From an optimization exercise on the open Yosys and OpenROAD flow, aimed at a short achievable clock period and few clock cycles; shortcuts taken in it are not production practice.
At most, simulation tests tie the RTL to the original design; equivalence was not proved.
Some runs may be left out. An edit can pass the tests and still lose a function that they never use.
The RTL of run 2 was laid out without a check of its function.
Power is estimated from default activity; no workload was simulated.

### flow/run.sh
#!/bin/bash
# synth_recipe.tcl (not shown) runs the flow's synth.tcl, then flattens the netlist and writes it again
# the make line also repeats each setting of config.mk as NAME=value (left out here)
make -C /OpenROAD-flow-scripts/flow DESIGN_CONFIG=/design/flow/config.mk WORK_HOME=/design/flow/orfs CLKGATE_MAP_FILE= SYNTH_SCRIPT=/design/flow/synth_recipe.tcl finish
### flow/config.mk
export PLATFORM = sky130hd
export DESIGN_NAME = ARM_Processor
export DESIGN_NICKNAME = ARM_Processor
export VERILOG_FILES = /design/flow/design.v
export SDC_FILE = /design/flow/constraint.sdc
export NUM_CORES = 4
export LEC_CHECK = 0
export CAP_MARGIN = 20
export CORE_MARGIN = 2
export CORE_UTILIZATION = 40
export SLEW_MARGIN = 20
### flow/constraint.sdc
create_clock -name core_clock -period 25.0 [get_ports {Clk}]
set_input_delay 5.0000 -clock core_clock [delete_from_list [all_inputs] [get_ports {Clk}]]
set_output_delay 5.0000 -clock core_clock [all_outputs]
set_load 0.01 [all_outputs]
### flow/design.v
module Adder_N
          #(parameter N = 3)
          (input logic [N-1:0] A, B,
          input logic Ci,
          output logic [N-1:0] S,
          output logic Co, V, Z, Neg);
  assign {Co, S}= A + B + Ci;
  assign Neg = S[N-1] ? 1'b1 : 1'b0;
  assign Z = (S == 0) ? 1'b1 : 1'b0;
  assign V = (~A[N-1] & ~B[N-1] & S[N-1]) | (A[N-1] & B[N-1] & ~S[N-1] );
endmodule
module MUX_2_To_1
						#(parameter N = 8)
						(input logic S,
						input logic [N-1:0] D0, D1,
						output logic [N-1:0] Y);
	always_comb
		begin
			case(S)
				1'b0: Y = D0;
				1'b1: Y = D1;
				default : Y = 0;
			endcase
		end
endmodule
module Plus4(input logic [31:0] PC,
					output logic [31:0] PCP);
	always_comb
		PCP = PC + 4;
endmodule
module PC_Register(input logic clk,reset,
						 input logic [31:0] PCP,
						 output logic [31:0] PC);
	always_ff @(posedge clk)
		begin
			if(reset)
				PC <= 0;
			else
				PC <= PCP;
		end
endmodule
module Extend(input logic [1:0] ImmSrc,
				  input logic [23:0] Instr,
				  output logic [31:0] ExtImm);
	always_comb
		case(ImmSrc)
			2'b00 : ExtImm = {24'b0, Instr[7:0]};
			2'b01 : ExtImm = {20'b0, Instr[11:0]};
			2'b10 : ExtImm = {{6{Instr[23]}}, Instr[23:0], 2'b00};
			default : ExtImm = 32'b0;
		endcase
endmodule
module Register_Bank(input logic Clk, WE3,
							input logic [3:0] A1, A2, A3,
							input logic [31:0] WD3, R15,
							output logic [31:0] RD1, RD2);
	logic [31:0] rf[14:0];
	always_ff @(negedge Clk)
		if(WE3) rf[A3] <= WD3;
	assign RD1 = (A1 == 4'b1111) ? R15 : rf[A1];
	assign RD2 = (A2 == 4'b1111) ? R15 : rf[A2];
endmodule
module ALU(input logic [1:0] ALUControl,
			  input logic [31:0] SrcA, SrcB,
			  output logic [31:0] ALUResult,
			  output logic [3:0] ALUFlags);
	logic [31:0] AddS, SubS;
	logic AddC, AddV, AddZ, AddN, SubC, SubV, SubZ, SubN;
	Adder_N #(32) Add(SrcA, SrcB, 1'b0, AddS, AddC, AddV, AddZ, AddN);
	Adder_N #(32) Sub(SrcA, ~SrcB, 1'b1, SubS, SubC, SubV, SubZ, SubN);
	always_comb
		begin
			case(ALUControl)
				2'b00 : begin
							ALUResult = AddS;
							ALUFlags = {AddN, AddZ, AddC, AddV};
						  end
				2'b01 : begin
							ALUResult = SubS;
							ALUFlags = {SubN, SubZ, SubC, SubV};
						  end
				2'b10 : begin
							ALUResult = SrcA & SrcB;
							ALUFlags = {ALUResult[31], (ALUResult == 32'b0), 2'b00};
						  end
				2'b11 : begin
							ALUResult = SrcA | SrcB;
							ALUFlags = {ALUResult[31], (ALUResult == 32'b0), 2'b00};
						  end
				default : begin
								ALUResult = 32'b0;
								ALUFlags = 4'b0;
							 end
			endcase
		end
endmodule
module ALU_Decoder(input logic ALUOp,
						 input logic [4:0] Funct,
						 output logic NoWrite,
						 output logic [1:0] FlagW, ALUControl);
	logic [3:0] Cmd;
	assign Cmd = Funct[4:1];
	logic S;
	assign S = Funct[0];
	always_comb
		begin
			if(~ALUOp)
				begin
					ALUControl = 2'b00;
					FlagW = 2'b00;
					NoWrite = 1'b0;
				end
			else
				begin
					case(Cmd)
						4'b0100 : begin
										NoWrite = 1'b0;
										ALUControl = 2'b00;
										if(~S) FlagW = 2'b00;
										else FlagW = 2'b11;
									 end
						4'b0010 : begin
										NoWrite = 1'b0;
										ALUControl = 2'b01;
										if(~S) FlagW = 2'b00;
										else FlagW = 2'b11;
									 end
						4'b0000 : begin
										NoWrite = 1'b0;
										ALUControl = 2'b10;
										if(~S) FlagW = 2'b00;
										else FlagW = 2'b10;
									 end
						4'b1100 : begin
										NoWrite = 1'b0;
										ALUControl = 2'b11;
										if(~S) FlagW = 2'b00;
										else FlagW = 2'b10;
									 end
						4'b1010 : begin
										NoWrite = 1'b1;
										ALUControl = 2'b01;
										if(S) FlagW = 2'b11;
										else FlagW = 2'bXX;
									 end
						default : begin
										NoWrite = 1'bx;
										ALUControl = 2'bXX;
										FlagW = 2'bXX;
									 end
					endcase
				end
		end
endmodule		
module Decoder(input logic [1:0] Op,
				   input logic [5:0] Funct,
					input logic [3:0] Rd,
					output logic PCS, RegW, MemW, MemToReg, ALUSrc, NoWrite,
					output logic [1:0] ImmSrc, RegSrc, ALUControl, FlagW);
	logic ALUOp;
	assign MemToReg = ~Op[1] & Op[0] & Funct[0];
	assign MemW = ~Op[1] & Op[0] & ~Funct[0];
	assign ALUSrc = ~(~Op[0] & ~Op[1] & ~Funct[5]);
	assign RegW = ~((~Op[1] & Op[0] & ~Funct[0]) | (Op[1] & ~Op[0]));
	assign ALUOp = ~Op[0] & ~Op[1];
	assign PCS = (((Rd == 15) & RegW) | (Op[1] & ~Op[0]));
	always_comb
		begin
			case(Op)
				2'b00 : if(~Funct[5])
								begin
									ImmSrc = 2'bXX;
									RegSrc = 2'b00;
								end
						  else
								begin
									ImmSrc = 2'b00;
									RegSrc = 2'bX0;
								end
				2'b01 : begin 
							  ImmSrc = 2'b01;
							  if(~Funct[0]) RegSrc = 2'b10;
							  else RegSrc = 2'bX0;
						  end
				2'b10 : begin
								ImmSrc = 2'b10;
								RegSrc = 2'bX1;
						  end
				default:
						begin
							ImmSrc = 2'bXX;
							RegSrc = 2'bXX;
						end
			endcase
		end
	ALU_Decoder ALUDeco(ALUOp, Funct[4:0], NoWrite, FlagW, ALUControl);
endmodule
module Conditional_Logic(input logic [3:0] Cond, ALUFlags,
								 input logic [1:0] FlagW,
								 input logic Clk, Reset, PCS, RegW, MemW, NoWrite,
								 output logic PCSrc, RegWrite, MemWrite);
	logic [3:0] Flags;
	logic [1:0] FlagWrite;
	logic CondEx;
	assign PCSrc = PCS & CondEx;
	assign RegWrite = (RegW) & (CondEx) & (~NoWrite);
	assign MemWrite = MemW & CondEx;
	assign FlagWrite = FlagW & {2{CondEx}};
	logic N, Z, C, V;
	assign {N, Z, C, V} = Flags;
	always_comb
		begin
			case(Cond)
				4'b0000 : CondEx = Z;
				4'b0001 : CondEx = ~Z;
				4'b0010 : CondEx = C;
				4'b0011 : CondEx = ~C;
				4'b0100 : CondEx = N;
				4'b0101 : CondEx = ~N;
				4'b0110 : CondEx = V;
				4'b0111 : CondEx = ~V;
				4'b1000 : CondEx = ~Z & C;
				4'b1001 : CondEx = Z | ~C;
				4'b1010 : CondEx = ~(N ^ V);
				4'b1011 : CondEx = (N ^ V);
				4'b1100 : CondEx = ~Z & (~(N ^ V));
				4'b1101 : CondEx = Z | (N ^ V);
				4'b1110 : CondEx = 1'b1;
				default : CondEx = 1'bX;
			endcase
		end
	always_ff @(negedge Clk)
		begin
			if(!Reset)
				begin
					if(FlagWrite[0]) Flags[1:0] <= ALUFlags[1:0];
					if(FlagWrite[1]) Flags[3:2] <= ALUFlags[3:2];
				end
			else Flags <= 4'b0;	
		end
endmodule
module Control_Unit(input logic [3:0] Cond, ALUFlags, Rd,
						  input logic [5:0] Funct,
						  input logic [1:0] Op,
						  input logic Clk, Reset,
						  output logic [1:0] ImmSrc, RegSrc, ALUControl,
						  output logic PCSrc, RegWrite, MemWrite, MemToReg, ALUSrc);
	logic PCS, RegW, MemW, NoWrite;
	logic [1:0] FlagW;
	Decoder Main_Decoder(Op, Funct, Rd, PCS, RegW, MemW, MemToReg, ALUSrc, NoWrite, ImmSrc, RegSrc, ALUControl, FlagW);
	Conditional_Logic Cond_Logic(Cond, ALUFlags, FlagW, Clk, Reset, PCS, RegW, MemW, NoWrite, PCSrc, RegWrite, MemWrite);
endmodule
module Datapath(input logic Clk, Reset, RegWrite, ALUSrc, MemToReg, PCSrc,
					 input logic [1:0] RegSrc, ImmSrc, ALUControl,
					 input logic [31:0] Instr, ReadData,
					 output logic [3:0] ALUFlags,
					 output logic [31:0] PC, ALUResult, WriteData);
	logic [31:0] PCP, PCP4, PCP8, Result, ExtImm, SrcB, SrcA;
	logic [3:0] RA1, RA2, RD1, RD2;
	Plus4 PCPlus4(PC, PCP4);
	Plus4 PCPlus8(PCP4, PCP8);
	MUX_2_To_1 #(32) PCMux(PCSrc, PCP4, Result, PCP);
	PC_Register PCReg(Clk, Reset, PCP, PC);
	MUX_2_To_1 #(4) RA1Mux(RegSrc[0], Instr[19:16], 4'b1111, RA1);
	MUX_2_To_1 #(4) RA2Mux(RegSrc[1], Instr[3:0], Instr[15:12], RA2);
	Extend Ext(ImmSrc, Instr[23:0], ExtImm);
	MUX_2_To_1 #(32) SrcBMux(ALUSrc, WriteData, ExtImm, SrcB);
	ALU alu(ALUControl, SrcA, SrcB, ALUResult, ALUFlags);
	MUX_2_To_1 #(32) ResultMux(MemToReg, ALUResult, ReadData, Result);
	Register_Bank RegBank(Clk, RegWrite, RA1, RA2, Instr[15:12], Result, PCP8, SrcA, WriteData);
endmodule
module ARM_Processor(input logic Clk, Reset,
							input logic [31:0] Instr, ReadData,
							output logic [31:0] PC, WriteData, ALUResult,
							output logic MemWrite);
	logic RegWrite, ALUSrc, MemToReg, PCSrc;
	logic [1:0] RegSrc, ImmSrc, ALUControl;
	logic [3:0] ALUFlags;
	Datapath Path(Clk, Reset, RegWrite, ALUSrc, MemToReg, PCSrc, RegSrc, ImmSrc, ALUControl, Instr, ReadData, ALUFlags, PC, ALUResult, WriteData);
	Control_Unit Control(Instr[31:28], ALUFlags, Instr[15:12], Instr[25:20], Instr[27:26], Clk, Reset, ImmSrc, RegSrc, ALUControl, PCSrc, RegWrite, MemWrite, MemToReg, ALUSrc);
endmodule
==> out/metrics.yaml, run 1 <==
drt:
  drtPass1Iterations: 7
  viasPerCell: 6.28
  met1_length_um: 56800
  drt-total-wl_um: 154000
  wl_met3_um: 16700
  vias: 32200
  dr_wl_met2_um: 69600
  drc: 0
  top_layer: "met5"
  post_drt_wl_per_cell_um: 30.1
grt:
  grt_usage: 0.352
  grt_pass1_wl_um: 217000
  overflow: 0
  antenna_found_initial: 5
  grt_pass1_vias: 31400
  grtUsageMet3: 0.0853
  grt_max_degree: 63
  grt-busiest-layer: "met2"
  use_met2: 0.544
  use_met1: 0.433
yosys:
  synthAdderAreaFrac: 0.0399
  yosysWarnings: 10
  synth_top_cells_by_area: "edfxtp_1, mux4_2, nand2_1, ha_1, o21ai_0"
  yosys-top-cells-count: "edfxtp_1, nand2_1, nor2_1"
  synth_simple_gate_area_frac: 0.141
  synth_fp_nets: 3400
  yosysMostFrequentCell: "edfxtp_1"
  netlist_area_mm2: 0.0333
  synthXorXnorAreaFrac: 0.0241
  seq_area_frac_synth: 0.454
  ys.flop_type: "edfxtp_1"
  yosys.area.top_type: "edfxtp_1"
  synth_seq_cells: 516
  synth.mux.area_fraction: 0.123
  synthDistinctLibCells: 101
critical_path:
  worstPathMaxFanout: 21
  critical_path_class: "in -> reg"
  worstPathArrival_ns: 12.19
  crit_chain: "clkdlybuf4s50_1, inv_1, ha_1, buf_4, mux2i_4, buf_4, nor2_1, nand3_1, buf_4, buf_4, o21ai_0, a222oi_1, buf_4, ha_1, nor4_1, o21ai_0, nand3_1, o21bai_1, a21oi_1, a21oi_1, xnor2_1, a221o_1, nor2_1, nor2_1"
  worstPathRequired_ns: 12.81
  slowest_stage: "nor2_1"
  cpMostUsedCell: "buf_4"
  crit_family: "simple AND/OR/NAND/NOR gates"
  cp.buffers_inverters: 7
  worstRegToRegCells: 24
  end_kind: "flip-flop"
  startpoint_type: "input pin"
  r2r_slack_ns: 4.65
  cpPeakStageDelay_ns: 0.88
pwr:
  comb_power_mw: 1.14
  combPwrFrac: 0.332
  ir_drop_uv: 72.3
  largestPowerGroup: "clock"
  p_clk_mw: 1.21
  p_clk_frac: 0.353
  p_int_mw: 2.09
  powerSeq_mw: 1.08
  power.switching_mw: 1.34
  power.total_mw: 3.42
  p_leak_nw: 16.9
  power_frac_seq: 0.315
  swShare: 0.391
  power.density_mw_per_mm2: 81.7
clock_tree:
  clkSinkCount: 516
  postCtsHoldBufs: 0
  post_cts_buffers: 0
  cts_buffers: 58
  cts.reportedPaths.clkPinSlew_ns: 0.03
  cts_tree: "yes"
  cts_resized: 0
  clock_path_buffers: 3
  htree_levels: 2
  root_buffer: "clkbuf_16"
layout:
  buffer_area_frac: 0.0970
  seq_area_mm2: 0.0151
  multi_input_cells: 2364
  nFlopsAndLatches: 516
  inv_count: 118
  reg_top3: "Path.RegBank.rf x480, Path.PCReg.PC x32, Control.Cond_Logic.Flags x4"
  design_area_mm2: 0.0419
  num_antenna_cells: 3
  regMostFlops: "Path.RegBank.rf"
  drive_above_1_share: 0.164
  dominant_cells: "multi-input combinational cells"
  clkCellAreaFrac: 0.0919
  multi_input_area_share: 0.407
  fin_nets: 4177
  nNonClkBuffers: 464
  nClkBuffers: 60
  sh_seq_area: 0.361
  finalNonFillerCells: 5126
placed_design:
  dp.cells: 4533
  dp_hpwl_um: 109000
  place_area_mm2: 0.0380
sta:
  worst_slack_ns: 0.615
  tightest_slew_ns: 1.18
  finalHoldViolCount: 0
  rsz0062_at_grt: "false"
  slew_violations: 0
  slew_headroom: 0.211
  final.setup_skew_ns: 0.0773
  finalSetupViolations: 0
floorplan:
  die_area_mm2: 0.0856
  std_cell_rows: 105
  io_pins: 163
run:
  max-cap-violations: 0
min_path:
  whs_endpoint: "Control.Cond_Logic.Flags[3]$_SDFFE_NP0P_"
  min_delay_path_depth: 2
  hold_class: "reg -> reg"
outcome:
  status: "complete, no violations"
Testbench counts for the RTL of run 1, summed over its fixed seeds: cycles 92,970.
**Run 1: pin map**

Bar = 100 um. Pins as bars across the die edge, other pins in grey.
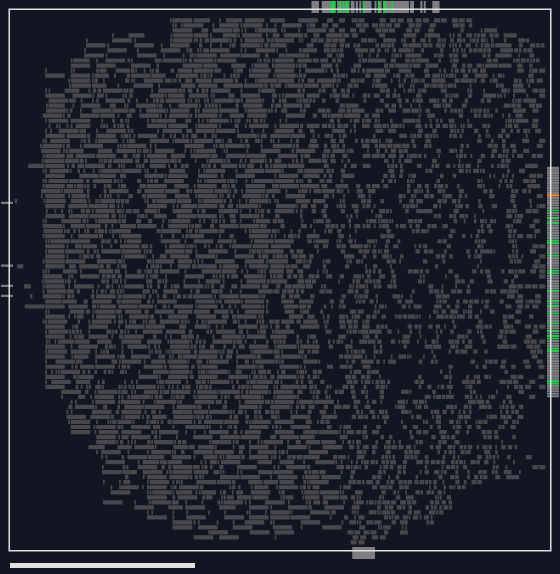
`Reset` -> orange  # pins 1, direction input, edge right
`WriteData` -> green  # pins 32, direction output, edge 20 right, 12 top
die width: 293 um
port bufs: 162
die height: 293 um

**Run 1: placed standard cells**

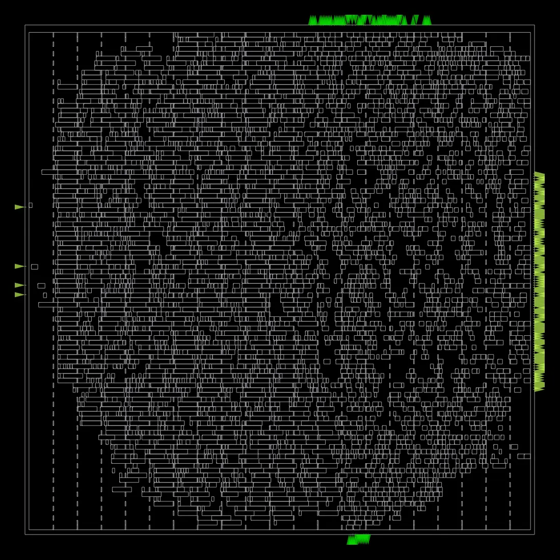
Finished Core Util: 0.509
Layout fillers: 7,561

**Run 1: clock wires, drivers and flops**

Bar = 100 um.
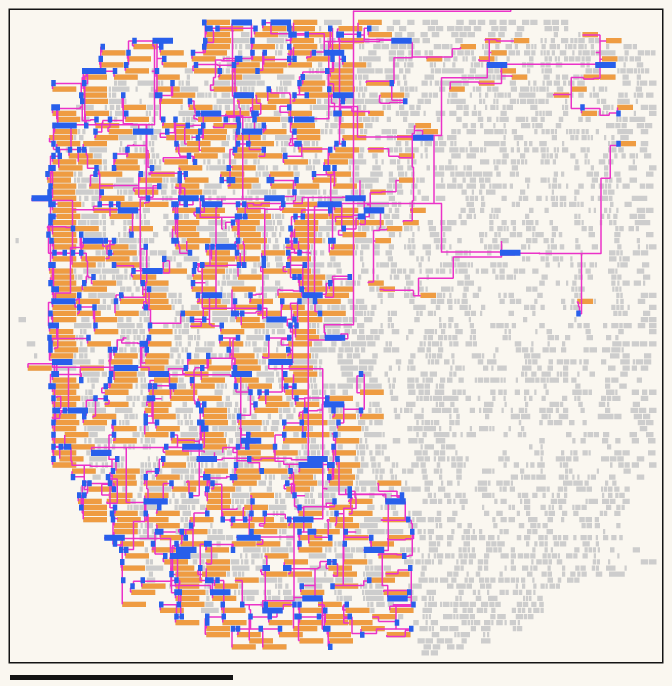
clock wires -> magenta  # length 8,900 um
clock-net drivers -> blue  # count 542
flip-flops -> orange  # count 516
routed clock nets = 543

**Run 1: cells by drive strength**

Bar = 100 um.
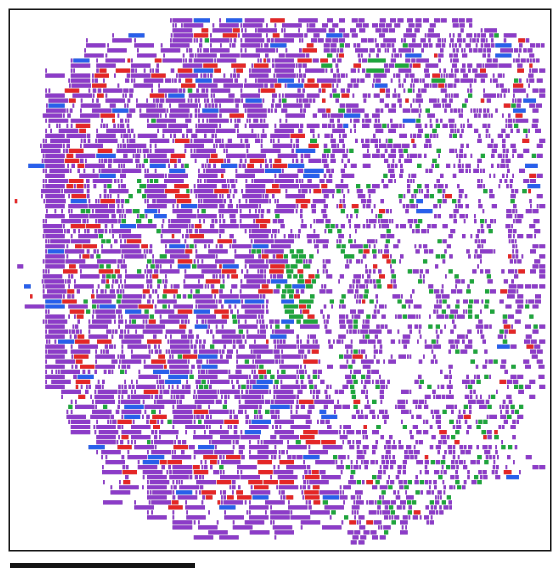

## Run 2: files that changed since run 1, shown whole
==> flow/design.v <==
module ARM_Processor(input logic Clk, Reset,
                     input logic [31:0] Instr, ReadData,
                     output logic [31:0] PC, WriteData, ALUResult,
                     output logic MemWrite);
	function automatic logic cond_pass(input logic [3:0] c, input logic [3:0] f);
		logic n, z, cc, v;
		{n, z, cc, v} = f;
		case (c)
			4'b0000: cond_pass = z;
			4'b0001: cond_pass = ~z;
			4'b0010: cond_pass = cc;
			4'b0011: cond_pass = ~cc;
			4'b0100: cond_pass = n;
			4'b0101: cond_pass = ~n;
			4'b0110: cond_pass = v;
			4'b0111: cond_pass = ~v;
			4'b1000: cond_pass = ~z & cc;
			4'b1001: cond_pass = z | ~cc;
			4'b1010: cond_pass = ~(n ^ v);
			4'b1011: cond_pass = n ^ v;
			4'b1100: cond_pass = ~z & ~(n ^ v);
			4'b1101: cond_pass = z | (n ^ v);
			default: cond_pass = 1'b1;
		endcase
	endfunction
	localparam int NB = 4;    
	logic [31:0] PC_F;
	logic [31:0] IR, PC_D;
	logic        V_D, PT_D;
	logic        V_E;
	logic [3:0]  cond_E, rd_E;
	logic        dp_E, ld_E, st_E, wr_E, s_E, arith_E, sub_E, and_E, orr_E;
	logic [31:0] a_E, b_E, sd_E;
	logic [31:0] alu_M;
	logic [3:0]  rd_M;
	logic        wr_M, ld_M;
	logic [31:0] alu_W, ld_W;
	logic [3:0]  rd_W;
	logic        wr_W, ld_W_sel;
	logic [3:0]  flags;
	logic [31:0] rf [0:14];
	logic        bv [0:NB-1];
	logic [29:0] btag [0:NB-1];
	logic [29:0] btgt [0:NB-1];
	logic [1:0]  bptr;
	logic        bhit;
	logic [29:0] bhit_tgt;
	always_comb begin
		bhit = 1'b0;
		bhit_tgt = 30'b0;
		for (int i = 0; i < NB; i++)
			if (bv[i] && btag[i] == PC_F[31:2]) begin
				bhit = 1'b1;
				bhit_tgt = bhit_tgt | btgt[i];
			end
	end
	logic [3:0]  cond_D, rn_D, rd_D, rm_D, cmd_D;
	logic [1:0]  op_D;
	logic        i_D, s_D, l_D;
	assign cond_D = IR[31:28];
	assign op_D   = IR[27:26];
	assign i_D    = IR[25];
	assign cmd_D  = IR[24:21];
	assign s_D    = IR[20];
	assign l_D    = IR[20];
	assign rn_D   = IR[19:16];
	assign rd_D   = IR[15:12];
	assign rm_D   = IR[3:0];
	logic dp_D, mem_D, ld_D, st_D, b_D;
	assign dp_D  = (op_D == 2'b00);
	assign mem_D = (op_D == 2'b01);
	assign ld_D  = mem_D & l_D;
	assign st_D  = mem_D & ~l_D;
	assign b_D   = (op_D == 2'b10);
	logic use_a_D, use_b_D, use_s_D;
	assign use_a_D = V_D & (dp_D | mem_D);
	assign use_b_D = V_D & dp_D & ~i_D;
	assign use_s_D = V_D & st_D;
	logic [31:0] alu_E;
	logic [3:0]  flags_E;    
	logic        cx_E;       
	logic stall;
	assign stall = V_E & ld_E & cx_E &
	               ((use_a_D & rn_D == rd_E) | (use_b_D & rm_D == rd_E) | (use_s_D & rd_D == rd_E));
	logic [31:0] pc8_D;
	assign pc8_D = PC_D + 32'd8;
	function automatic logic [31:0] fwd(input logic [3:0] r);
		if (V_E & wr_E & cx_E & rd_E == r)
			fwd = alu_E;
		else if (wr_M & rd_M == r)
			fwd = ld_M ? ReadData : alu_M;
		else if (wr_W & rd_W == r)
			fwd = ld_W_sel ? ld_W : alu_W;
		else
			fwd = rf[r];
	endfunction
	logic [31:0] ra_D, rb_D, rs_D;
	assign ra_D = (rn_D == 4'd15) ? pc8_D : fwd(rn_D);
	assign rb_D = i_D ? {24'b0, IR[7:0]} : ((rm_D == 4'd15) ? pc8_D : fwd(rm_D));
	assign rs_D = (rd_D == 4'd15) ? pc8_D : fwd(rd_D);
	logic [31:0] tgt_D, pc4_D;
	assign tgt_D = pc8_D + {{6{IR[23]}}, IR[23:0], 2'b00};
	assign pc4_D = PC_D + 32'd4;
	logic taken_D, mispred;
	assign taken_D = V_D & b_D & cond_pass(cond_D, flags_E);
	assign mispred = V_D & ~stall &
	                 (taken_D ? ~(PT_D & (PC_F == tgt_D)) : PT_D);
	logic [32:0] sum_E;
	logic [31:0] bop_E;
	assign bop_E = sub_E ? ~b_E : b_E;
	assign sum_E = {1'b0, a_E} + {1'b0, bop_E} + {32'b0, sub_E};
	always_comb begin
		if (and_E)      alu_E = a_E & b_E;
		else if (orr_E) alu_E = a_E | b_E;
		else            alu_E = sum_E[31:0];
	end
	assign cx_E = cond_pass(cond_E, flags);
	logic vflag_E;
	assign vflag_E = (a_E[31] & bop_E[31] & ~sum_E[31]) | (~a_E[31] & ~bop_E[31] & sum_E[31]);
	always_comb begin
		flags_E = flags;
		if (V_E & dp_E & s_E & cx_E) begin
			flags_E[3] = alu_E[31];
			flags_E[2] = (alu_E == 32'b0);
			if (arith_E) begin
				flags_E[1] = sum_E[32];
				flags_E[0] = vflag_E;
			end
		end
	end
	always_ff @(posedge Clk) begin
		if (Reset) begin
			PC_F <= 32'b0;
			V_D  <= 1'b0;
		end else if (mispred) begin
			PC_F <= taken_D ? tgt_D : pc4_D;
			V_D  <= 1'b0;
		end else if (!stall) begin
			PC_F <= bhit ? {bhit_tgt, 2'b00} : PC_F + 32'd4;
			V_D  <= 1'b1;
		end
		if (!stall) begin
			IR   <= Instr;
			PC_D <= PC_F;
			PT_D <= bhit;
		end
		if (Reset) begin
			for (int i = 0; i < NB; i++) bv[i] <= 1'b0;
			bptr <= 2'd0;
		end else if (mispred & taken_D) begin
			bv[bptr]   <= 1'b1;
			btag[bptr] <= PC_D[31:2];
			btgt[bptr] <= tgt_D[31:2];
			bptr <= bptr + 2'd1;
		end
		V_E     <= ~Reset & V_D & ~stall & (dp_D | mem_D);
		cond_E  <= cond_D;
		rd_E    <= rd_D;
		dp_E    <= dp_D;
		ld_E    <= ld_D;
		st_E    <= st_D;
		wr_E    <= (dp_D & cmd_D != 4'b1010) | ld_D;
		s_E     <= s_D;
		arith_E <= dp_D & (cmd_D == 4'b0100 | cmd_D == 4'b0010 | cmd_D == 4'b1010);
		sub_E   <= dp_D & (cmd_D == 4'b0010 | cmd_D == 4'b1010);
		and_E   <= dp_D & (cmd_D == 4'b0000);
		orr_E   <= dp_D & (cmd_D == 4'b1100);
		a_E     <= ra_D;
		b_E     <= mem_D ? {20'b0, IR[11:0]} : rb_D;
		sd_E    <= rs_D;
		if (Reset) flags <= 4'b0;
		else       flags <= flags_E;
		alu_M <= alu_E;
		rd_M  <= rd_E;
		wr_M  <= ~Reset & V_E & wr_E & cx_E;
		ld_M  <= ld_E;
		if (V_E & (ld_E | st_E)) ALUResult <= alu_E;
		if (V_E & st_E) WriteData <= sd_E;
		MemWrite <= ~Reset & V_E & st_E & cx_E;
		alu_W    <= alu_M;
		ld_W     <= ReadData;
		rd_W     <= rd_M;
		wr_W     <= ~Reset & wr_M;
		ld_W_sel <= ld_M;
		if (wr_W) rf[rd_W] <= ld_W_sel ? ld_W : alu_W;
	end
	assign PC = PC_F;
endmodule
**Run 2: cells by drive strength**

Bar = 100 um.
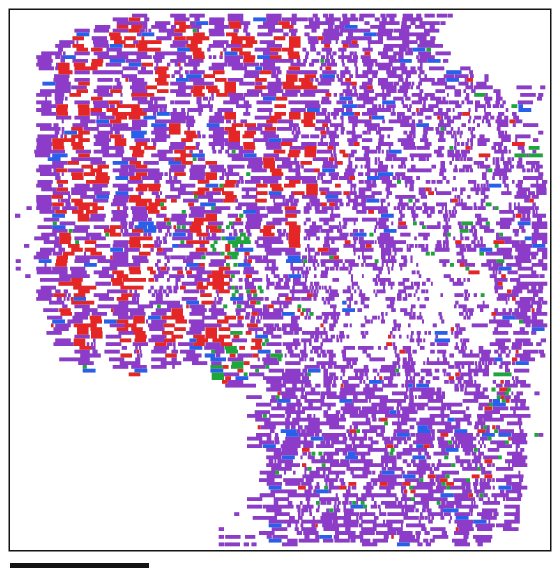
x2 -> red  # cells 545
x3 and x4 -> green  # cells 154
x6 and larger -> blue  # cells 153
x1 and smaller -> purple  # cells 3,819

**Run 2: pin map**

Bar = 100 um. Pins as bars across the die edge, other pins in grey.
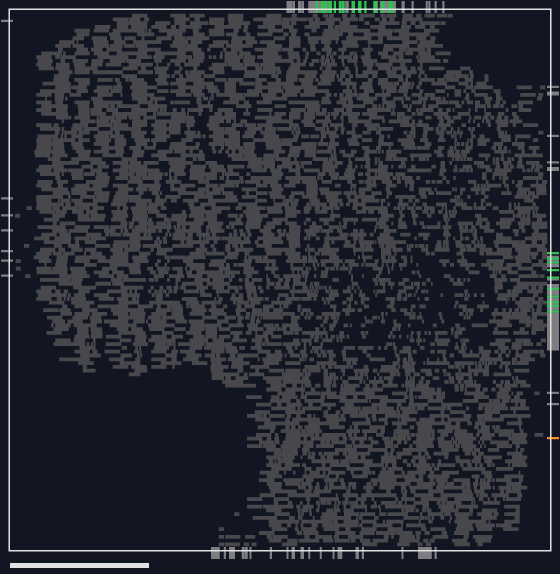
`WriteData` -> green  # pins 32, direction output, edge 22 top, 10 right
`Reset` -> orange  # pins 1, direction input, edge right
all pins by edge = 59 top, 55 right, 42 bottom, 7 left
die width: 389 um
die height: 389 um

**Run 2: sequential cells coloured by netlist name**

Other sequential cells in the stronger grey, the rest of the logic in the fainter grey.
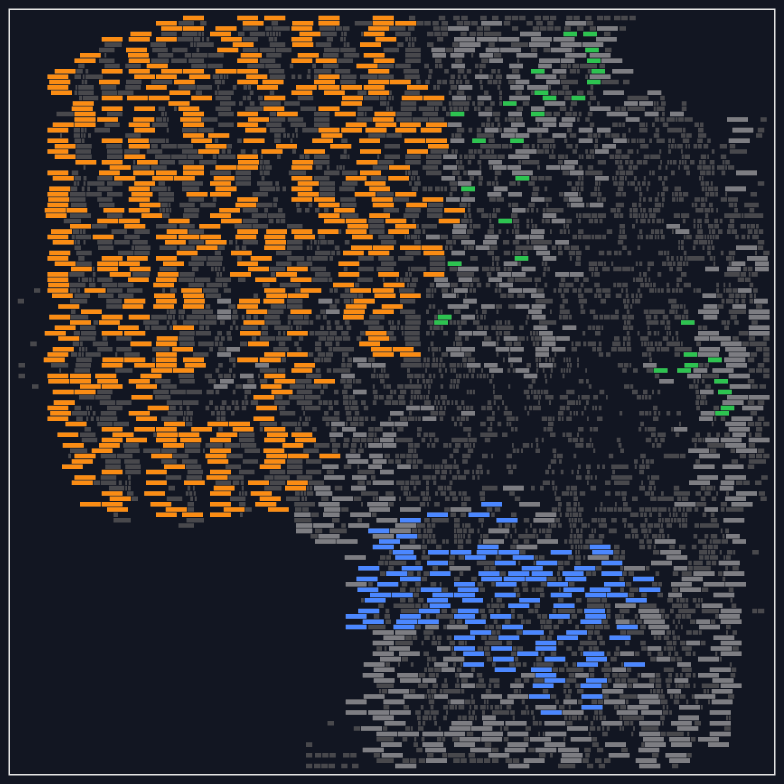
`btag` -> blue  # placed flops 120
`rf` -> orange  # placed flops 480
`sd_E` -> green  # placed flops 32

==> run 2 against run 1 <==
  * Still clean on timing, DRC and antenna
  * First-iteration DRC count is 31% higher
  * Non-clock buffer count decreased by 184
  * Combinational power shrank about 30%
  * Clock power rose by about 50%
  * Power rose by 43%
  * Global-route usage down 7.9 points
  * Sequential share of layout area grew 10 points
  * Final cell count rose by 29%
  * Routed wire length up 36%
  * Sequential power increased by 110%
  * Final area is 60% higher
  * Largest cell class is now registers
==> out/metrics.yaml, run 2 <==
outcome:
  status: "complete, no violations"  # unchanged
layout:
  nFlopsAndLatches: 1127  # was 516
  num_antenna_cells: 3  # unchanged
  inv_count: 55  # was 118
  fill_cells: 13100  # was 7,561
  clkCellAreaFrac: 0.0600  # was 0.0919
  sh_seq_area: 0.464  # was 0.361
  reg_top3: "rf x480, btag x120, btgt x120"  # was Path.RegBank.rf x480, Path.PCReg.PC x32, Control.Cond_Logic.Flags x4
  post-route-util: 0.455  # was 0.509
  buffer_area_frac: 0.0379  # was 0.0970
  multi_input_area_share: 0.399  # was 0.407
  finalNonFillerCells: 6604  # was 5,126
  nClkBuffers: 152  # was 60
  multi_input_cells: 2983  # was 2,364
  design_area_mm2: 0.0671  # was 0.0419 mm2
pwr:
  comb_power_uw: 799  # was 1.14 mW
  p_int_mw: 3.48  # was 2.09 mW
  p_leak_nw: 23.9  # was 16.9 nW
  power.switching_mw: 1.40  # was 1.34 mW
  swShare: 0.287  # was 0.391
  largestPowerGroup: "registers"  # was clock
  power.density_mw_per_mm2: 72.7  # was 81.7 mW/mm2
  combPwrFrac: 0.164  # was 0.332
  p_clk_mw: 1.82  # was 1.21 mW
  power.total_mw: 4.88  # was 3.42 mW
  power_frac_seq: 0.462  # was 0.315
grt:
  grt_max_degree: 97  # was 63
  use_met2: 0.408  # was 0.544
  grtUsageMet3: 0.0606  # was 0.0853
  grt_pass1_vias: 39700  # was 31.4k
  grt_pass1_wl_um: 296000  # was 217,000 um
critical_path:
  cpMostUsedCell: "nor4_1"  # was buf_4
  startpoint_type: "flip-flop"  # was input pin
  r2r_slack_ns: 16.84  # was 4.65 ns
  crit_family: "simple AND/OR/NAND/NOR gates"  # unchanged
  critical_path_class: "reg -> reg"  # was in -> reg
  worstRegToRegCells: 22  # was 24
  worstPathRequired_ns: 25.32  # was 12.81 ns
clock_tree:
  htree_levels: 3  # was 2
  clock_path_buffers: 3  # unchanged
  post_cts_buffers: 0  # unchanged
  postCtsHoldBufs: 0  # unchanged
  root_buffer: "clkbuf_16"  # unchanged
  cts_buffers: 118  # was 58
  cts.reportedPaths.clkPinSlew_ns: 0.07  # was 0.03 ns
yosys:
  synthXorXnorAreaFrac: 0.0521  # was 0.0241
  yosysWarnings: 1  # was 10
  synthAdderAreaFrac: 0.0155  # was 0.0399
  synth_top_cells_by_area: "edfxtp_1, mux4_2, dfxtp_1, mux2i_1, xor2_1"  # was edfxtp_1, mux4_2, nand2_1, ha_1, o21ai_0
  synthDistinctLibCells: 107  # was 101
  synth_simple_gate_area_frac: 0.0793  # was 0.141
  netlist_area_mm2: 0.0593  # was 0.0333 mm2
  seq_area_frac_synth: 0.525  # was 0.454
  yosysMostFrequentCell: "edfxtp_1"  # unchanged
  yosys-top-cells-count: "edfxtp_1, mux4_2, nand2_1"  # was edfxtp_1, nand2_1, nor2_1
sta:
  worst_slack_ns: 16.84  # was 0.615 ns
  slew_headroom: 0.265  # was 0.211
  slew_violations: 0  # unchanged
  rsz0062_at_grt: "false"  # unchanged
  final.setup_skew_ns: 0.0948  # was 0.0773 ns
drt:
  post_drt_wl_per_cell_um: 31.8  # was 30.1 um
  wl_met3_um: 21100  # was 16,700 um
floorplan:
  std_cell_rows: 141  # was 105
placed_design:
  io_buffers: 162  # unchanged
min_path:
  hold_class: "reg -> reg"  # unchanged
  min_delay_path_depth: 0  # was 2
**Run 2: placed standard cells**

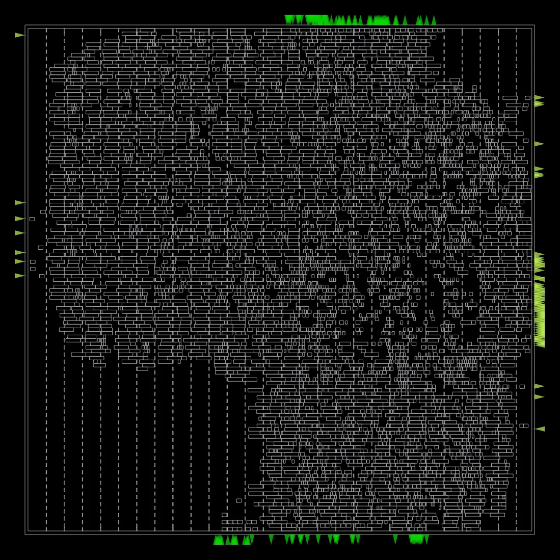

## Run 3: files that changed since run 2, shown whole
removed: flow/run.sh
==> flow/design.v <==
module ARM_Processor(input logic Clk, Reset,
                     input logic [31:0] Instr, ReadData,
                     output logic [31:0] PC, WriteData, ALUResult,
                     output logic MemWrite);
	function automatic logic cond_pass(input logic [3:0] c, input logic [3:0] f);
		logic n, z, cc, v;
		{n, z, cc, v} = f;
		case (c)
			4'b0000: cond_pass = z;
			4'b0001: cond_pass = ~z;
			4'b0010: cond_pass = cc;
			4'b0011: cond_pass = ~cc;
			4'b0100: cond_pass = n;
			4'b0101: cond_pass = ~n;
			4'b0110: cond_pass = v;
			4'b0111: cond_pass = ~v;
			4'b1000: cond_pass = ~z & cc;
			4'b1001: cond_pass = z | ~cc;
			4'b1010: cond_pass = ~(n ^ v);
			4'b1011: cond_pass = n ^ v;
			4'b1100: cond_pass = ~z & ~(n ^ v);
			4'b1101: cond_pass = z | (n ^ v);
			default: cond_pass = 1'b1;
		endcase
	endfunction
	localparam int NB = 2;    
	logic [31:0] PC_F, NPC_F;         
	logic        FV_F;                
	logic [3:0]  FC_F;                
	logic [31:0] FPC_F, FPC4_F;       
	logic [31:0] IR, PC4_D, PC8_D, PC12_D;
	logic        V_D, FV_D;
	logic [3:0]  FC_D;
	logic [31:0] FPC_D, FPC4_D;
	logic        V_E;                 
	logic [3:0]  rd_E;
	logic        ld_E, wr_E, s_E, arith_E, sub_E, and_E, orr_E;
	logic [31:0] a_E, b_E;
	logic [31:0] alu_M, ldd_M;
	logic [3:0]  rd_M;
	logic        wr_M, ld_M;
	logic [3:0]  flags;
	logic [31:0] rf [0:14];
	logic        bv [0:NB-1];
	logic [29:0] btag [0:NB-1];       
	logic [3:0]  bcond [0:NB-1];
	logic [31:0] btgt [0:NB-1];
	logic [31:0] btgt4 [0:NB-1];
	logic        bptr;              
	logic        bhit;
	logic [3:0]  bhit_cond;
	logic [31:0] bhit_tgt, bhit_tgt4;
	always_comb begin
		bhit = 1'b0;
		bhit_cond = 4'b0;
		bhit_tgt = 32'b0;
		bhit_tgt4 = 32'b0;
		for (int i = 0; i < NB; i++)
			if (bv[i] && btag[i] == NPC_F[31:2]) begin
				bhit = 1'b1;
				bhit_cond = bhit_cond | bcond[i];
				bhit_tgt = bhit_tgt | btgt[i];
				bhit_tgt4 = bhit_tgt4 | btgt4[i];
			end
	end
	logic [3:0]  cond_D, rn_D, rd_D, rm_D, cmd_D;
	logic [1:0]  op_D;
	logic        i_D, s_D, l_D;
	assign cond_D = IR[31:28];
	assign op_D   = IR[27:26];
	assign i_D    = IR[25];
	assign cmd_D  = IR[24:21];
	assign s_D    = IR[20];
	assign l_D    = IR[20];
	assign rn_D   = IR[19:16];
	assign rd_D   = IR[15:12];
	assign rm_D   = IR[3:0];
	logic dp_D, mem_D, ld_D, st_D, b_D;
	assign dp_D  = (op_D == 2'b00);
	assign mem_D = (op_D == 2'b01);
	assign ld_D  = mem_D & l_D;
	assign st_D  = mem_D & ~l_D;
	assign b_D   = (op_D == 2'b10);
	logic [31:0] alu_E;
	logic [3:0]  flags_E;    
	logic stall;
	assign stall = V_D & mem_D & V_E & ld_E & wr_E & (rn_D == rd_E);
	function automatic logic [31:0] fwd(input logic [3:0] r);
		if (V_E & wr_E & rd_E == r)
			fwd = ld_E ? ReadData : alu_E;
		else if (wr_M & rd_M == r)
			fwd = ld_M ? ldd_M : alu_M;
		else
			fwd = rf[r];
	endfunction
	function automatic logic [31:0] fwd_a(input logic [3:0] r);
		if (V_E & wr_E & rd_E == r)
			fwd_a = alu_E;
		else if (wr_M & rd_M == r)
			fwd_a = ld_M ? ldd_M : alu_M;
		else
			fwd_a = rf[r];
	endfunction
	logic [31:0] ra_D, rb_D, rs_D, base_D, addr_D;
	assign ra_D   = (rn_D == 4'd15) ? PC8_D : fwd(rn_D);
	assign rb_D   = i_D ? {24'b0, IR[7:0]} : ((rm_D == 4'd15) ? PC8_D : fwd(rm_D));
	assign rs_D   = (rd_D == 4'd15) ? PC8_D : fwd(rd_D);
	assign base_D = (rn_D == 4'd15) ? PC8_D : fwd_a(rn_D);
	assign addr_D = base_D + {20'b0, IR[11:0]};
	logic cx_D;
	assign cx_D = cond_pass(cond_D, flags_E);
	logic [31:0] off_D, tgt_D, tgt4_D;
	assign off_D  = {{6{IR[23]}}, IR[23:0], 2'b00};
	assign tgt_D  = PC8_D + off_D;
	assign tgt4_D = PC12_D + off_D;
	logic kill, taken, redirect, go_D;
	assign kill     = V_D & FV_D & ~cond_pass(FC_D, flags_E);
	assign taken    = V_D & b_D & cx_D;
	assign redirect = kill | taken;
	assign go_D     = V_D & ~stall & ~kill;
	logic [31:0] rtgt, rtgt4;
	assign rtgt  = kill ? FPC_D : tgt_D;
	assign rtgt4 = kill ? FPC4_D : tgt4_D;
	logic [29:0] bpc_D;
	assign bpc_D = PC4_D[31:2] - 30'd1;
	logic [32:0] sum_E;
	logic [31:0] bop_E;
	assign bop_E = sub_E ? ~b_E : b_E;
	assign sum_E = {1'b0, a_E} + {1'b0, bop_E} + {32'b0, sub_E};
	always_comb begin
		if (and_E)      alu_E = a_E & b_E;
		else if (orr_E) alu_E = a_E | b_E;
		else            alu_E = sum_E[31:0];
	end
	logic vflag_E, zflag_E;
	assign vflag_E = (a_E[31] & bop_E[31] & ~sum_E[31]) | (~a_E[31] & ~bop_E[31] & sum_E[31]);
	always_comb begin
		if (and_E)      zflag_E = ~|(a_E & b_E);
		else if (orr_E) zflag_E = ~|(a_E | b_E);
		else            zflag_E = &((a_E ^ bop_E) ~^ {a_E[30:0] | bop_E[30:0], sub_E});
	end
	always_comb begin
		flags_E = flags;
		if (V_E & s_E) begin
			flags_E[3] = alu_E[31];
			flags_E[2] = zflag_E;
			if (arith_E) begin
				flags_E[1] = sum_E[32];
				flags_E[0] = vflag_E;
			end
		end
	end
	always_ff @(posedge Clk) begin
		if (Reset) begin
			PC_F  <= 32'd0;
			NPC_F <= 32'd4;
			FV_F  <= 1'b0;
		end else if (redirect) begin
			PC_F  <= rtgt;
			NPC_F <= rtgt4;
			FV_F  <= 1'b0;
		end else if (!stall) begin
			if (bhit) begin
				PC_F  <= bhit_tgt;
				NPC_F <= bhit_tgt4;
			end else begin
				PC_F  <= NPC_F;
				NPC_F <= NPC_F + 32'd4;
			end
			FV_F   <= bhit;
			FC_F   <= bhit_cond;
			FPC_F  <= NPC_F + 32'd4;
			FPC4_F <= NPC_F + 32'd8;
		end
		if (Reset | redirect)
			V_D <= 1'b0;
		else if (!stall)
			V_D <= 1'b1;
		if (!stall) begin
			IR     <= Instr;
			PC4_D  <= NPC_F;
			PC8_D  <= NPC_F + 32'd4;
			PC12_D <= NPC_F + 32'd8;
			FV_D   <= FV_F;
			FC_D   <= FC_F;
			FPC_D  <= FPC_F;
			FPC4_D <= FPC4_F;
		end
		if (Reset) begin
			for (int i = 0; i < NB; i++) bv[i] <= 1'b0;
			bptr <= 1'b0;
		end else if (taken & ~kill) begin
			bv[bptr]    <= 1'b1;
			btag[bptr]  <= bpc_D;
			bcond[bptr] <= cond_D;
			btgt[bptr]  <= tgt_D;
			btgt4[bptr] <= tgt4_D;
			bptr <= bptr + 1'b1;
		end
		V_E     <= ~Reset & go_D & cx_D & (dp_D | ld_D);
		rd_E    <= rd_D;
		ld_E    <= ld_D;
		wr_E    <= (dp_D & cmd_D != 4'b1010) | ld_D;
		s_E     <= dp_D & s_D;
		arith_E <= cmd_D == 4'b0100 | cmd_D == 4'b0010 | cmd_D == 4'b1010;
		sub_E   <= cmd_D == 4'b0010 | cmd_D == 4'b1010;
		and_E   <= cmd_D == 4'b0000;
		orr_E   <= cmd_D == 4'b1100;
		a_E     <= ra_D;
		b_E     <= rb_D;
		ALUResult <= addr_D;
		WriteData <= rs_D;
		MemWrite <= ~Reset & go_D & st_D & cx_D;
		if (Reset) flags <= 4'b0;
		else       flags <= flags_E;
		alu_M <= alu_E;
		ldd_M <= ReadData;
		rd_M  <= rd_E;
		wr_M  <= ~Reset & V_E & wr_E;
		ld_M  <= ld_E;
		if (wr_M) rf[rd_M] <= ld_M ? ldd_M : alu_M;
	end
	assign PC = PC_F;
endmodule
==> flow/flow/run.sh <==
#!/bin/bash
# The standard ORFS layout (standard.sh, with its unchanged synthesis), with
# timing repair aiming well below the 25 ns clock so that the achieved period
# shrinks, cell sizing not held to each cell's footprint, and ports buffered
# with buf_4. The SDC, clock period and I/O delays are the standard flow's, unchanged.
set -euo pipefail
bash standard.sh \
  SETUP_SLACK_MARGIN=19 \
  MATCH_CELL_FOOTPRINT=0 \
  "BUFFER_PORTS_ARGS=-buffer_cell sky130_fd_sc_hd__buf_4" \
  finish > flow_make.log 2>&1
==> flow/standard.sh <==
#!/bin/bash
# synth_recipe.tcl (not shown) runs the flow's synth.tcl, then flattens the netlist and writes it again
# the make line also repeats each setting of config.mk as NAME=value (left out here)
make -C /OpenROAD-flow-scripts/flow DESIGN_CONFIG=/design/flow/config.mk WORK_HOME=/design/flow/orfs CLKGATE_MAP_FILE= SYNTH_SCRIPT=/design/flow/synth_recipe.tcl "${@:-finish}"
==> flow/config.mk <==
export PLATFORM = sky130hd
export DESIGN_NAME = ARM_Processor
export DESIGN_NICKNAME = ARM_Processor
export VERILOG_FILES = /design/flow/design.v
export SDC_FILE = /design/flow/constraint.sdc
export NUM_CORES = 4
export LEC_CHECK = 0
export ABC_CLOCK_PERIOD_IN_PS = 5000
export CAP_MARGIN = 20
export CORE_MARGIN = 2
export CORE_UTILIZATION = 65
export SLEW_MARGIN = 20
**Run 3: placed standard cells**

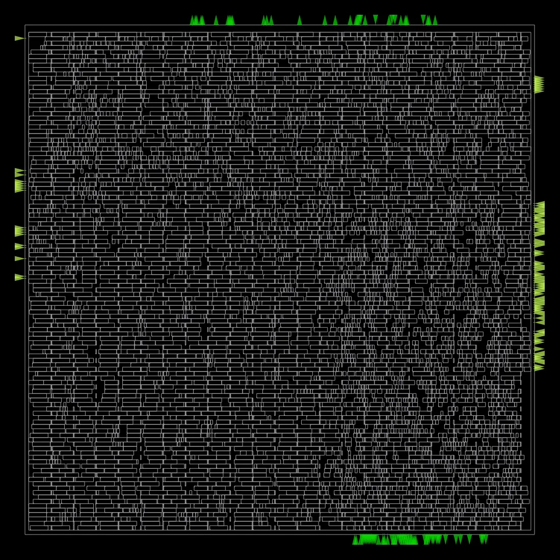
Seq/total area: 0.484
Finished Core Util: 0.737

**Run 3: pin map**

Bar = 100 um. Pins as bars across the die edge, other pins in grey.
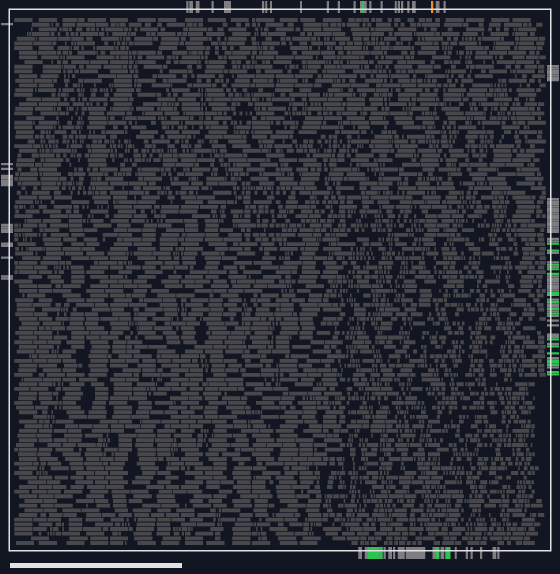
`Reset` -> orange  # pins 1, direction input, edge top
`WriteData` -> green  # pins 32, direction output, edge 18 right, 13 bottom, 1 top

**Run 3: cells by drive strength**

Bar = 100 um.
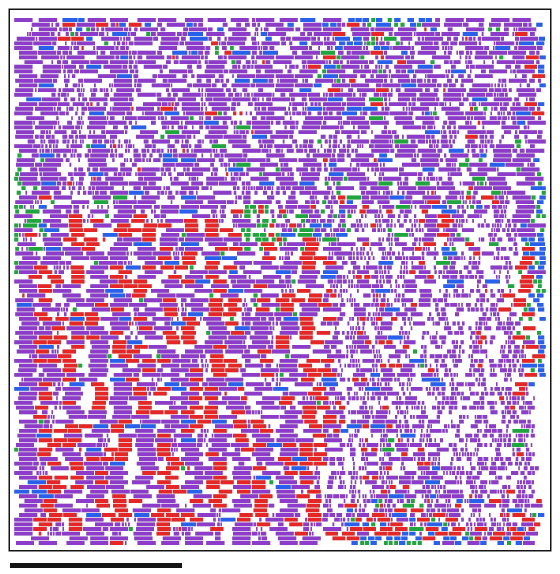
x1 and smaller -> purple  # cells 3,942
x2 -> red  # cells 605
x3 and x4 -> green  # cells 223
x6 and larger -> blue  # cells 272
design area: 0.0702 mm2
final worst slack: 18.78 ns
nonclk buf count: 284
area grow syn2layout: 12.0%

==> run 3 against run 2 <==
  * Final area up 4.6%
  * Die area fell by 35%
  * Power up 6.7%
  * Global-route usage grew 13 points
==> out/metrics.yaml, run 3 <==
placed_design:
  dp_hpwl_um: 130000  # was 144,000 um
  io_buffers: 162  # unchanged
  place_area_mm2: 0.0651  # was 0.0630 mm2
sta:
  rsz0062_at_grt: "true"  # was false
  slew_violations: 0  # unchanged
  finalSetupViolations: 0  # unchanged
  finalHoldViolCount: 0  # unchanged
  slew_headroom: 0.281  # was 0.265
grt:
  grt-busiest-layer: "met1"  # was met2
  overflow: 0  # unchanged
  antenna_found_initial: 3  # was 5
  grtUsageMet3: 0.139  # was 0.0606
  grt_usage: 0.399  # was 0.272
  grt_pass1_vias: 41800  # was 39.7k
  use_met1: 0.589  # was 0.385
  grt_pass1_wl_um: 286000  # was 296,000 um
min_path:
  min_delay_path_depth: 0  # unchanged
  whs_endpoint: "FPC_D[1]$_DFFE_PN_"  # was alu_W[8]$_DFF_P_
clock_tree:
  cts.reportedPaths.clkPinSlew_ns: 0.07  # about the same
  cts_resized: 224  # was 0
  root_buffer: "clkbuf_16"  # unchanged
  clock_path_buffers: 3  # unchanged
  postCtsHoldBufs: 0  # unchanged
  htree_levels: 3  # unchanged
yosys:
  synthXorXnorAreaFrac: 0.0455  # was 0.0521
  netlist_area_mm2: 0.0627  # was 0.0593 mm2
  ys.flop_type: "edfxtp_1"  # unchanged
  synthAdderAreaFrac: 0.0284  # was 0.0155
  yosysWarnings: 1  # unchanged
  synth_simple_gate_area_frac: 0.0782  # was 0.0793
  synthDistinctLibCells: 90  # was 107
  synth_fp_nets: 5053  # was 4,655
  yosysMostFrequentCell: "edfxtp_1"  # unchanged
  seq_area_frac_synth: 0.539  # was 0.525
critical_path:
  worstRegToRegCells: 20  # was 22
  cp.buffers_inverters: 1  # was 2
  startpoint_type: "flip-flop"  # unchanged
  critical_path_class: "reg -> out"  # was reg -> reg
  r2r_slack_ns: 19.15  # was 16.84 ns
  worstPathArrival_ns: 1.22  # was 8.48 ns
  end_kind: "output pin"  # was flip-flop
  slowest_stage: "dfxtp_4"  # was edfxtp_1
layout:
  fill_cells: 6252  # was 13.1k
  seq_area_mm2: 0.0340  # was 0.0311 mm2
  dominant_cells: "registers"  # unchanged
  nClkBuffers: 164  # was 152
  inv_count: 148  # was 55
  buffer_area_frac: 0.0390  # was 0.0379
pwr:
  power.total_mw: 5.20  # was 4.88 mW
  comb_power_uw: 885  # was 799 uW
  power.switching_mw: 1.46  # was 1.40 mW
  powerSeq_mw: 2.48  # was 2.26 mW
  power_frac_seq: 0.477  # was 0.462
outcome:
  status: "complete, no violations"  # unchanged
drt:
  vias: 44600  # was 41.6k
  viasPerCell: 7.06  # was 6.30
  drtPass1Iterations: 6  # unchanged
  post_drt_wl_per_cell_um: 31.5  # was 31.8 um
  dr_wl_met2_um: 83000  # was 92,900 um
  drt-total-wl_um: 199000  # was 210,000 um
floorplan:
  io_pins: 163  # unchanged
  die_area_mm2: 0.0990  # was 0.151 mm2
run:
  max-cap-violations: 0  # unchanged
Testbench counts for the RTL of run 3, summed over its fixed seeds: cycles 90,601.
**Run 3: clock wires, drivers and flops**

Bar = 100 um.
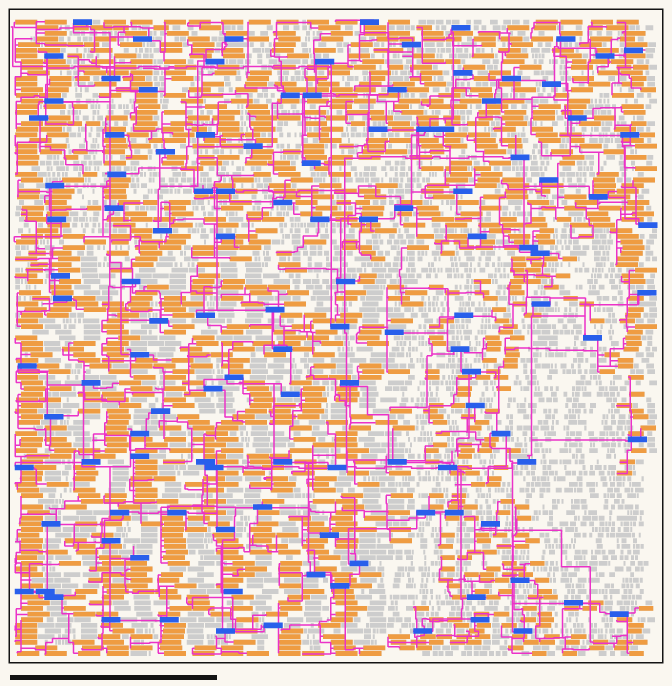

--- run 4 (diff from run 3) ---
--- a/flow/design.v
+++ b/flow/design.v
@@ -113,14 +113,26 @@
 	assign off_D  = {{6{IR[23]}}, IR[23:0], 2'b00};
 	assign tgt_D  = PC8_D + off_D;
 	assign tgt4_D = PC12_D + off_D;
-	logic kill, taken, redirect, go_D;
+	logic kill, taken, ekill, redirect, go_D;
 	assign kill     = V_D & FV_D & ~cond_pass(FC_D, flags_E);
 	assign taken    = V_D & b_D & cx_D;
-	assign redirect = kill | taken;
+	logic zres_D, z_after_D;
+	always_comb begin
+		case (cmd_D)
+			4'b0000: zres_D = ~|(ra_D & rb_D);
+			4'b1100: zres_D = ~|(ra_D | rb_D);
+			4'b0100: zres_D = &((ra_D ^ rb_D) ~^ {ra_D[30:0] | rb_D[30:0], 1'b0});
+			default: zres_D = (ra_D == rb_D);
+		endcase
+	end
+	assign z_after_D = (dp_D & s_D & cx_D) ? zres_D : flags_E[2];
+	assign ekill    = V_D & ~kill & ~stall & FV_F & (FC_F[3:1] == 3'b000) &
+	                  (FC_F[0] ? z_after_D : ~z_after_D);
+	assign redirect = kill | taken | ekill;
 	assign go_D     = V_D & ~stall & ~kill;
 	logic [31:0] rtgt, rtgt4;
-	assign rtgt  = kill ? FPC_D : tgt_D;
-	assign rtgt4 = kill ? FPC4_D : tgt4_D;
+	assign rtgt  = kill ? FPC_D : taken ? tgt_D : FPC_F;
+	assign rtgt4 = kill ? FPC4_D : taken ? tgt4_D : FPC4_F;
 	logic [29:0] bpc_D;
 	assign bpc_D = PC4_D[31:2] - 30'd1;
 	logic [32:0] sum_E;
==> flow/flow/run.sh (replaced) <==
#!/bin/bash
# The standard ORFS layout (standard.sh, with its unchanged synthesis), with
# timing repair aiming well below the 25 ns clock so that the achieved period
# shrinks, cell sizing not held to each cell's footprint, and ports buffered
# with buf_8. The SDC, clock period and I/O delays are the standard flow's, unchanged.
set -euo pipefail
bash standard.sh \
  SETUP_SLACK_MARGIN=19 \
  MATCH_CELL_FOOTPRINT=0 \
  "BUFFER_PORTS_ARGS=-buffer_cell sky130_fd_sc_hd__buf_8" \
  finish > flow_make.log 2>&1
--- a/flow/config.mk
+++ b/flow/config.mk
@@ -9,4 +9,6 @@
 export CAP_MARGIN = 20
 export CORE_MARGIN = 2
 export CORE_UTILIZATION = 65
+export CTS_CLUSTER_DIAMETER = 300
+export CTS_CLUSTER_SIZE = 20
 export SLEW_MARGIN = 20
**Run 4: clock wires, drivers and flops**

Bar = 100 um.
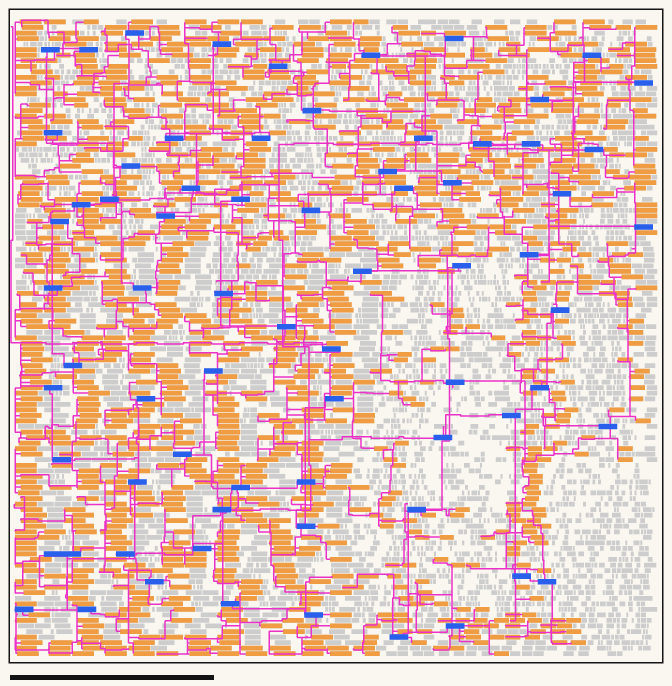
clock wires -> magenta  # length 13,100 um
flip-flops -> orange  # count 1,224
clock-net drivers -> blue  # count 71
flops lie = widely spread

**Run 4: sequential cells coloured by netlist name**

Other sequential cells in the stronger grey, the rest of the logic in the fainter grey.
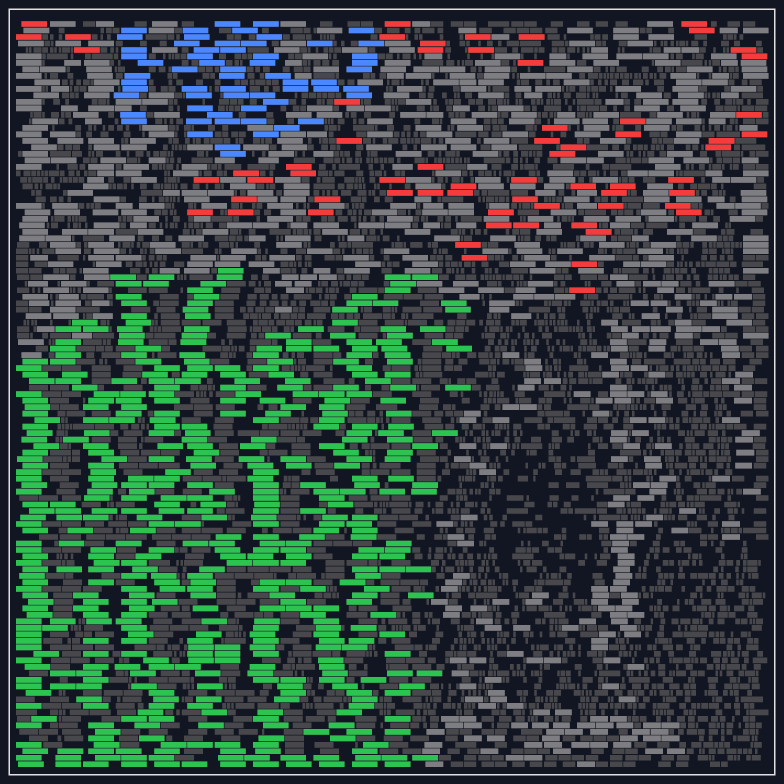
`btgt` -> red  # placed flops 64
`btag` -> blue  # placed flops 60
`rf` -> green  # placed flops 480
not coloured = 620

==> run 4 against run 3 <==
  * Still clean on timing, DRC and antenna
  * Combinational power increased by 12%
  * Clock-buffer cell count is 49 lower
  * Sequential power barely moved
  * Utilization decreased by 0.091 points
  * First-iteration DRC count up 19%
  * Critical path type is now in -> reg
  * Largest cell class unchanged
==> out/metrics.yaml, run 4 <==
grt:
  overflow: 0  # unchanged
  grt-busiest-layer: "met1"  # unchanged
  use_met1: 0.600  # was 0.589
  grt_max_degree: 85  # was 111
  grtUsageMet3: 0.152  # was 0.139
outcome:
  status: "complete, no violations"  # unchanged
layout:
  multi_input_cells: 3415  # was 3,155
  dominant_cells: "registers"  # unchanged
  clkCellAreaFrac: 0.0287  # was 0.0572
  design_area_mm2: 0.0726  # was 0.0702 mm2
  multi_input_area_share: 0.411  # was 0.389
  drive_above_1_share: 0.212  # was 0.218
  sh_seq_area: 0.468  # was 0.484
  seq_area_mm2: 0.0340  # about the same
critical_path:
  worstPathRequired_ns: 25.40  # was 20.00 ns
  critical_path_class: "in -> reg"  # was reg -> out
  crit_chain: "buf_8, a21oi_4, nor2_2, a21oi_2, nor2_1, a21oi_1, o21a_1, ha_4, nor4_4, nand4_1, nor2_2, nand4_1, o21ai_1, a31o_2, a31oi_4, mux2i_4, xnor2_2, a21o_4, buf_12, nor3_4, buf_12, clkbuf_16"  # was buf_6
  startpoint_type: "input pin"  # was flip-flop
  r2r_slack_ns: 17.25  # was 19.15 ns
  slowest_stage: "nor4_4"  # was dfxtp_4
drt:
  met1_length_um: 81600  # was 76,400 um
  viasPerCell: 7.19  # was 7.06
  drt-total-wl_um: 217000  # was 199,000 um
yosys:
  synth_fp_nets: 5461  # was 5,053
  synthDistinctLibCells: 80  # was 90
  synth.mux.area_fraction: 0.177  # was 0.179
  ys.flop_type: "edfxtp_1"  # unchanged
  synth_seq_cells: 1224  # unchanged
  yosysWarnings: 1  # unchanged
  synth_simple_gate_area_frac: 0.0835  # was 0.0782
  synthAdderAreaFrac: 0.0398  # was 0.0284
clock_tree:
  cts_buffers: 71  # was 121
  clock_path_buffers: 3  # unchanged
  root_buffer: "clkbuf_16"  # unchanged
  htree_levels: 3  # unchanged
  post_cts_buffers: 24  # was 7
  clkSinkCount: 1224  # unchanged
pwr:
  power_frac_seq: 0.524  # was 0.477
  power.switching_mw: 1.39  # was 1.46 mW
  p_clk_frac: 0.264  # was 0.353
sta:
  tightest_slew_ns: 1.13  # was 1.08 ns
  final.setup_skew_ns: 0.0347  # was 0.0277 ns
floorplan:
  die-width_um: 320  # was 315 um
  fp.dieH_um: 320  # was 315 um
min_path:
  whs_endpoint: "rd_M[0]$_DFF_P_"  # was FPC_D[1]$_DFFE_PN_
placed_design:
  dp_hpwl_um: 142000  # was 130,000 um
  io_buffers: 162  # unchanged
  dp.cells: 6402  # was 6,038
Testbench counts for the RTL of run 4, summed over its fixed seeds: cycles 89,343.
**Run 4: placed standard cells**

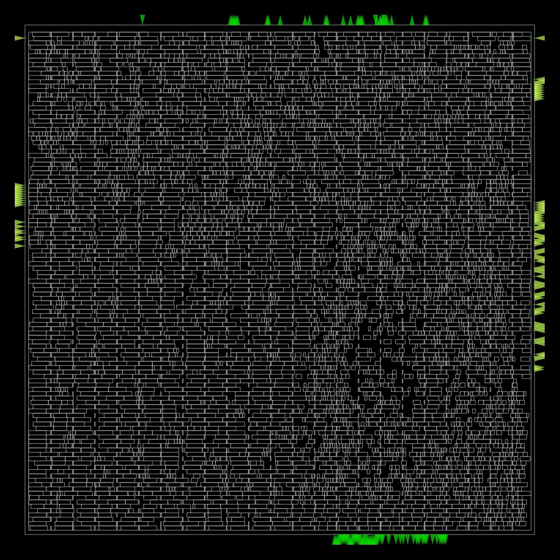
Finished Layout Cells: 6,598
Finished Core Util: 0.736

**Run 4: pin map**

Bar = 100 um. Pins as bars across the die edge, other pins in grey.
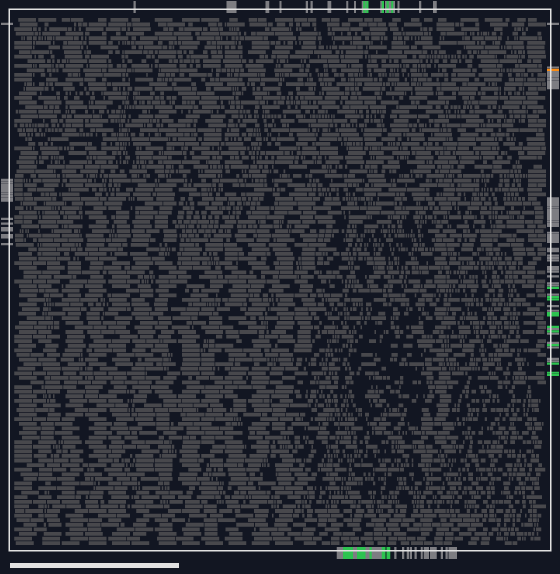

--- run 5 (diff from run 4) ---
--- a/flow/design.v
+++ b/flow/design.v
@@ -116,17 +116,29 @@
 	logic kill, taken, ekill, redirect, go_D;
 	assign kill     = V_D & FV_D & ~cond_pass(FC_D, flags_E);
 	assign taken    = V_D & b_D & cx_D;
+	function automatic logic [31:0] fwd_m(input logic [3:0] r);
+		if (wr_M & rd_M == r)
+			fwd_m = ld_M ? ldd_M : alu_M;
+		else
+			fwd_m = rf[r];
+	endfunction
+	logic [31:0] za_D, zb_D;
+	assign za_D = (rn_D == 4'd15) ? PC8_D : fwd_m(rn_D);
+	assign zb_D = i_D ? {24'b0, IR[7:0]} : ((rm_D == 4'd15) ? PC8_D : fwd_m(rm_D));
+	logic zld_D;
+	assign zld_D = V_E & wr_E & ((rn_D == rd_E) | (~i_D & rm_D == rd_E));
 	logic zres_D, z_after_D;
 	always_comb begin
 		case (cmd_D)
-			4'b0000: zres_D = ~|(ra_D & rb_D);
-			4'b1100: zres_D = ~|(ra_D | rb_D);
-			4'b0100: zres_D = &((ra_D ^ rb_D) ~^ {ra_D[30:0] | rb_D[30:0], 1'b0});
-			default: zres_D = (ra_D == rb_D);
+			4'b0000: zres_D = ~|(za_D & zb_D);
+			4'b1100: zres_D = ~|(za_D | zb_D);
+			4'b0100: zres_D = &((za_D ^ zb_D) ~^ {za_D[30:0] | zb_D[30:0], 1'b0});
+			default: zres_D = (za_D == zb_D);
 		endcase
 	end
 	assign z_after_D = (dp_D & s_D & cx_D) ? zres_D : flags_E[2];
 	assign ekill    = V_D & ~kill & ~stall & FV_F & (FC_F[3:1] == 3'b000) &
+	                  ~(dp_D & s_D & zld_D) &
 	                  (FC_F[0] ? z_after_D : ~z_after_D);
 	assign redirect = kill | taken | ekill;
 	assign go_D     = V_D & ~stall & ~kill;
@@ -180,6 +192,8 @@
 				NPC_F <= NPC_F + 32'd4;
 			end
 			FV_F   <= bhit;
+		end
+		if (!stall) begin
 			FC_F   <= bhit_cond;
 			FPC_F  <= NPC_F + 32'd4;
 			FPC4_F <= NPC_F + 32'd8;
**Run 5: pin map**

Bar = 100 um. Pins as bars across the die edge, other pins in grey.
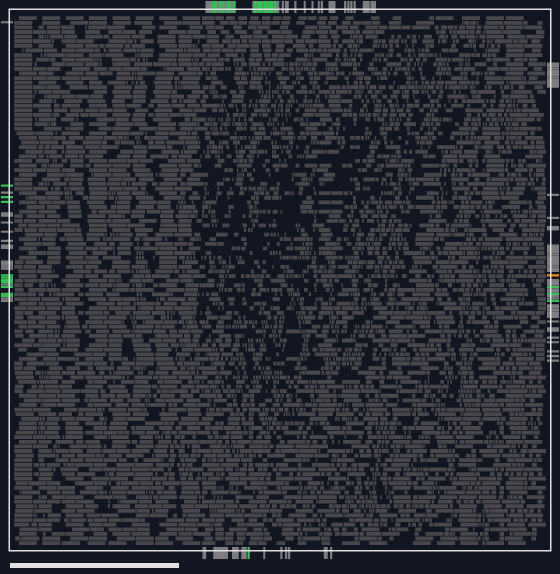
`WriteData` -> green  # pins 32, direction output, edge 18 top, 10 left, 3 right, 1 bottom
`Reset` -> orange  # pins 1, direction input, edge right

**Run 5: clock wires, drivers and flops**

Bar = 100 um.
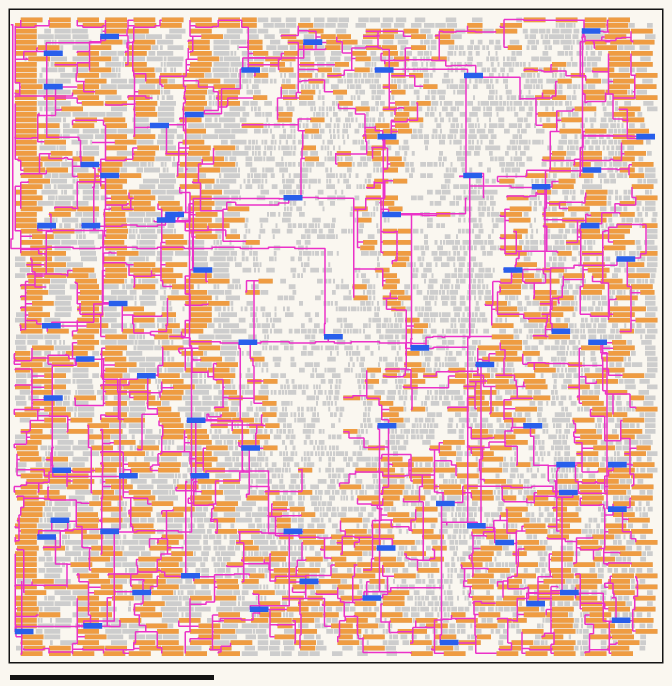
clock wires -> magenta  # length 12,900 um
clock-net drivers -> blue  # count 68
flip-flops -> orange  # count 1,162
routed clock nets = 69
flops lie = widely spread
Clock Power Share: 0.265
Worst-Skew Late Latency: 0.70 ns
Clock Skews: 0.0271 ns
clk pwr: 1.19 mW

==> run 5 against run 4 <==
  * Still clean
  * Clock power decreased by 4%
  * First-iteration DRC count decreased by 8.6%
  * Sequential share of layout area decreased by 1.7 points
  * Largest power group unchanged
  * Highest routed layer unchanged
==> out/metrics.yaml, run 5 <==
grt:
  grt_max_degree: 135  # was 85
  grtUsageMet3: 0.0848  # was 0.152
  grt_pass1_wl_um: 316000  # was 307,000 um
  use_met2: 0.667  # was 0.578
  grt_usage: 0.427  # was 0.416
  grt-busiest-layer: "met2"  # was met1
  overflow: 0  # unchanged
  grt_pass1_vias: 46100  # was 44.6k
pwr:
  largestPowerGroup: "registers"  # unchanged
  comb_power_uw: 979  # was 993 uW
  p_leak_nw: 26.2  # was 27.0 nW
  combPwrFrac: 0.218  # was 0.212
  p_int_mw: 3.13  # was 3.30 mW
  powerSeq_mw: 2.32  # was 2.46 mW
  power.density_mw_per_mm2: 63.0  # was 64.6 mW/mm2
  power.switching_mw: 1.37  # was 1.39 mW
  swShare: 0.304  # was 0.297
yosys:
  yosys-top-cells-count: "edfxtp_1, nand2_1, mux4_2"  # unchanged
  synthDistinctLibCells: 101  # was 80
  yosys.area.top_type: "edfxtp_1"  # unchanged
  synthAdderAreaFrac: 0.0400  # was 0.0398
  synth_simple_gate_area_frac: 0.0812  # was 0.0835
  synth.mux.area_fraction: 0.182  # was 0.177
  yosysMostFrequentCell: "edfxtp_1"  # unchanged
  synthXorXnorAreaFrac: 0.0496  # was 0.0491
  seq_area_frac_synth: 0.495  # was 0.521
  ys.flop_type: "edfxtp_1"  # unchanged
  synth_seq_cells: 1162  # was 1,224
critical_path:
  worstPathArrival_ns: 1.22  # was 8.45 ns
  startpoint_type: "flip-flop"  # was input pin
  worstPathRequired_ns: 20.00  # was 25.40 ns
  slowest_stage: "dfxtp_4"  # was nor4_4
  crit_family: "flip-flops"  # was compound AO/OA/AOI/OAI gates
  critical_path_class: "reg -> out"  # was in -> reg
  worstRegToRegCells: 19  # was 30
  cpPeakStageDelay_ns: 0.42  # was 0.33 ns
min_path:
  min_delay_path_depth: 0  # unchanged
  hold_class: "reg -> reg"  # unchanged
  whs_endpoint: "rd_M[1]$_DFF_P_"  # was rd_M[0]$_DFF_P_
drt:
  vias: 48100  # was 47.5k
  drt-total-wl_um: 220000  # was 217,000 um
  post_drt_wl_per_cell_um: 33.4  # was 32.8 um
  drtPass1Iterations: 6  # was 7
  viasPerCell: 7.29  # was 7.19
  top_layer: "met5"  # unchanged
placed_design:
  io_buffers: 162  # unchanged
  dp.cells: 6421  # was 6,402
  place_area_mm2: 0.0682  # was 0.0687 mm2
run:
  max-cap-violations: 0  # unchanged
layout:
  nNonClkBuffers: 313  # was 327
  buffer_area_frac: 0.0560  # was 0.0586
  fill_cells: 6486  # was 6,390
  fin_nets: 5517  # was 5,532
  multi_input_area_share: 0.430  # was 0.411
  drive_above_1_share: 0.206  # was 0.212
  area_growth_pct: 10.6  # was 11.9%
  clkCellAreaFrac: 0.0281  # was 0.0287
  dominant_cells: "registers"  # unchanged
  num_antenna_cells: 4  # was 1
  nClkBuffers: 114  # was 115
  inv_count: 216  # was 223
clock_tree:
  htree_levels: 3  # unchanged
  cts_resized: 190  # was 210
  root_buffer: "clkbuf_16"  # unchanged
  cts_buffers: 68  # was 71
  postCtsHoldBufs: 0  # unchanged
  clock_path_buffers: 3  # unchanged
  post_cts_buffers: 20  # was 24
sta:
  finalSetupViolations: 0  # unchanged
  worst_slack_ns: 18.78  # was 16.95 ns
  finalHoldViolCount: 0  # unchanged
  slew_violations: 0  # unchanged
  slew_headroom: 0.290  # was 0.242
outcome:
  status: "complete, no violations"  # unchanged
Testbench counts for the RTL of run 5, summed over its fixed seeds: cycles 89,343.
**Run 5: placed standard cells**

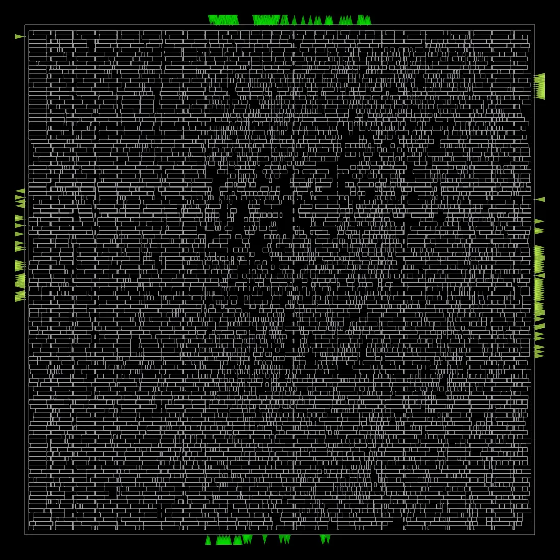
num rows: 115
FF+latch count: 1,162
Finished Layout Cells: 6,590
Core Box Area: 0.0984 mm2
Seq/total area: 0.451

**Run 5: cells by drive strength**

Bar = 100 um.
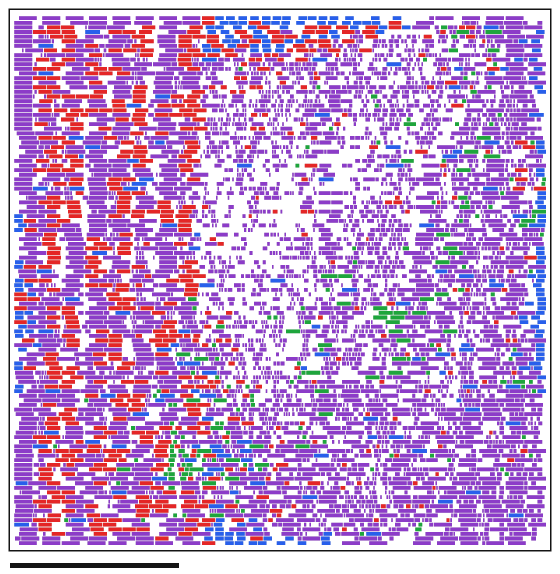

--- run 6 (diff from run 5) ---
--- a/flow/design.v
+++ b/flow/design.v
@@ -1,3 +1,67 @@
+module FetchNext(input  logic [31:0] Instr,
+                 input  logic [31:0] pc8, pc12,      
+                 input  logic [31:0] npc, npc4,      
+                 input  logic        bhit,           
+                 input  logic [31:0] btgt, btgt4,    
+                 input  logic        rst, redirect, stall,
+                 input  logic [31:0] rtgt, rtgt4,    
+                 input  logic [31:0] pc_cur,         
+                 output logic [31:0] pc_next, npc_next,
+                 output logic        pf);
+	function automatic logic [7:0] add8(input logic [7:0] a, input logic [7:0] b);
+		logic [7:0] p, g, gg, pp, g2, p2;
+		p = a ^ b;
+		g = a & b;
+		gg = g;
+		pp = p;
+		for (int d = 1; d < 8; d = d * 2) begin
+			for (int i = 0; i < 8; i++) begin
+				if (i >= d) begin
+					g2[i] = gg[i] | (pp[i] & gg[i-d]);
+					p2[i] = pp[i] & pp[i-d];
+				end else begin
+					g2[i] = gg[i];
+					p2[i] = pp[i];
+				end
+			end
+			gg = g2;
+			pp = p2;
+		end
+		add8[0] = p[0];
+		for (int i = 1; i < 8; i++) add8[i] = p[i] ^ gg[i-1];
+	endfunction
+	logic isb, sgn;
+	assign isb = Instr[27:26] == 2'b10;
+	assign sgn = Instr[23];
+	assign pf  = isb & (sgn | Instr[31:28] == 4'b1110);
+	logic [7:0] l8, l12;
+	assign l8   = add8(pc8[9:2], Instr[7:0]);
+	assign l12  = add8(pc12[9:2], Instr[7:0]);
+	logic [31:0] ptgt, ptgt4;
+	assign ptgt  = {pc8[31:10], l8, 2'b00};
+	assign ptgt4 = {pc12[31:10], l12, 2'b00};
+	always_comb begin
+		if (rst) begin
+			pc_next  = 32'd0;
+			npc_next = 32'd4;
+		end else if (redirect) begin
+			pc_next  = rtgt;
+			npc_next = rtgt4;
+		end else if (stall) begin
+			pc_next  = pc_cur;
+			npc_next = npc;
+		end else if (pf) begin
+			pc_next  = ptgt;
+			npc_next = ptgt4;
+		end else if (bhit) begin
+			pc_next  = btgt;
+			npc_next = btgt4;
+		end else begin
+			pc_next  = npc;
+			npc_next = npc4;
+		end
+	end
+endmodule
 module ARM_Processor(input logic Clk, Reset,
                      input logic [31:0] Instr, ReadData,
                      output logic [31:0] PC, WriteData, ALUResult,
@@ -29,7 +93,7 @@
 	logic [3:0]  FC_F;                
 	logic [31:0] FPC_F, FPC4_F;       
 	logic [31:0] IR, PC4_D, PC8_D, PC12_D;
-	logic        V_D, FV_D;
+	logic        V_D, FV_D, PT_D;
 	logic [3:0]  FC_D;
 	logic [31:0] FPC_D, FPC4_D;
 	logic        V_E;                 
@@ -63,6 +127,16 @@
 				bhit_tgt4 = bhit_tgt4 | btgt4[i];
 			end
 	end
+	logic [31:0] pc_next, npc_next;
+	logic        pf;
+	logic [31:0] rtgt, rtgt4;
+	logic        redirect;
+	FetchNext fetch_next(.Instr(Instr), .pc8(NPC_F + 32'd4), .pc12(NPC_F + 32'd8),
+	                     .npc(NPC_F), .npc4(NPC_F + 32'd4),
+	                     .bhit(bhit), .btgt(bhit_tgt), .btgt4(bhit_tgt4),
+	                     .rst(Reset), .redirect(redirect), .stall(stall),
+	                     .rtgt(rtgt), .rtgt4(rtgt4), .pc_cur(PC_F),
+	                     .pc_next(pc_next), .npc_next(npc_next), .pf(pf));
 	logic [3:0]  cond_D, rn_D, rd_D, rm_D, cmd_D;
 	logic [1:0]  op_D;
 	logic        i_D, s_D, l_D;
@@ -113,9 +187,17 @@
 	assign off_D  = {{6{IR[23]}}, IR[23:0], 2'b00};
 	assign tgt_D  = PC8_D + off_D;
 	assign tgt4_D = PC12_D + off_D;
-	logic kill, taken, ekill, redirect, go_D;
+	logic kill, taken, ekill, go_D;
 	assign kill     = V_D & FV_D & ~cond_pass(FC_D, flags_E);
 	assign taken    = V_D & b_D & cx_D;
+	logic [8:0] pl8_D, pl12_D;
+	assign pl8_D  = {1'b0, PC8_D[9:2]} + {1'b0, IR[7:0]};
+	assign pl12_D = {1'b0, PC12_D[9:2]} + {1'b0, IR[7:0]};
+	logic PTOK_D;
+	assign PTOK_D = (IR[23] ? (&IR[22:8]) : ~(|IR[22:8])) &
+	                (pl8_D[8] == IR[23]) & (pl12_D[8] == IR[23]);
+	logic bmiss;
+	assign bmiss    = V_D & ((b_D & cx_D) ? ~(PT_D & PTOK_D) : PT_D);
 	function automatic logic [31:0] fwd_m(input logic [3:0] r);
 		if (wr_M & rd_M == r)
 			fwd_m = ld_M ? ldd_M : alu_M;
@@ -140,11 +222,10 @@
 	assign ekill    = V_D & ~kill & ~stall & FV_F & (FC_F[3:1] == 3'b000) &
 	                  ~(dp_D & s_D & zld_D) &
 	                  (FC_F[0] ? z_after_D : ~z_after_D);
-	assign redirect = kill | taken | ekill;
+	assign redirect = kill | bmiss | ekill;
 	assign go_D     = V_D & ~stall & ~kill;
-	logic [31:0] rtgt, rtgt4;
-	assign rtgt  = kill ? FPC_D : taken ? tgt_D : FPC_F;
-	assign rtgt4 = kill ? FPC4_D : taken ? tgt4_D : FPC4_F;
+	assign rtgt  = kill ? FPC_D : bmiss ? (cx_D ? tgt_D : PC4_D) : FPC_F;
+	assign rtgt4 = kill ? FPC4_D : bmiss ? (cx_D ? tgt4_D : PC8_D) : FPC4_F;
 	logic [29:0] bpc_D;
 	assign bpc_D = PC4_D[31:2] - 30'd1;
 	logic [32:0] sum_E;
@@ -175,24 +256,12 @@
 		end
 	end
 	always_ff @(posedge Clk) begin
-		if (Reset) begin
-			PC_F  <= 32'd0;
-			NPC_F <= 32'd4;
-			FV_F  <= 1'b0;
-		end else if (redirect) begin
-			PC_F  <= rtgt;
-			NPC_F <= rtgt4;
-			FV_F  <= 1'b0;
-		end else if (!stall) begin
-			if (bhit) begin
-				PC_F  <= bhit_tgt;
-				NPC_F <= bhit_tgt4;
-			end else begin
-				PC_F  <= NPC_F;
-				NPC_F <= NPC_F + 32'd4;
-			end
-			FV_F   <= bhit;
-		end
+		PC_F  <= pc_next;
+		NPC_F <= npc_next;
+		if (Reset | redirect)
+			FV_F <= 1'b0;
+		else if (!stall)
+			FV_F <= bhit & ~pf;
 		if (!stall) begin
 			FC_F   <= bhit_cond;
 			FPC_F  <= NPC_F + 32'd4;
@@ -204,6 +273,7 @@
 			V_D <= 1'b1;
 		if (!stall) begin
 			IR     <= Instr;
+			PT_D   <= pf;
 			PC4_D  <= NPC_F;
 			PC8_D  <= NPC_F + 32'd4;
 			PC12_D <= NPC_F + 32'd8;
--- a/flow/config.mk
+++ b/flow/config.mk
@@ -5,10 +5,11 @@
 export SDC_FILE = /design/flow/constraint.sdc
 export NUM_CORES = 4
 export LEC_CHECK = 0
-export ABC_CLOCK_PERIOD_IN_PS = 5000
+export ABC_CLOCK_PERIOD_IN_PS = 100
 export CAP_MARGIN = 20
 export CORE_MARGIN = 2
 export CORE_UTILIZATION = 65
 export CTS_CLUSTER_DIAMETER = 300
 export CTS_CLUSTER_SIZE = 20
 export SLEW_MARGIN = 20
+export SYNTH_HIERARCHICAL = 1
**Run 6: cells by drive strength**

Bar = 100 um.
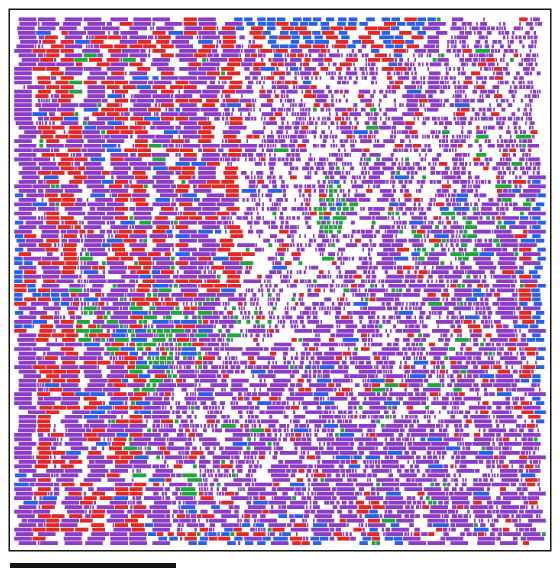
x6 and larger -> blue  # cells 320
x1 and smaller -> purple  # cells 4,351
x3 and x4 -> green  # cells 310
x2 -> red  # cells 776
final worst slack: 18.80 ns
area grow syn2layout: 13.9%

**Run 6: clock wires, drivers and flops**

Bar = 100 um.
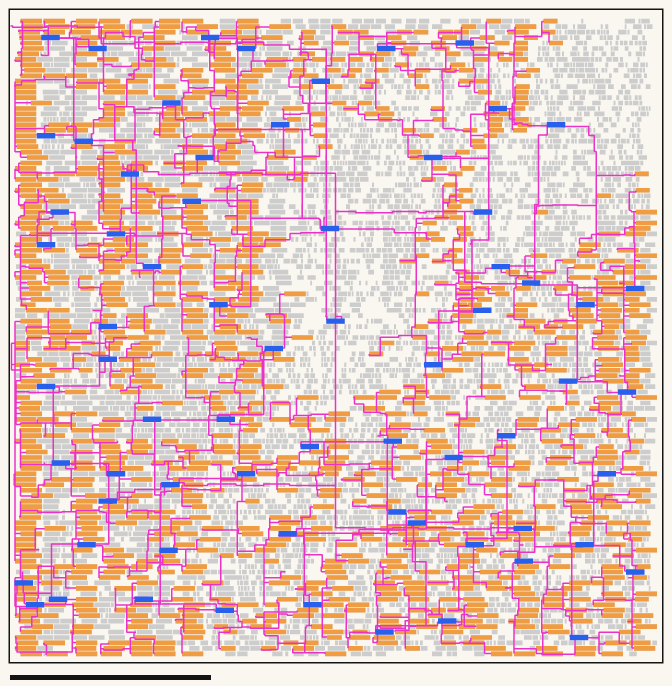
flip-flops -> orange  # count 1,163
clock-net drivers -> blue  # count 68
clock wires -> magenta  # length 13,400 um
flops lie = widely spread
Clock Skews: 0.0432 ns
Clock Power Share: 0.240
Worst-Skew Late Latency: 0.71 ns
clk pwr: 1.20 mW

**Run 6: placed standard cells**

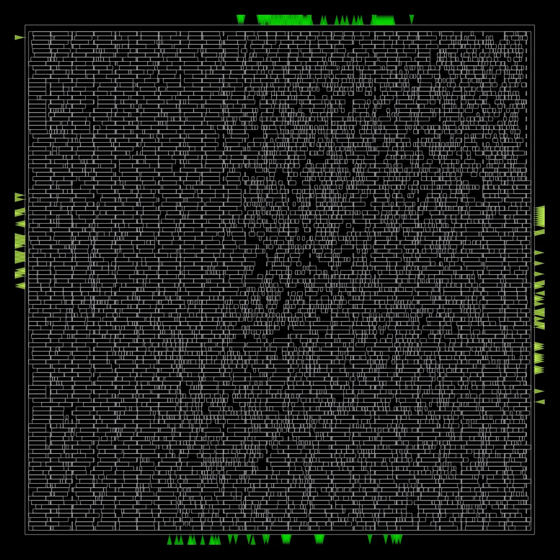
FF+latch count: 1,163
Core Box Area: 0.102 mm2
n_taps: 1,368
Layout fillers: 6,548

==> run 6 against run 5 <==
  * Still clean on timing, DRC and antenna
  * Power is 12% higher
  * Clock skew is 0.016 ns higher
  * Clock-buffer cell count grew 2
  * Area after synthesis rose by 4.0%
  * Die area is 3.9% higher
==> out/metrics.yaml, run 6 <==
pwr:
  comb_power_mw: 1.41  # was 979 uW
  power.switching_mw: 1.67  # was 1.37 mW
  power.total_mw: 5.02  # was 4.49 mW
  power_frac_seq: 0.480  # was 0.517
yosys:
  synthXorXnorAreaFrac: 0.0482  # was 0.0496
  synth_fp_nets: 5835  # was 5,501
  synth.mux.area_fraction: 0.197  # was 0.182
  seq_area_frac_synth: 0.477  # was 0.495
  synth_seq_cells: 1163  # was 1,162
  yosysWarnings: 8  # was 1
  synthAdderAreaFrac: 0.0417  # was 0.0400
  synth_top_cells_by_area: "edfxtp_1, mux4_2, dfxtp_1, mux2i_1, ha_1"  # was edfxtp_1, mux4_2, dfxtp_1, ha_1, mux2i_1
sta:
  slew_headroom: 0.102  # was 0.290
  tightest_slew_ns: 1.33  # was 1.06 ns
  slew_violations: 0  # unchanged
  rsz0062_at_grt: "true"  # unchanged
layout:
  sh_seq_area: 0.421  # was 0.451
  finalNonFillerCells: 7131  # was 6,590
  dominant_cells: "multi-input combinational cells"  # was registers
  nNonClkBuffers: 459  # was 313
  drive_above_1_share: 0.244  # was 0.206
  reg_top3: "rf x480, btgt x64"  # unchanged
  design_area_mm2: 0.0764  # was 0.0713 mm2
  inv_count: 268  # was 216
  multi_input_cells: 3745  # was 3,486
critical_path:
  critical_path_class: "reg -> out"  # unchanged
  end_kind: "output pin"  # unchanged
  worstPathRequired_ns: 20.00  # about the same
  crit_chain: "buf_8"  # unchanged
  slowest_stage: "dfxtp_4"  # unchanged
  cpPeakStageDelay_ns: 0.38  # was 0.42 ns
grt:
  grt_usage: 0.450  # was 0.427
  grt_pass1_vias: 49500  # was 46.1k
  antenna_found_initial: 16  # was 11
  grt_pass1_wl_um: 345000  # was 316,000 um
  grt_max_degree: 77  # was 135
drt:
  wl_met3_um: 37600  # was 28,000 um
  drc: 0  # unchanged
  top_layer: "met5"  # unchanged
floorplan:
  std_cell_rows: 117  # was 115
  io_pins: 163  # unchanged
  fp.dieH_um: 325  # was 319 um
clock_tree:
  clkSinkCount: 1163  # was 1,162
  htree_levels: 3  # unchanged
  clock_path_buffers: 3  # unchanged
  cts.reportedPaths.clkPinSlew_ns: 0.09  # about the same
  postCtsHoldBufs: 0  # unchanged
placed_design:
  dp.cells: 6811  # was 6,421
min_path:
  hold_class: "reg -> reg"  # unchanged
  whs_endpoint: "rd_M[2]$_DFF_P_"  # was rd_M[1]$_DFF_P_
run:
  max-cap-violations: 0  # unchanged
outcome:
  status: "complete, no violations"  # unchanged
Testbench counts for the RTL of run 6, summed over its fixed seeds: cycles 87,469.
**Run 6: sequential cells coloured by netlist name**

Other sequential cells in the stronger grey, the rest of the logic in the fainter grey.
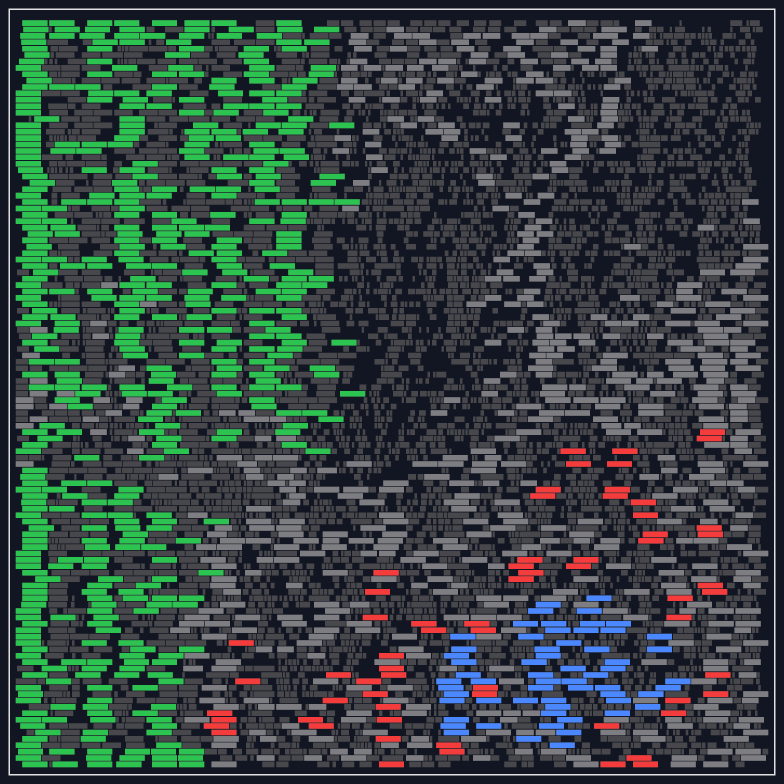

--- run 7 (diff from run 6) ---
--- a/flow/design.v
+++ b/flow/design.v
@@ -90,10 +90,11 @@
 	localparam int NB = 2;    
 	logic [31:0] PC_F, NPC_F;         
 	logic        FV_F;                
+	logic        FT_F;                
 	logic [3:0]  FC_F;                
 	logic [31:0] FPC_F, FPC4_F;       
 	logic [31:0] IR, PC4_D, PC8_D, PC12_D;
-	logic        V_D, FV_D, PT_D;
+	logic        V_D, FV_D, FT_D, PT_D;
 	logic [3:0]  FC_D;
 	logic [31:0] FPC_D, FPC4_D;
 	logic        V_E;                 
@@ -111,29 +112,57 @@
 	logic [31:0] btgt [0:NB-1];
 	logic [31:0] btgt4 [0:NB-1];
 	logic        bptr;              
-	logic        bhit;
+	logic        brv [0:NB-1];
+	logic [3:0]  brn [0:NB-1];
+	logic [7:0]  bimm [0:NB-1];
+	logic        rec_E;
+	logic [3:0]  rn_E;
+	logic [7:0]  imm8_E;
+	logic        bhit, bpt;
 	logic [3:0]  bhit_cond;
 	logic [31:0] bhit_tgt, bhit_tgt4;
+	logic        wr_D;              
+	logic        bpt_i [0:NB-1];
+	always_comb begin
+		for (int i = 0; i < NB; i++) begin
+			logic [31:0] v;
+			logic haz, z;
+			v = (wr_M & rd_M == brn[i]) ? (ld_M ? ldd_M : alu_M) : rf[brn[i]];
+			haz = (V_D & wr_D & rd_D == brn[i]) | (V_E & wr_E & rd_E == brn[i]);
+			z = (v == {24'b0, bimm[i]});
+			if (brv[i] & ~haz & bcond[i][3:1] == 3'b000)
+				bpt_i[i] = bcond[i][0] ? ~z : z;
+			else
+				bpt_i[i] = 1'b1;
+		end
+	end
 	always_comb begin
 		bhit = 1'b0;
+		bpt = 1'b0;
 		bhit_cond = 4'b0;
 		bhit_tgt = 32'b0;
 		bhit_tgt4 = 32'b0;
 		for (int i = 0; i < NB; i++)
 			if (bv[i] && btag[i] == NPC_F[31:2]) begin
 				bhit = 1'b1;
+				bpt = bpt | bpt_i[i];
 				bhit_cond = bhit_cond | bcond[i];
 				bhit_tgt = bhit_tgt | btgt[i];
 				bhit_tgt4 = bhit_tgt4 | btgt4[i];
 			end
 	end
+	logic [31:0] fgo, fgo4, falt, falt4;
+	assign fgo   = bpt ? bhit_tgt  : NPC_F + 32'd4;
+	assign fgo4  = bpt ? bhit_tgt4 : NPC_F + 32'd8;
+	assign falt  = bpt ? NPC_F + 32'd4 : bhit_tgt;
+	assign falt4 = bpt ? NPC_F + 32'd8 : bhit_tgt4;
 	logic [31:0] pc_next, npc_next;
 	logic        pf;
 	logic [31:0] rtgt, rtgt4;
 	logic        redirect;
 	FetchNext fetch_next(.Instr(Instr), .pc8(NPC_F + 32'd4), .pc12(NPC_F + 32'd8),
 	                     .npc(NPC_F), .npc4(NPC_F + 32'd4),
-	                     .bhit(bhit), .btgt(bhit_tgt), .btgt4(bhit_tgt4),
+	                     .bhit(bhit), .btgt(fgo), .btgt4(fgo4),
 	                     .rst(Reset), .redirect(redirect), .stall(stall),
 	                     .rtgt(rtgt), .rtgt4(rtgt4), .pc_cur(PC_F),
 	                     .pc_next(pc_next), .npc_next(npc_next), .pf(pf));
@@ -155,6 +184,7 @@
 	assign ld_D  = mem_D & l_D;
 	assign st_D  = mem_D & ~l_D;
 	assign b_D   = (op_D == 2'b10);
+	assign wr_D  = (dp_D & cmd_D != 4'b1010) | ld_D;
 	logic [31:0] alu_E;
 	logic [3:0]  flags_E;    
 	logic stall;
@@ -188,7 +218,7 @@
 	assign tgt_D  = PC8_D + off_D;
 	assign tgt4_D = PC12_D + off_D;
 	logic kill, taken, ekill, go_D;
-	assign kill     = V_D & FV_D & ~cond_pass(FC_D, flags_E);
+	assign kill     = V_D & FV_D & (cond_pass(FC_D, flags_E) != FT_D);
 	assign taken    = V_D & b_D & cx_D;
 	logic [8:0] pl8_D, pl12_D;
 	assign pl8_D  = {1'b0, PC8_D[9:2]} + {1'b0, IR[7:0]};
@@ -221,7 +251,7 @@
 	assign z_after_D = (dp_D & s_D & cx_D) ? zres_D : flags_E[2];
 	assign ekill    = V_D & ~kill & ~stall & FV_F & (FC_F[3:1] == 3'b000) &
 	                  ~(dp_D & s_D & zld_D) &
-	                  (FC_F[0] ? z_after_D : ~z_after_D);
+	                  ((FC_F[0] ? ~z_after_D : z_after_D) != FT_F);
 	assign redirect = kill | bmiss | ekill;
 	assign go_D     = V_D & ~stall & ~kill;
 	assign rtgt  = kill ? FPC_D : bmiss ? (cx_D ? tgt_D : PC4_D) : FPC_F;
@@ -263,9 +293,10 @@
 		else if (!stall)
 			FV_F <= bhit & ~pf;
 		if (!stall) begin
+			FT_F   <= bpt;
 			FC_F   <= bhit_cond;
-			FPC_F  <= NPC_F + 32'd4;
-			FPC4_F <= NPC_F + 32'd8;
+			FPC_F  <= falt;
+			FPC4_F <= falt4;
 		end
 		if (Reset | redirect)
 			V_D <= 1'b0;
@@ -278,6 +309,7 @@
 			PC8_D  <= NPC_F + 32'd4;
 			PC12_D <= NPC_F + 32'd8;
 			FV_D   <= FV_F;
+			FT_D   <= FT_F;
 			FC_D   <= FC_F;
 			FPC_D  <= FPC_F;
 			FPC4_D <= FPC4_F;
@@ -291,8 +323,15 @@
 			bcond[bptr] <= cond_D;
 			btgt[bptr]  <= tgt_D;
 			btgt4[bptr] <= tgt4_D;
+			brv[bptr]   <= V_E & rec_E;
+			brn[bptr]   <= rn_E;
+			bimm[bptr]  <= imm8_E;
 			bptr <= bptr + 1'b1;
 		end
+		rec_E   <= dp_D & s_D & i_D & (cmd_D == 4'b0010 | cmd_D == 4'b1010) &
+		           cond_D == 4'b1110 & rn_D != 4'd15;
+		rn_E    <= rn_D;
+		imm8_E  <= IR[7:0];
 		V_E     <= ~Reset & go_D & cx_D & (dp_D | ld_D);
 		rd_E    <= rd_D;
 		ld_E    <= ld_D;
**Run 7: sequential cells coloured by netlist name**

Other sequential cells in the stronger grey, the rest of the logic in the fainter grey.
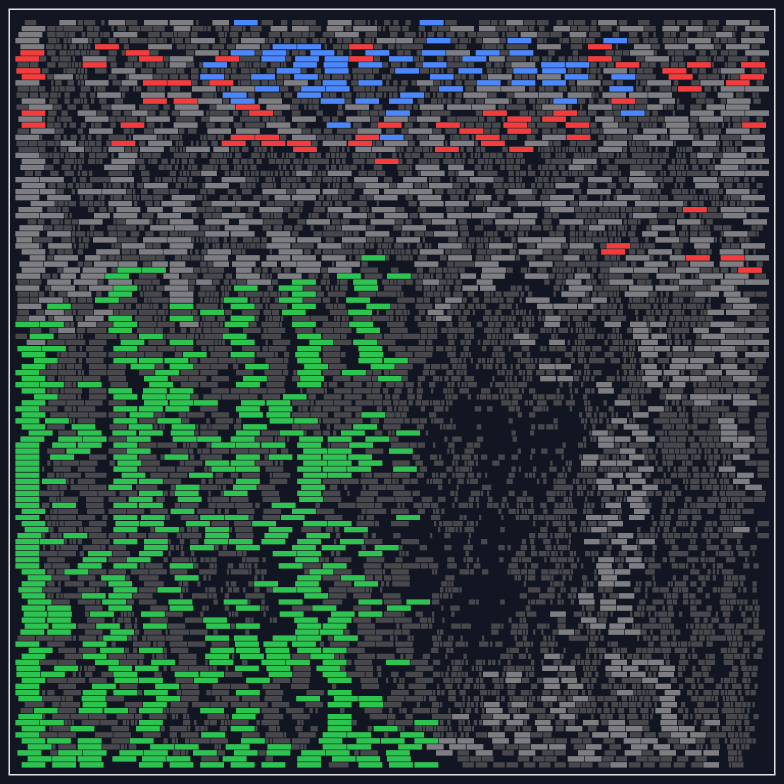
`btag` -> blue  # placed flops 60, where top centre
`btgt` -> red  # placed flops 64, where a horizontal strip, top
`rf` -> green  # placed flops 480
not coloured = 662

**Run 7: placed standard cells**

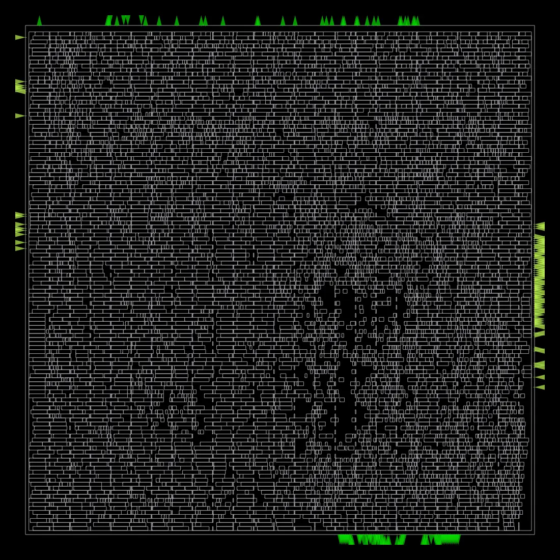
Finished Layout Cells: 7,785
n_taps: 1,512

**Run 7: cells by drive strength**

Bar = 100 um.
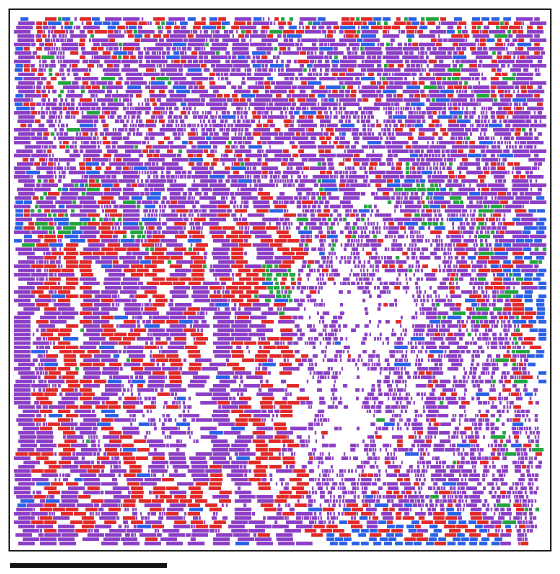
x3 and x4 -> green  # cells 249
x1 and smaller -> purple  # cells 4,650
x6 and larger -> blue  # cells 331
x2 -> red  # cells 1,038

==> run 7 against run 6 <==
  * Clock-buffer cell count decreased by 11
  * Area after synthesis increased by 12%
  * Power increased by 4.4%
  * First-iteration DRC count increased by 31%
  * Setup slack got worse by 0.036 ns
  * Critical endpoint is now PC[30]
  * Highest routed layer unchanged
==> out/metrics.yaml, run 7 <==
layout:
  sh_seq_area: 0.417  # was 0.421
  fill_cells: 7449  # was 6,548
  drive_above_1_share: 0.258  # was 0.244
  fin_nets: 6516  # was 5,991
  seq_area_mm2: 0.0351  # was 0.0322 mm2
  regMostFlops: "rf"  # unchanged
  nNonClkBuffers: 426  # was 459
  nFlopsAndLatches: 1266  # was 1,163
  largest_reg_flops: 480  # unchanged
  dominant_cells: "multi-input combinational cells"  # unchanged
  inv_count: 282  # was 268
  nClkBuffers: 105  # was 116
  post-route-util: 0.735  # was 0.748
  multi_input_cells: 4181  # was 3,745
  buffer_area_frac: 0.0658  # was 0.0769
  design_area_mm2: 0.0843  # was 0.0764 mm2
  area_growth_pct: 12.0  # was 13.9%
pwr:
  swShare: 0.327  # was 0.333
  combPwrFrac: 0.262  # was 0.281
  p_clk_mw: 1.28  # was 1.20 mW
  comb_power_mw: 1.37  # was 1.41 mW
  power.density_mw_per_mm2: 62.2  # was 65.8 mW/mm2
  p_int_mw: 3.53  # was 3.35 mW
  ir_drop_uv: 83.3  # was 70.9 uV
  power.switching_mw: 1.72  # was 1.67 mW
  power_frac_seq: 0.493  # was 0.480
  powerSeq_mw: 2.59  # was 2.41 mW
  largestPowerGroup: "registers"  # unchanged
floorplan:
  die-width_um: 344  # was 325 um
  std_cell_rows: 124  # was 117
  die_area_mm2: 0.119  # was 0.106 mm2
  core_mm2: 0.115  # was 0.102 mm2
  io_pins: 163  # unchanged
  fp.dieH_um: 344  # was 325 um
yosys:
  ys.flop_type: "edfxtp_1"  # unchanged
  synth_simple_gate_area_frac: 0.0806  # was 0.0823
  synthDistinctLibCells: 90  # was 94
  synth_seq_cells: 1266  # was 1,163
  synth_top_cells_by_area: "edfxtp_1, mux4_2, dfxtp_1, mux2_2, mux2i_1"  # was edfxtp_1, mux4_2, dfxtp_1, mux2i_1, ha_1
  yosysMostFrequentCell: "edfxtp_1"  # unchanged
  netlist_area_mm2: 0.0753  # was 0.0671 mm2
  synthAdderAreaFrac: 0.0372  # was 0.0417
  synth_fp_nets: 6433  # was 5,835
  yosysWarnings: 9  # was 8
  synthXorXnorAreaFrac: 0.0477  # was 0.0482
placed_design:
  place_area_mm2: 0.0793  # was 0.0708 mm2
  dp.cells: 7519  # was 6,811
  io_buffers: 162  # unchanged
  dp_hpwl_um: 187000  # was 155,000 um
critical_path:
  crit_family: "flip-flops"  # unchanged
  crit_chain: "buf_8"  # unchanged
  worstPathRequired_ns: 20.00  # about the same
  end_kind: "output pin"  # unchanged
  critical_path_class: "reg -> out"  # unchanged
  r2r_slack_ns: 18.99  # was 18.96 ns
  slowest_stage: "dfxtp_4"  # unchanged
  worstPathMaxFanout: 2  # unchanged
  worstRegToRegCells: 18  # was 21
  worstPathArrival_ns: 1.23  # was 1.20 ns
grt:
  grt_usage: 0.462  # was 0.450
  grt_max_degree: 148  # was 77
  overflow: 0  # unchanged
  use_met1: 0.635  # was 0.590
  grt_pass1_vias: 55100  # was 49.5k
  grtUsageMet3: 0.193  # was 0.147
  use_met2: 0.644  # was 0.663
  grt_pass1_wl_um: 392000  # was 345,000 um
min_path:
  min_delay_path_depth: 0  # unchanged
  whs_endpoint: "bimm[0][0]$_DFFE_PP_"  # was rd_M[2]$_DFF_P_
clock_tree:
  post_cts_buffers: 63  # was 106
  clkSinkCount: 1266  # was 1,163
  cts_buffers: 73  # was 68
  cts_tree: "yes"  # unchanged
  clock_path_buffers: 3  # unchanged
  cts_resized: 224  # was 304
  cts.reportedPaths.clkPinSlew_ns: 0.09  # about the same
  htree_levels: 3  # unchanged
run:
  max-cap-violations: 0  # unchanged
drt:
  drc: 0  # unchanged
  met1_length_um: 98400  # was 84,700 um
  wl_met3_um: 52900  # was 37,600 um
  dr_wl_met2_um: 117000  # was 106,000 um
  drt-total-wl_um: 286000  # was 247,000 um
  vias: 59600  # was 53.0k
  top_layer: "met5"  # unchanged
  post_drt_wl_per_cell_um: 36.8  # was 34.7 um
outcome:
  status: "complete, no violations"  # unchanged
sta:
  worst_slack_ns: 18.77  # was 18.80 ns
  final.setup_skew_ns: 0.0399  # was 0.0432 ns
  tightest_slew_ns: 1.19  # was 1.33 ns
  finalHoldViolCount: 0  # unchanged
Testbench counts for the RTL of run 7, summed over its fixed seeds: cycles 86,355.

==> notes/layouts.md <==
Pictures saved along the way, in no particular order.

Sequential cells coloured by netlist name.
Plate I
Other sequential cells in the stronger grey, the rest of the logic in the fainter grey.
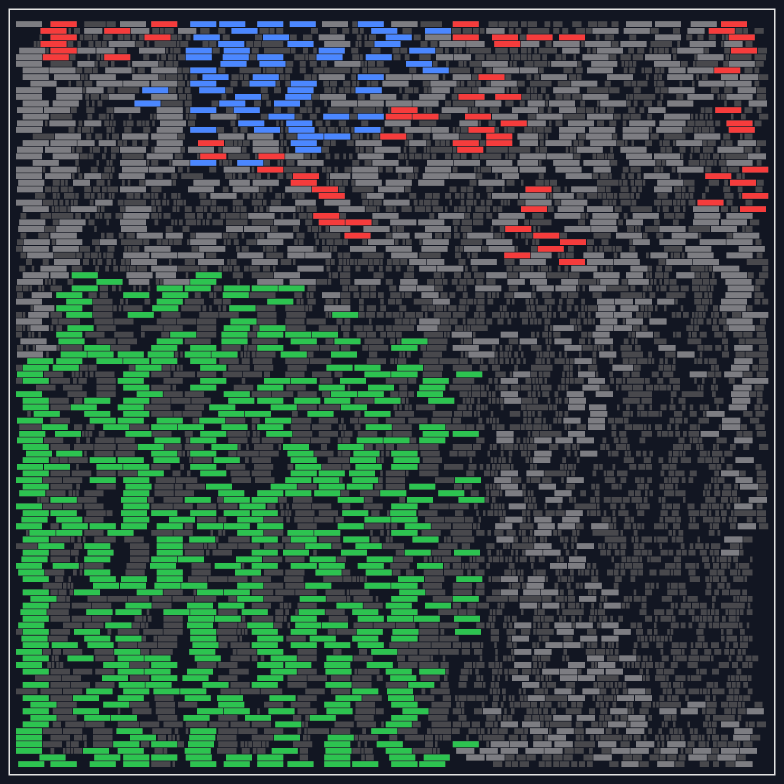
Plate II
Other cells in grey.
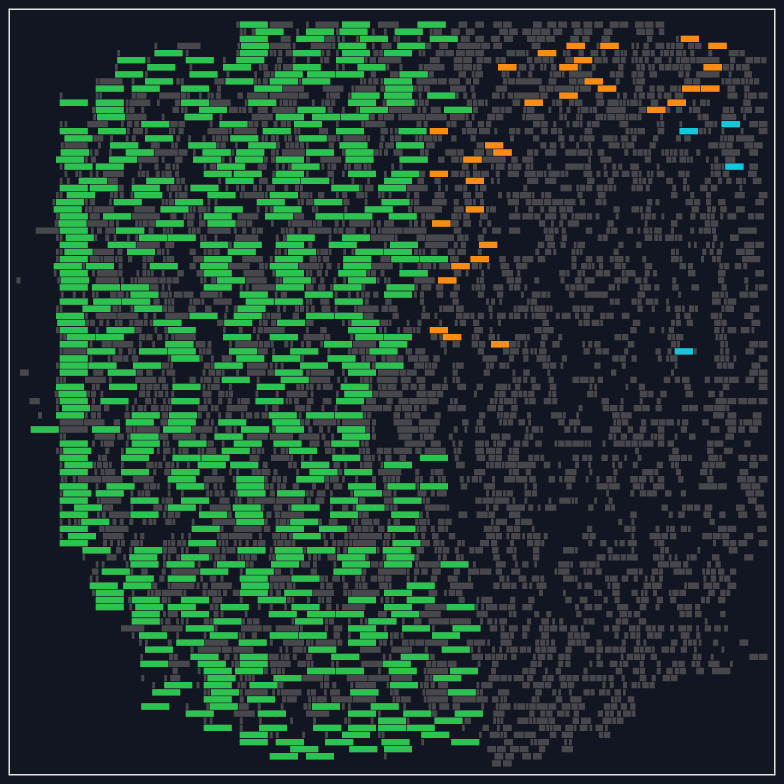
Plate III
Other sequential cells in the stronger grey, the rest of the logic in the fainter grey.
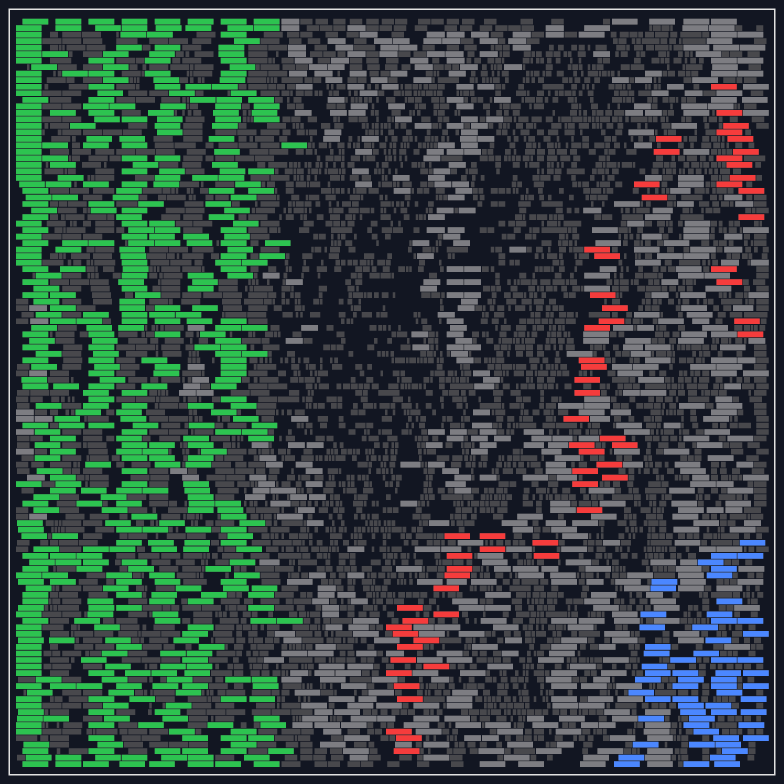
The one with the fewest sequential cells is Plate II.
The one with the fewest cells is Plate II.
| from | picture |
|---|---|
| run 5 | Plate III |
| run 1 | Plate II |
| run 3 | Plate I |

Key to Plate II:
`Path.RegBank.rf` -> green  # placed flops 480
`Path.PCReg.PC` -> orange  # placed flops 32
`Control.Cond_Logic.Flags` -> cyan  # placed flops 4, where upper right

==> what the ideal ports hide <==
The flow's constraints put no driver on any port. The routed layouts listed below were extracted and timed again, unchanged, in two steps.
Step 1 sets driving cells, clkbuf_16 on the clock port and buf_2 on the other inputs (assumed; they add their load-dependent delay and slew).
Step 2 moves the port delays by t, midway between the first and last clock arrival at a register: inputs arrive t later, outputs are due t later. That takes back most of the time a late clock gives input paths.
Three values: ideal, step 1, step 2; two values: the first two.
| run | t (ns) | setup slack, ns | worst setup path at the end | pins driven straight from the clock port |
|---|---|---|---|---|
| run 2 | 0.842 | 16.838 / 16.838 / 16.838 | register to register | 1 |
| run 3 | 0.800 | 18.780 / 18.702 / 18.230 | input to register | 1 |
| run 4 | 0.760 | 16.953 / 16.974 / 16.213 | input to register | 1 |
| run 5 | 0.770 | 18.775 / 18.696 / 18.328 | input to register | 1 |
| run 6 | 0.772 | 18.802 / 18.720 / 18.193 | input to register | 1 |
| run 7 | 0.781 | 18.766 / 18.684 / 18.214 | input to register | 1 |
After both steps setup and hold are still met in every run listed. For run 4, which loses most, drivers alone change the setup slack by +0.021 ns; drivers and shift together by -0.740 ns.
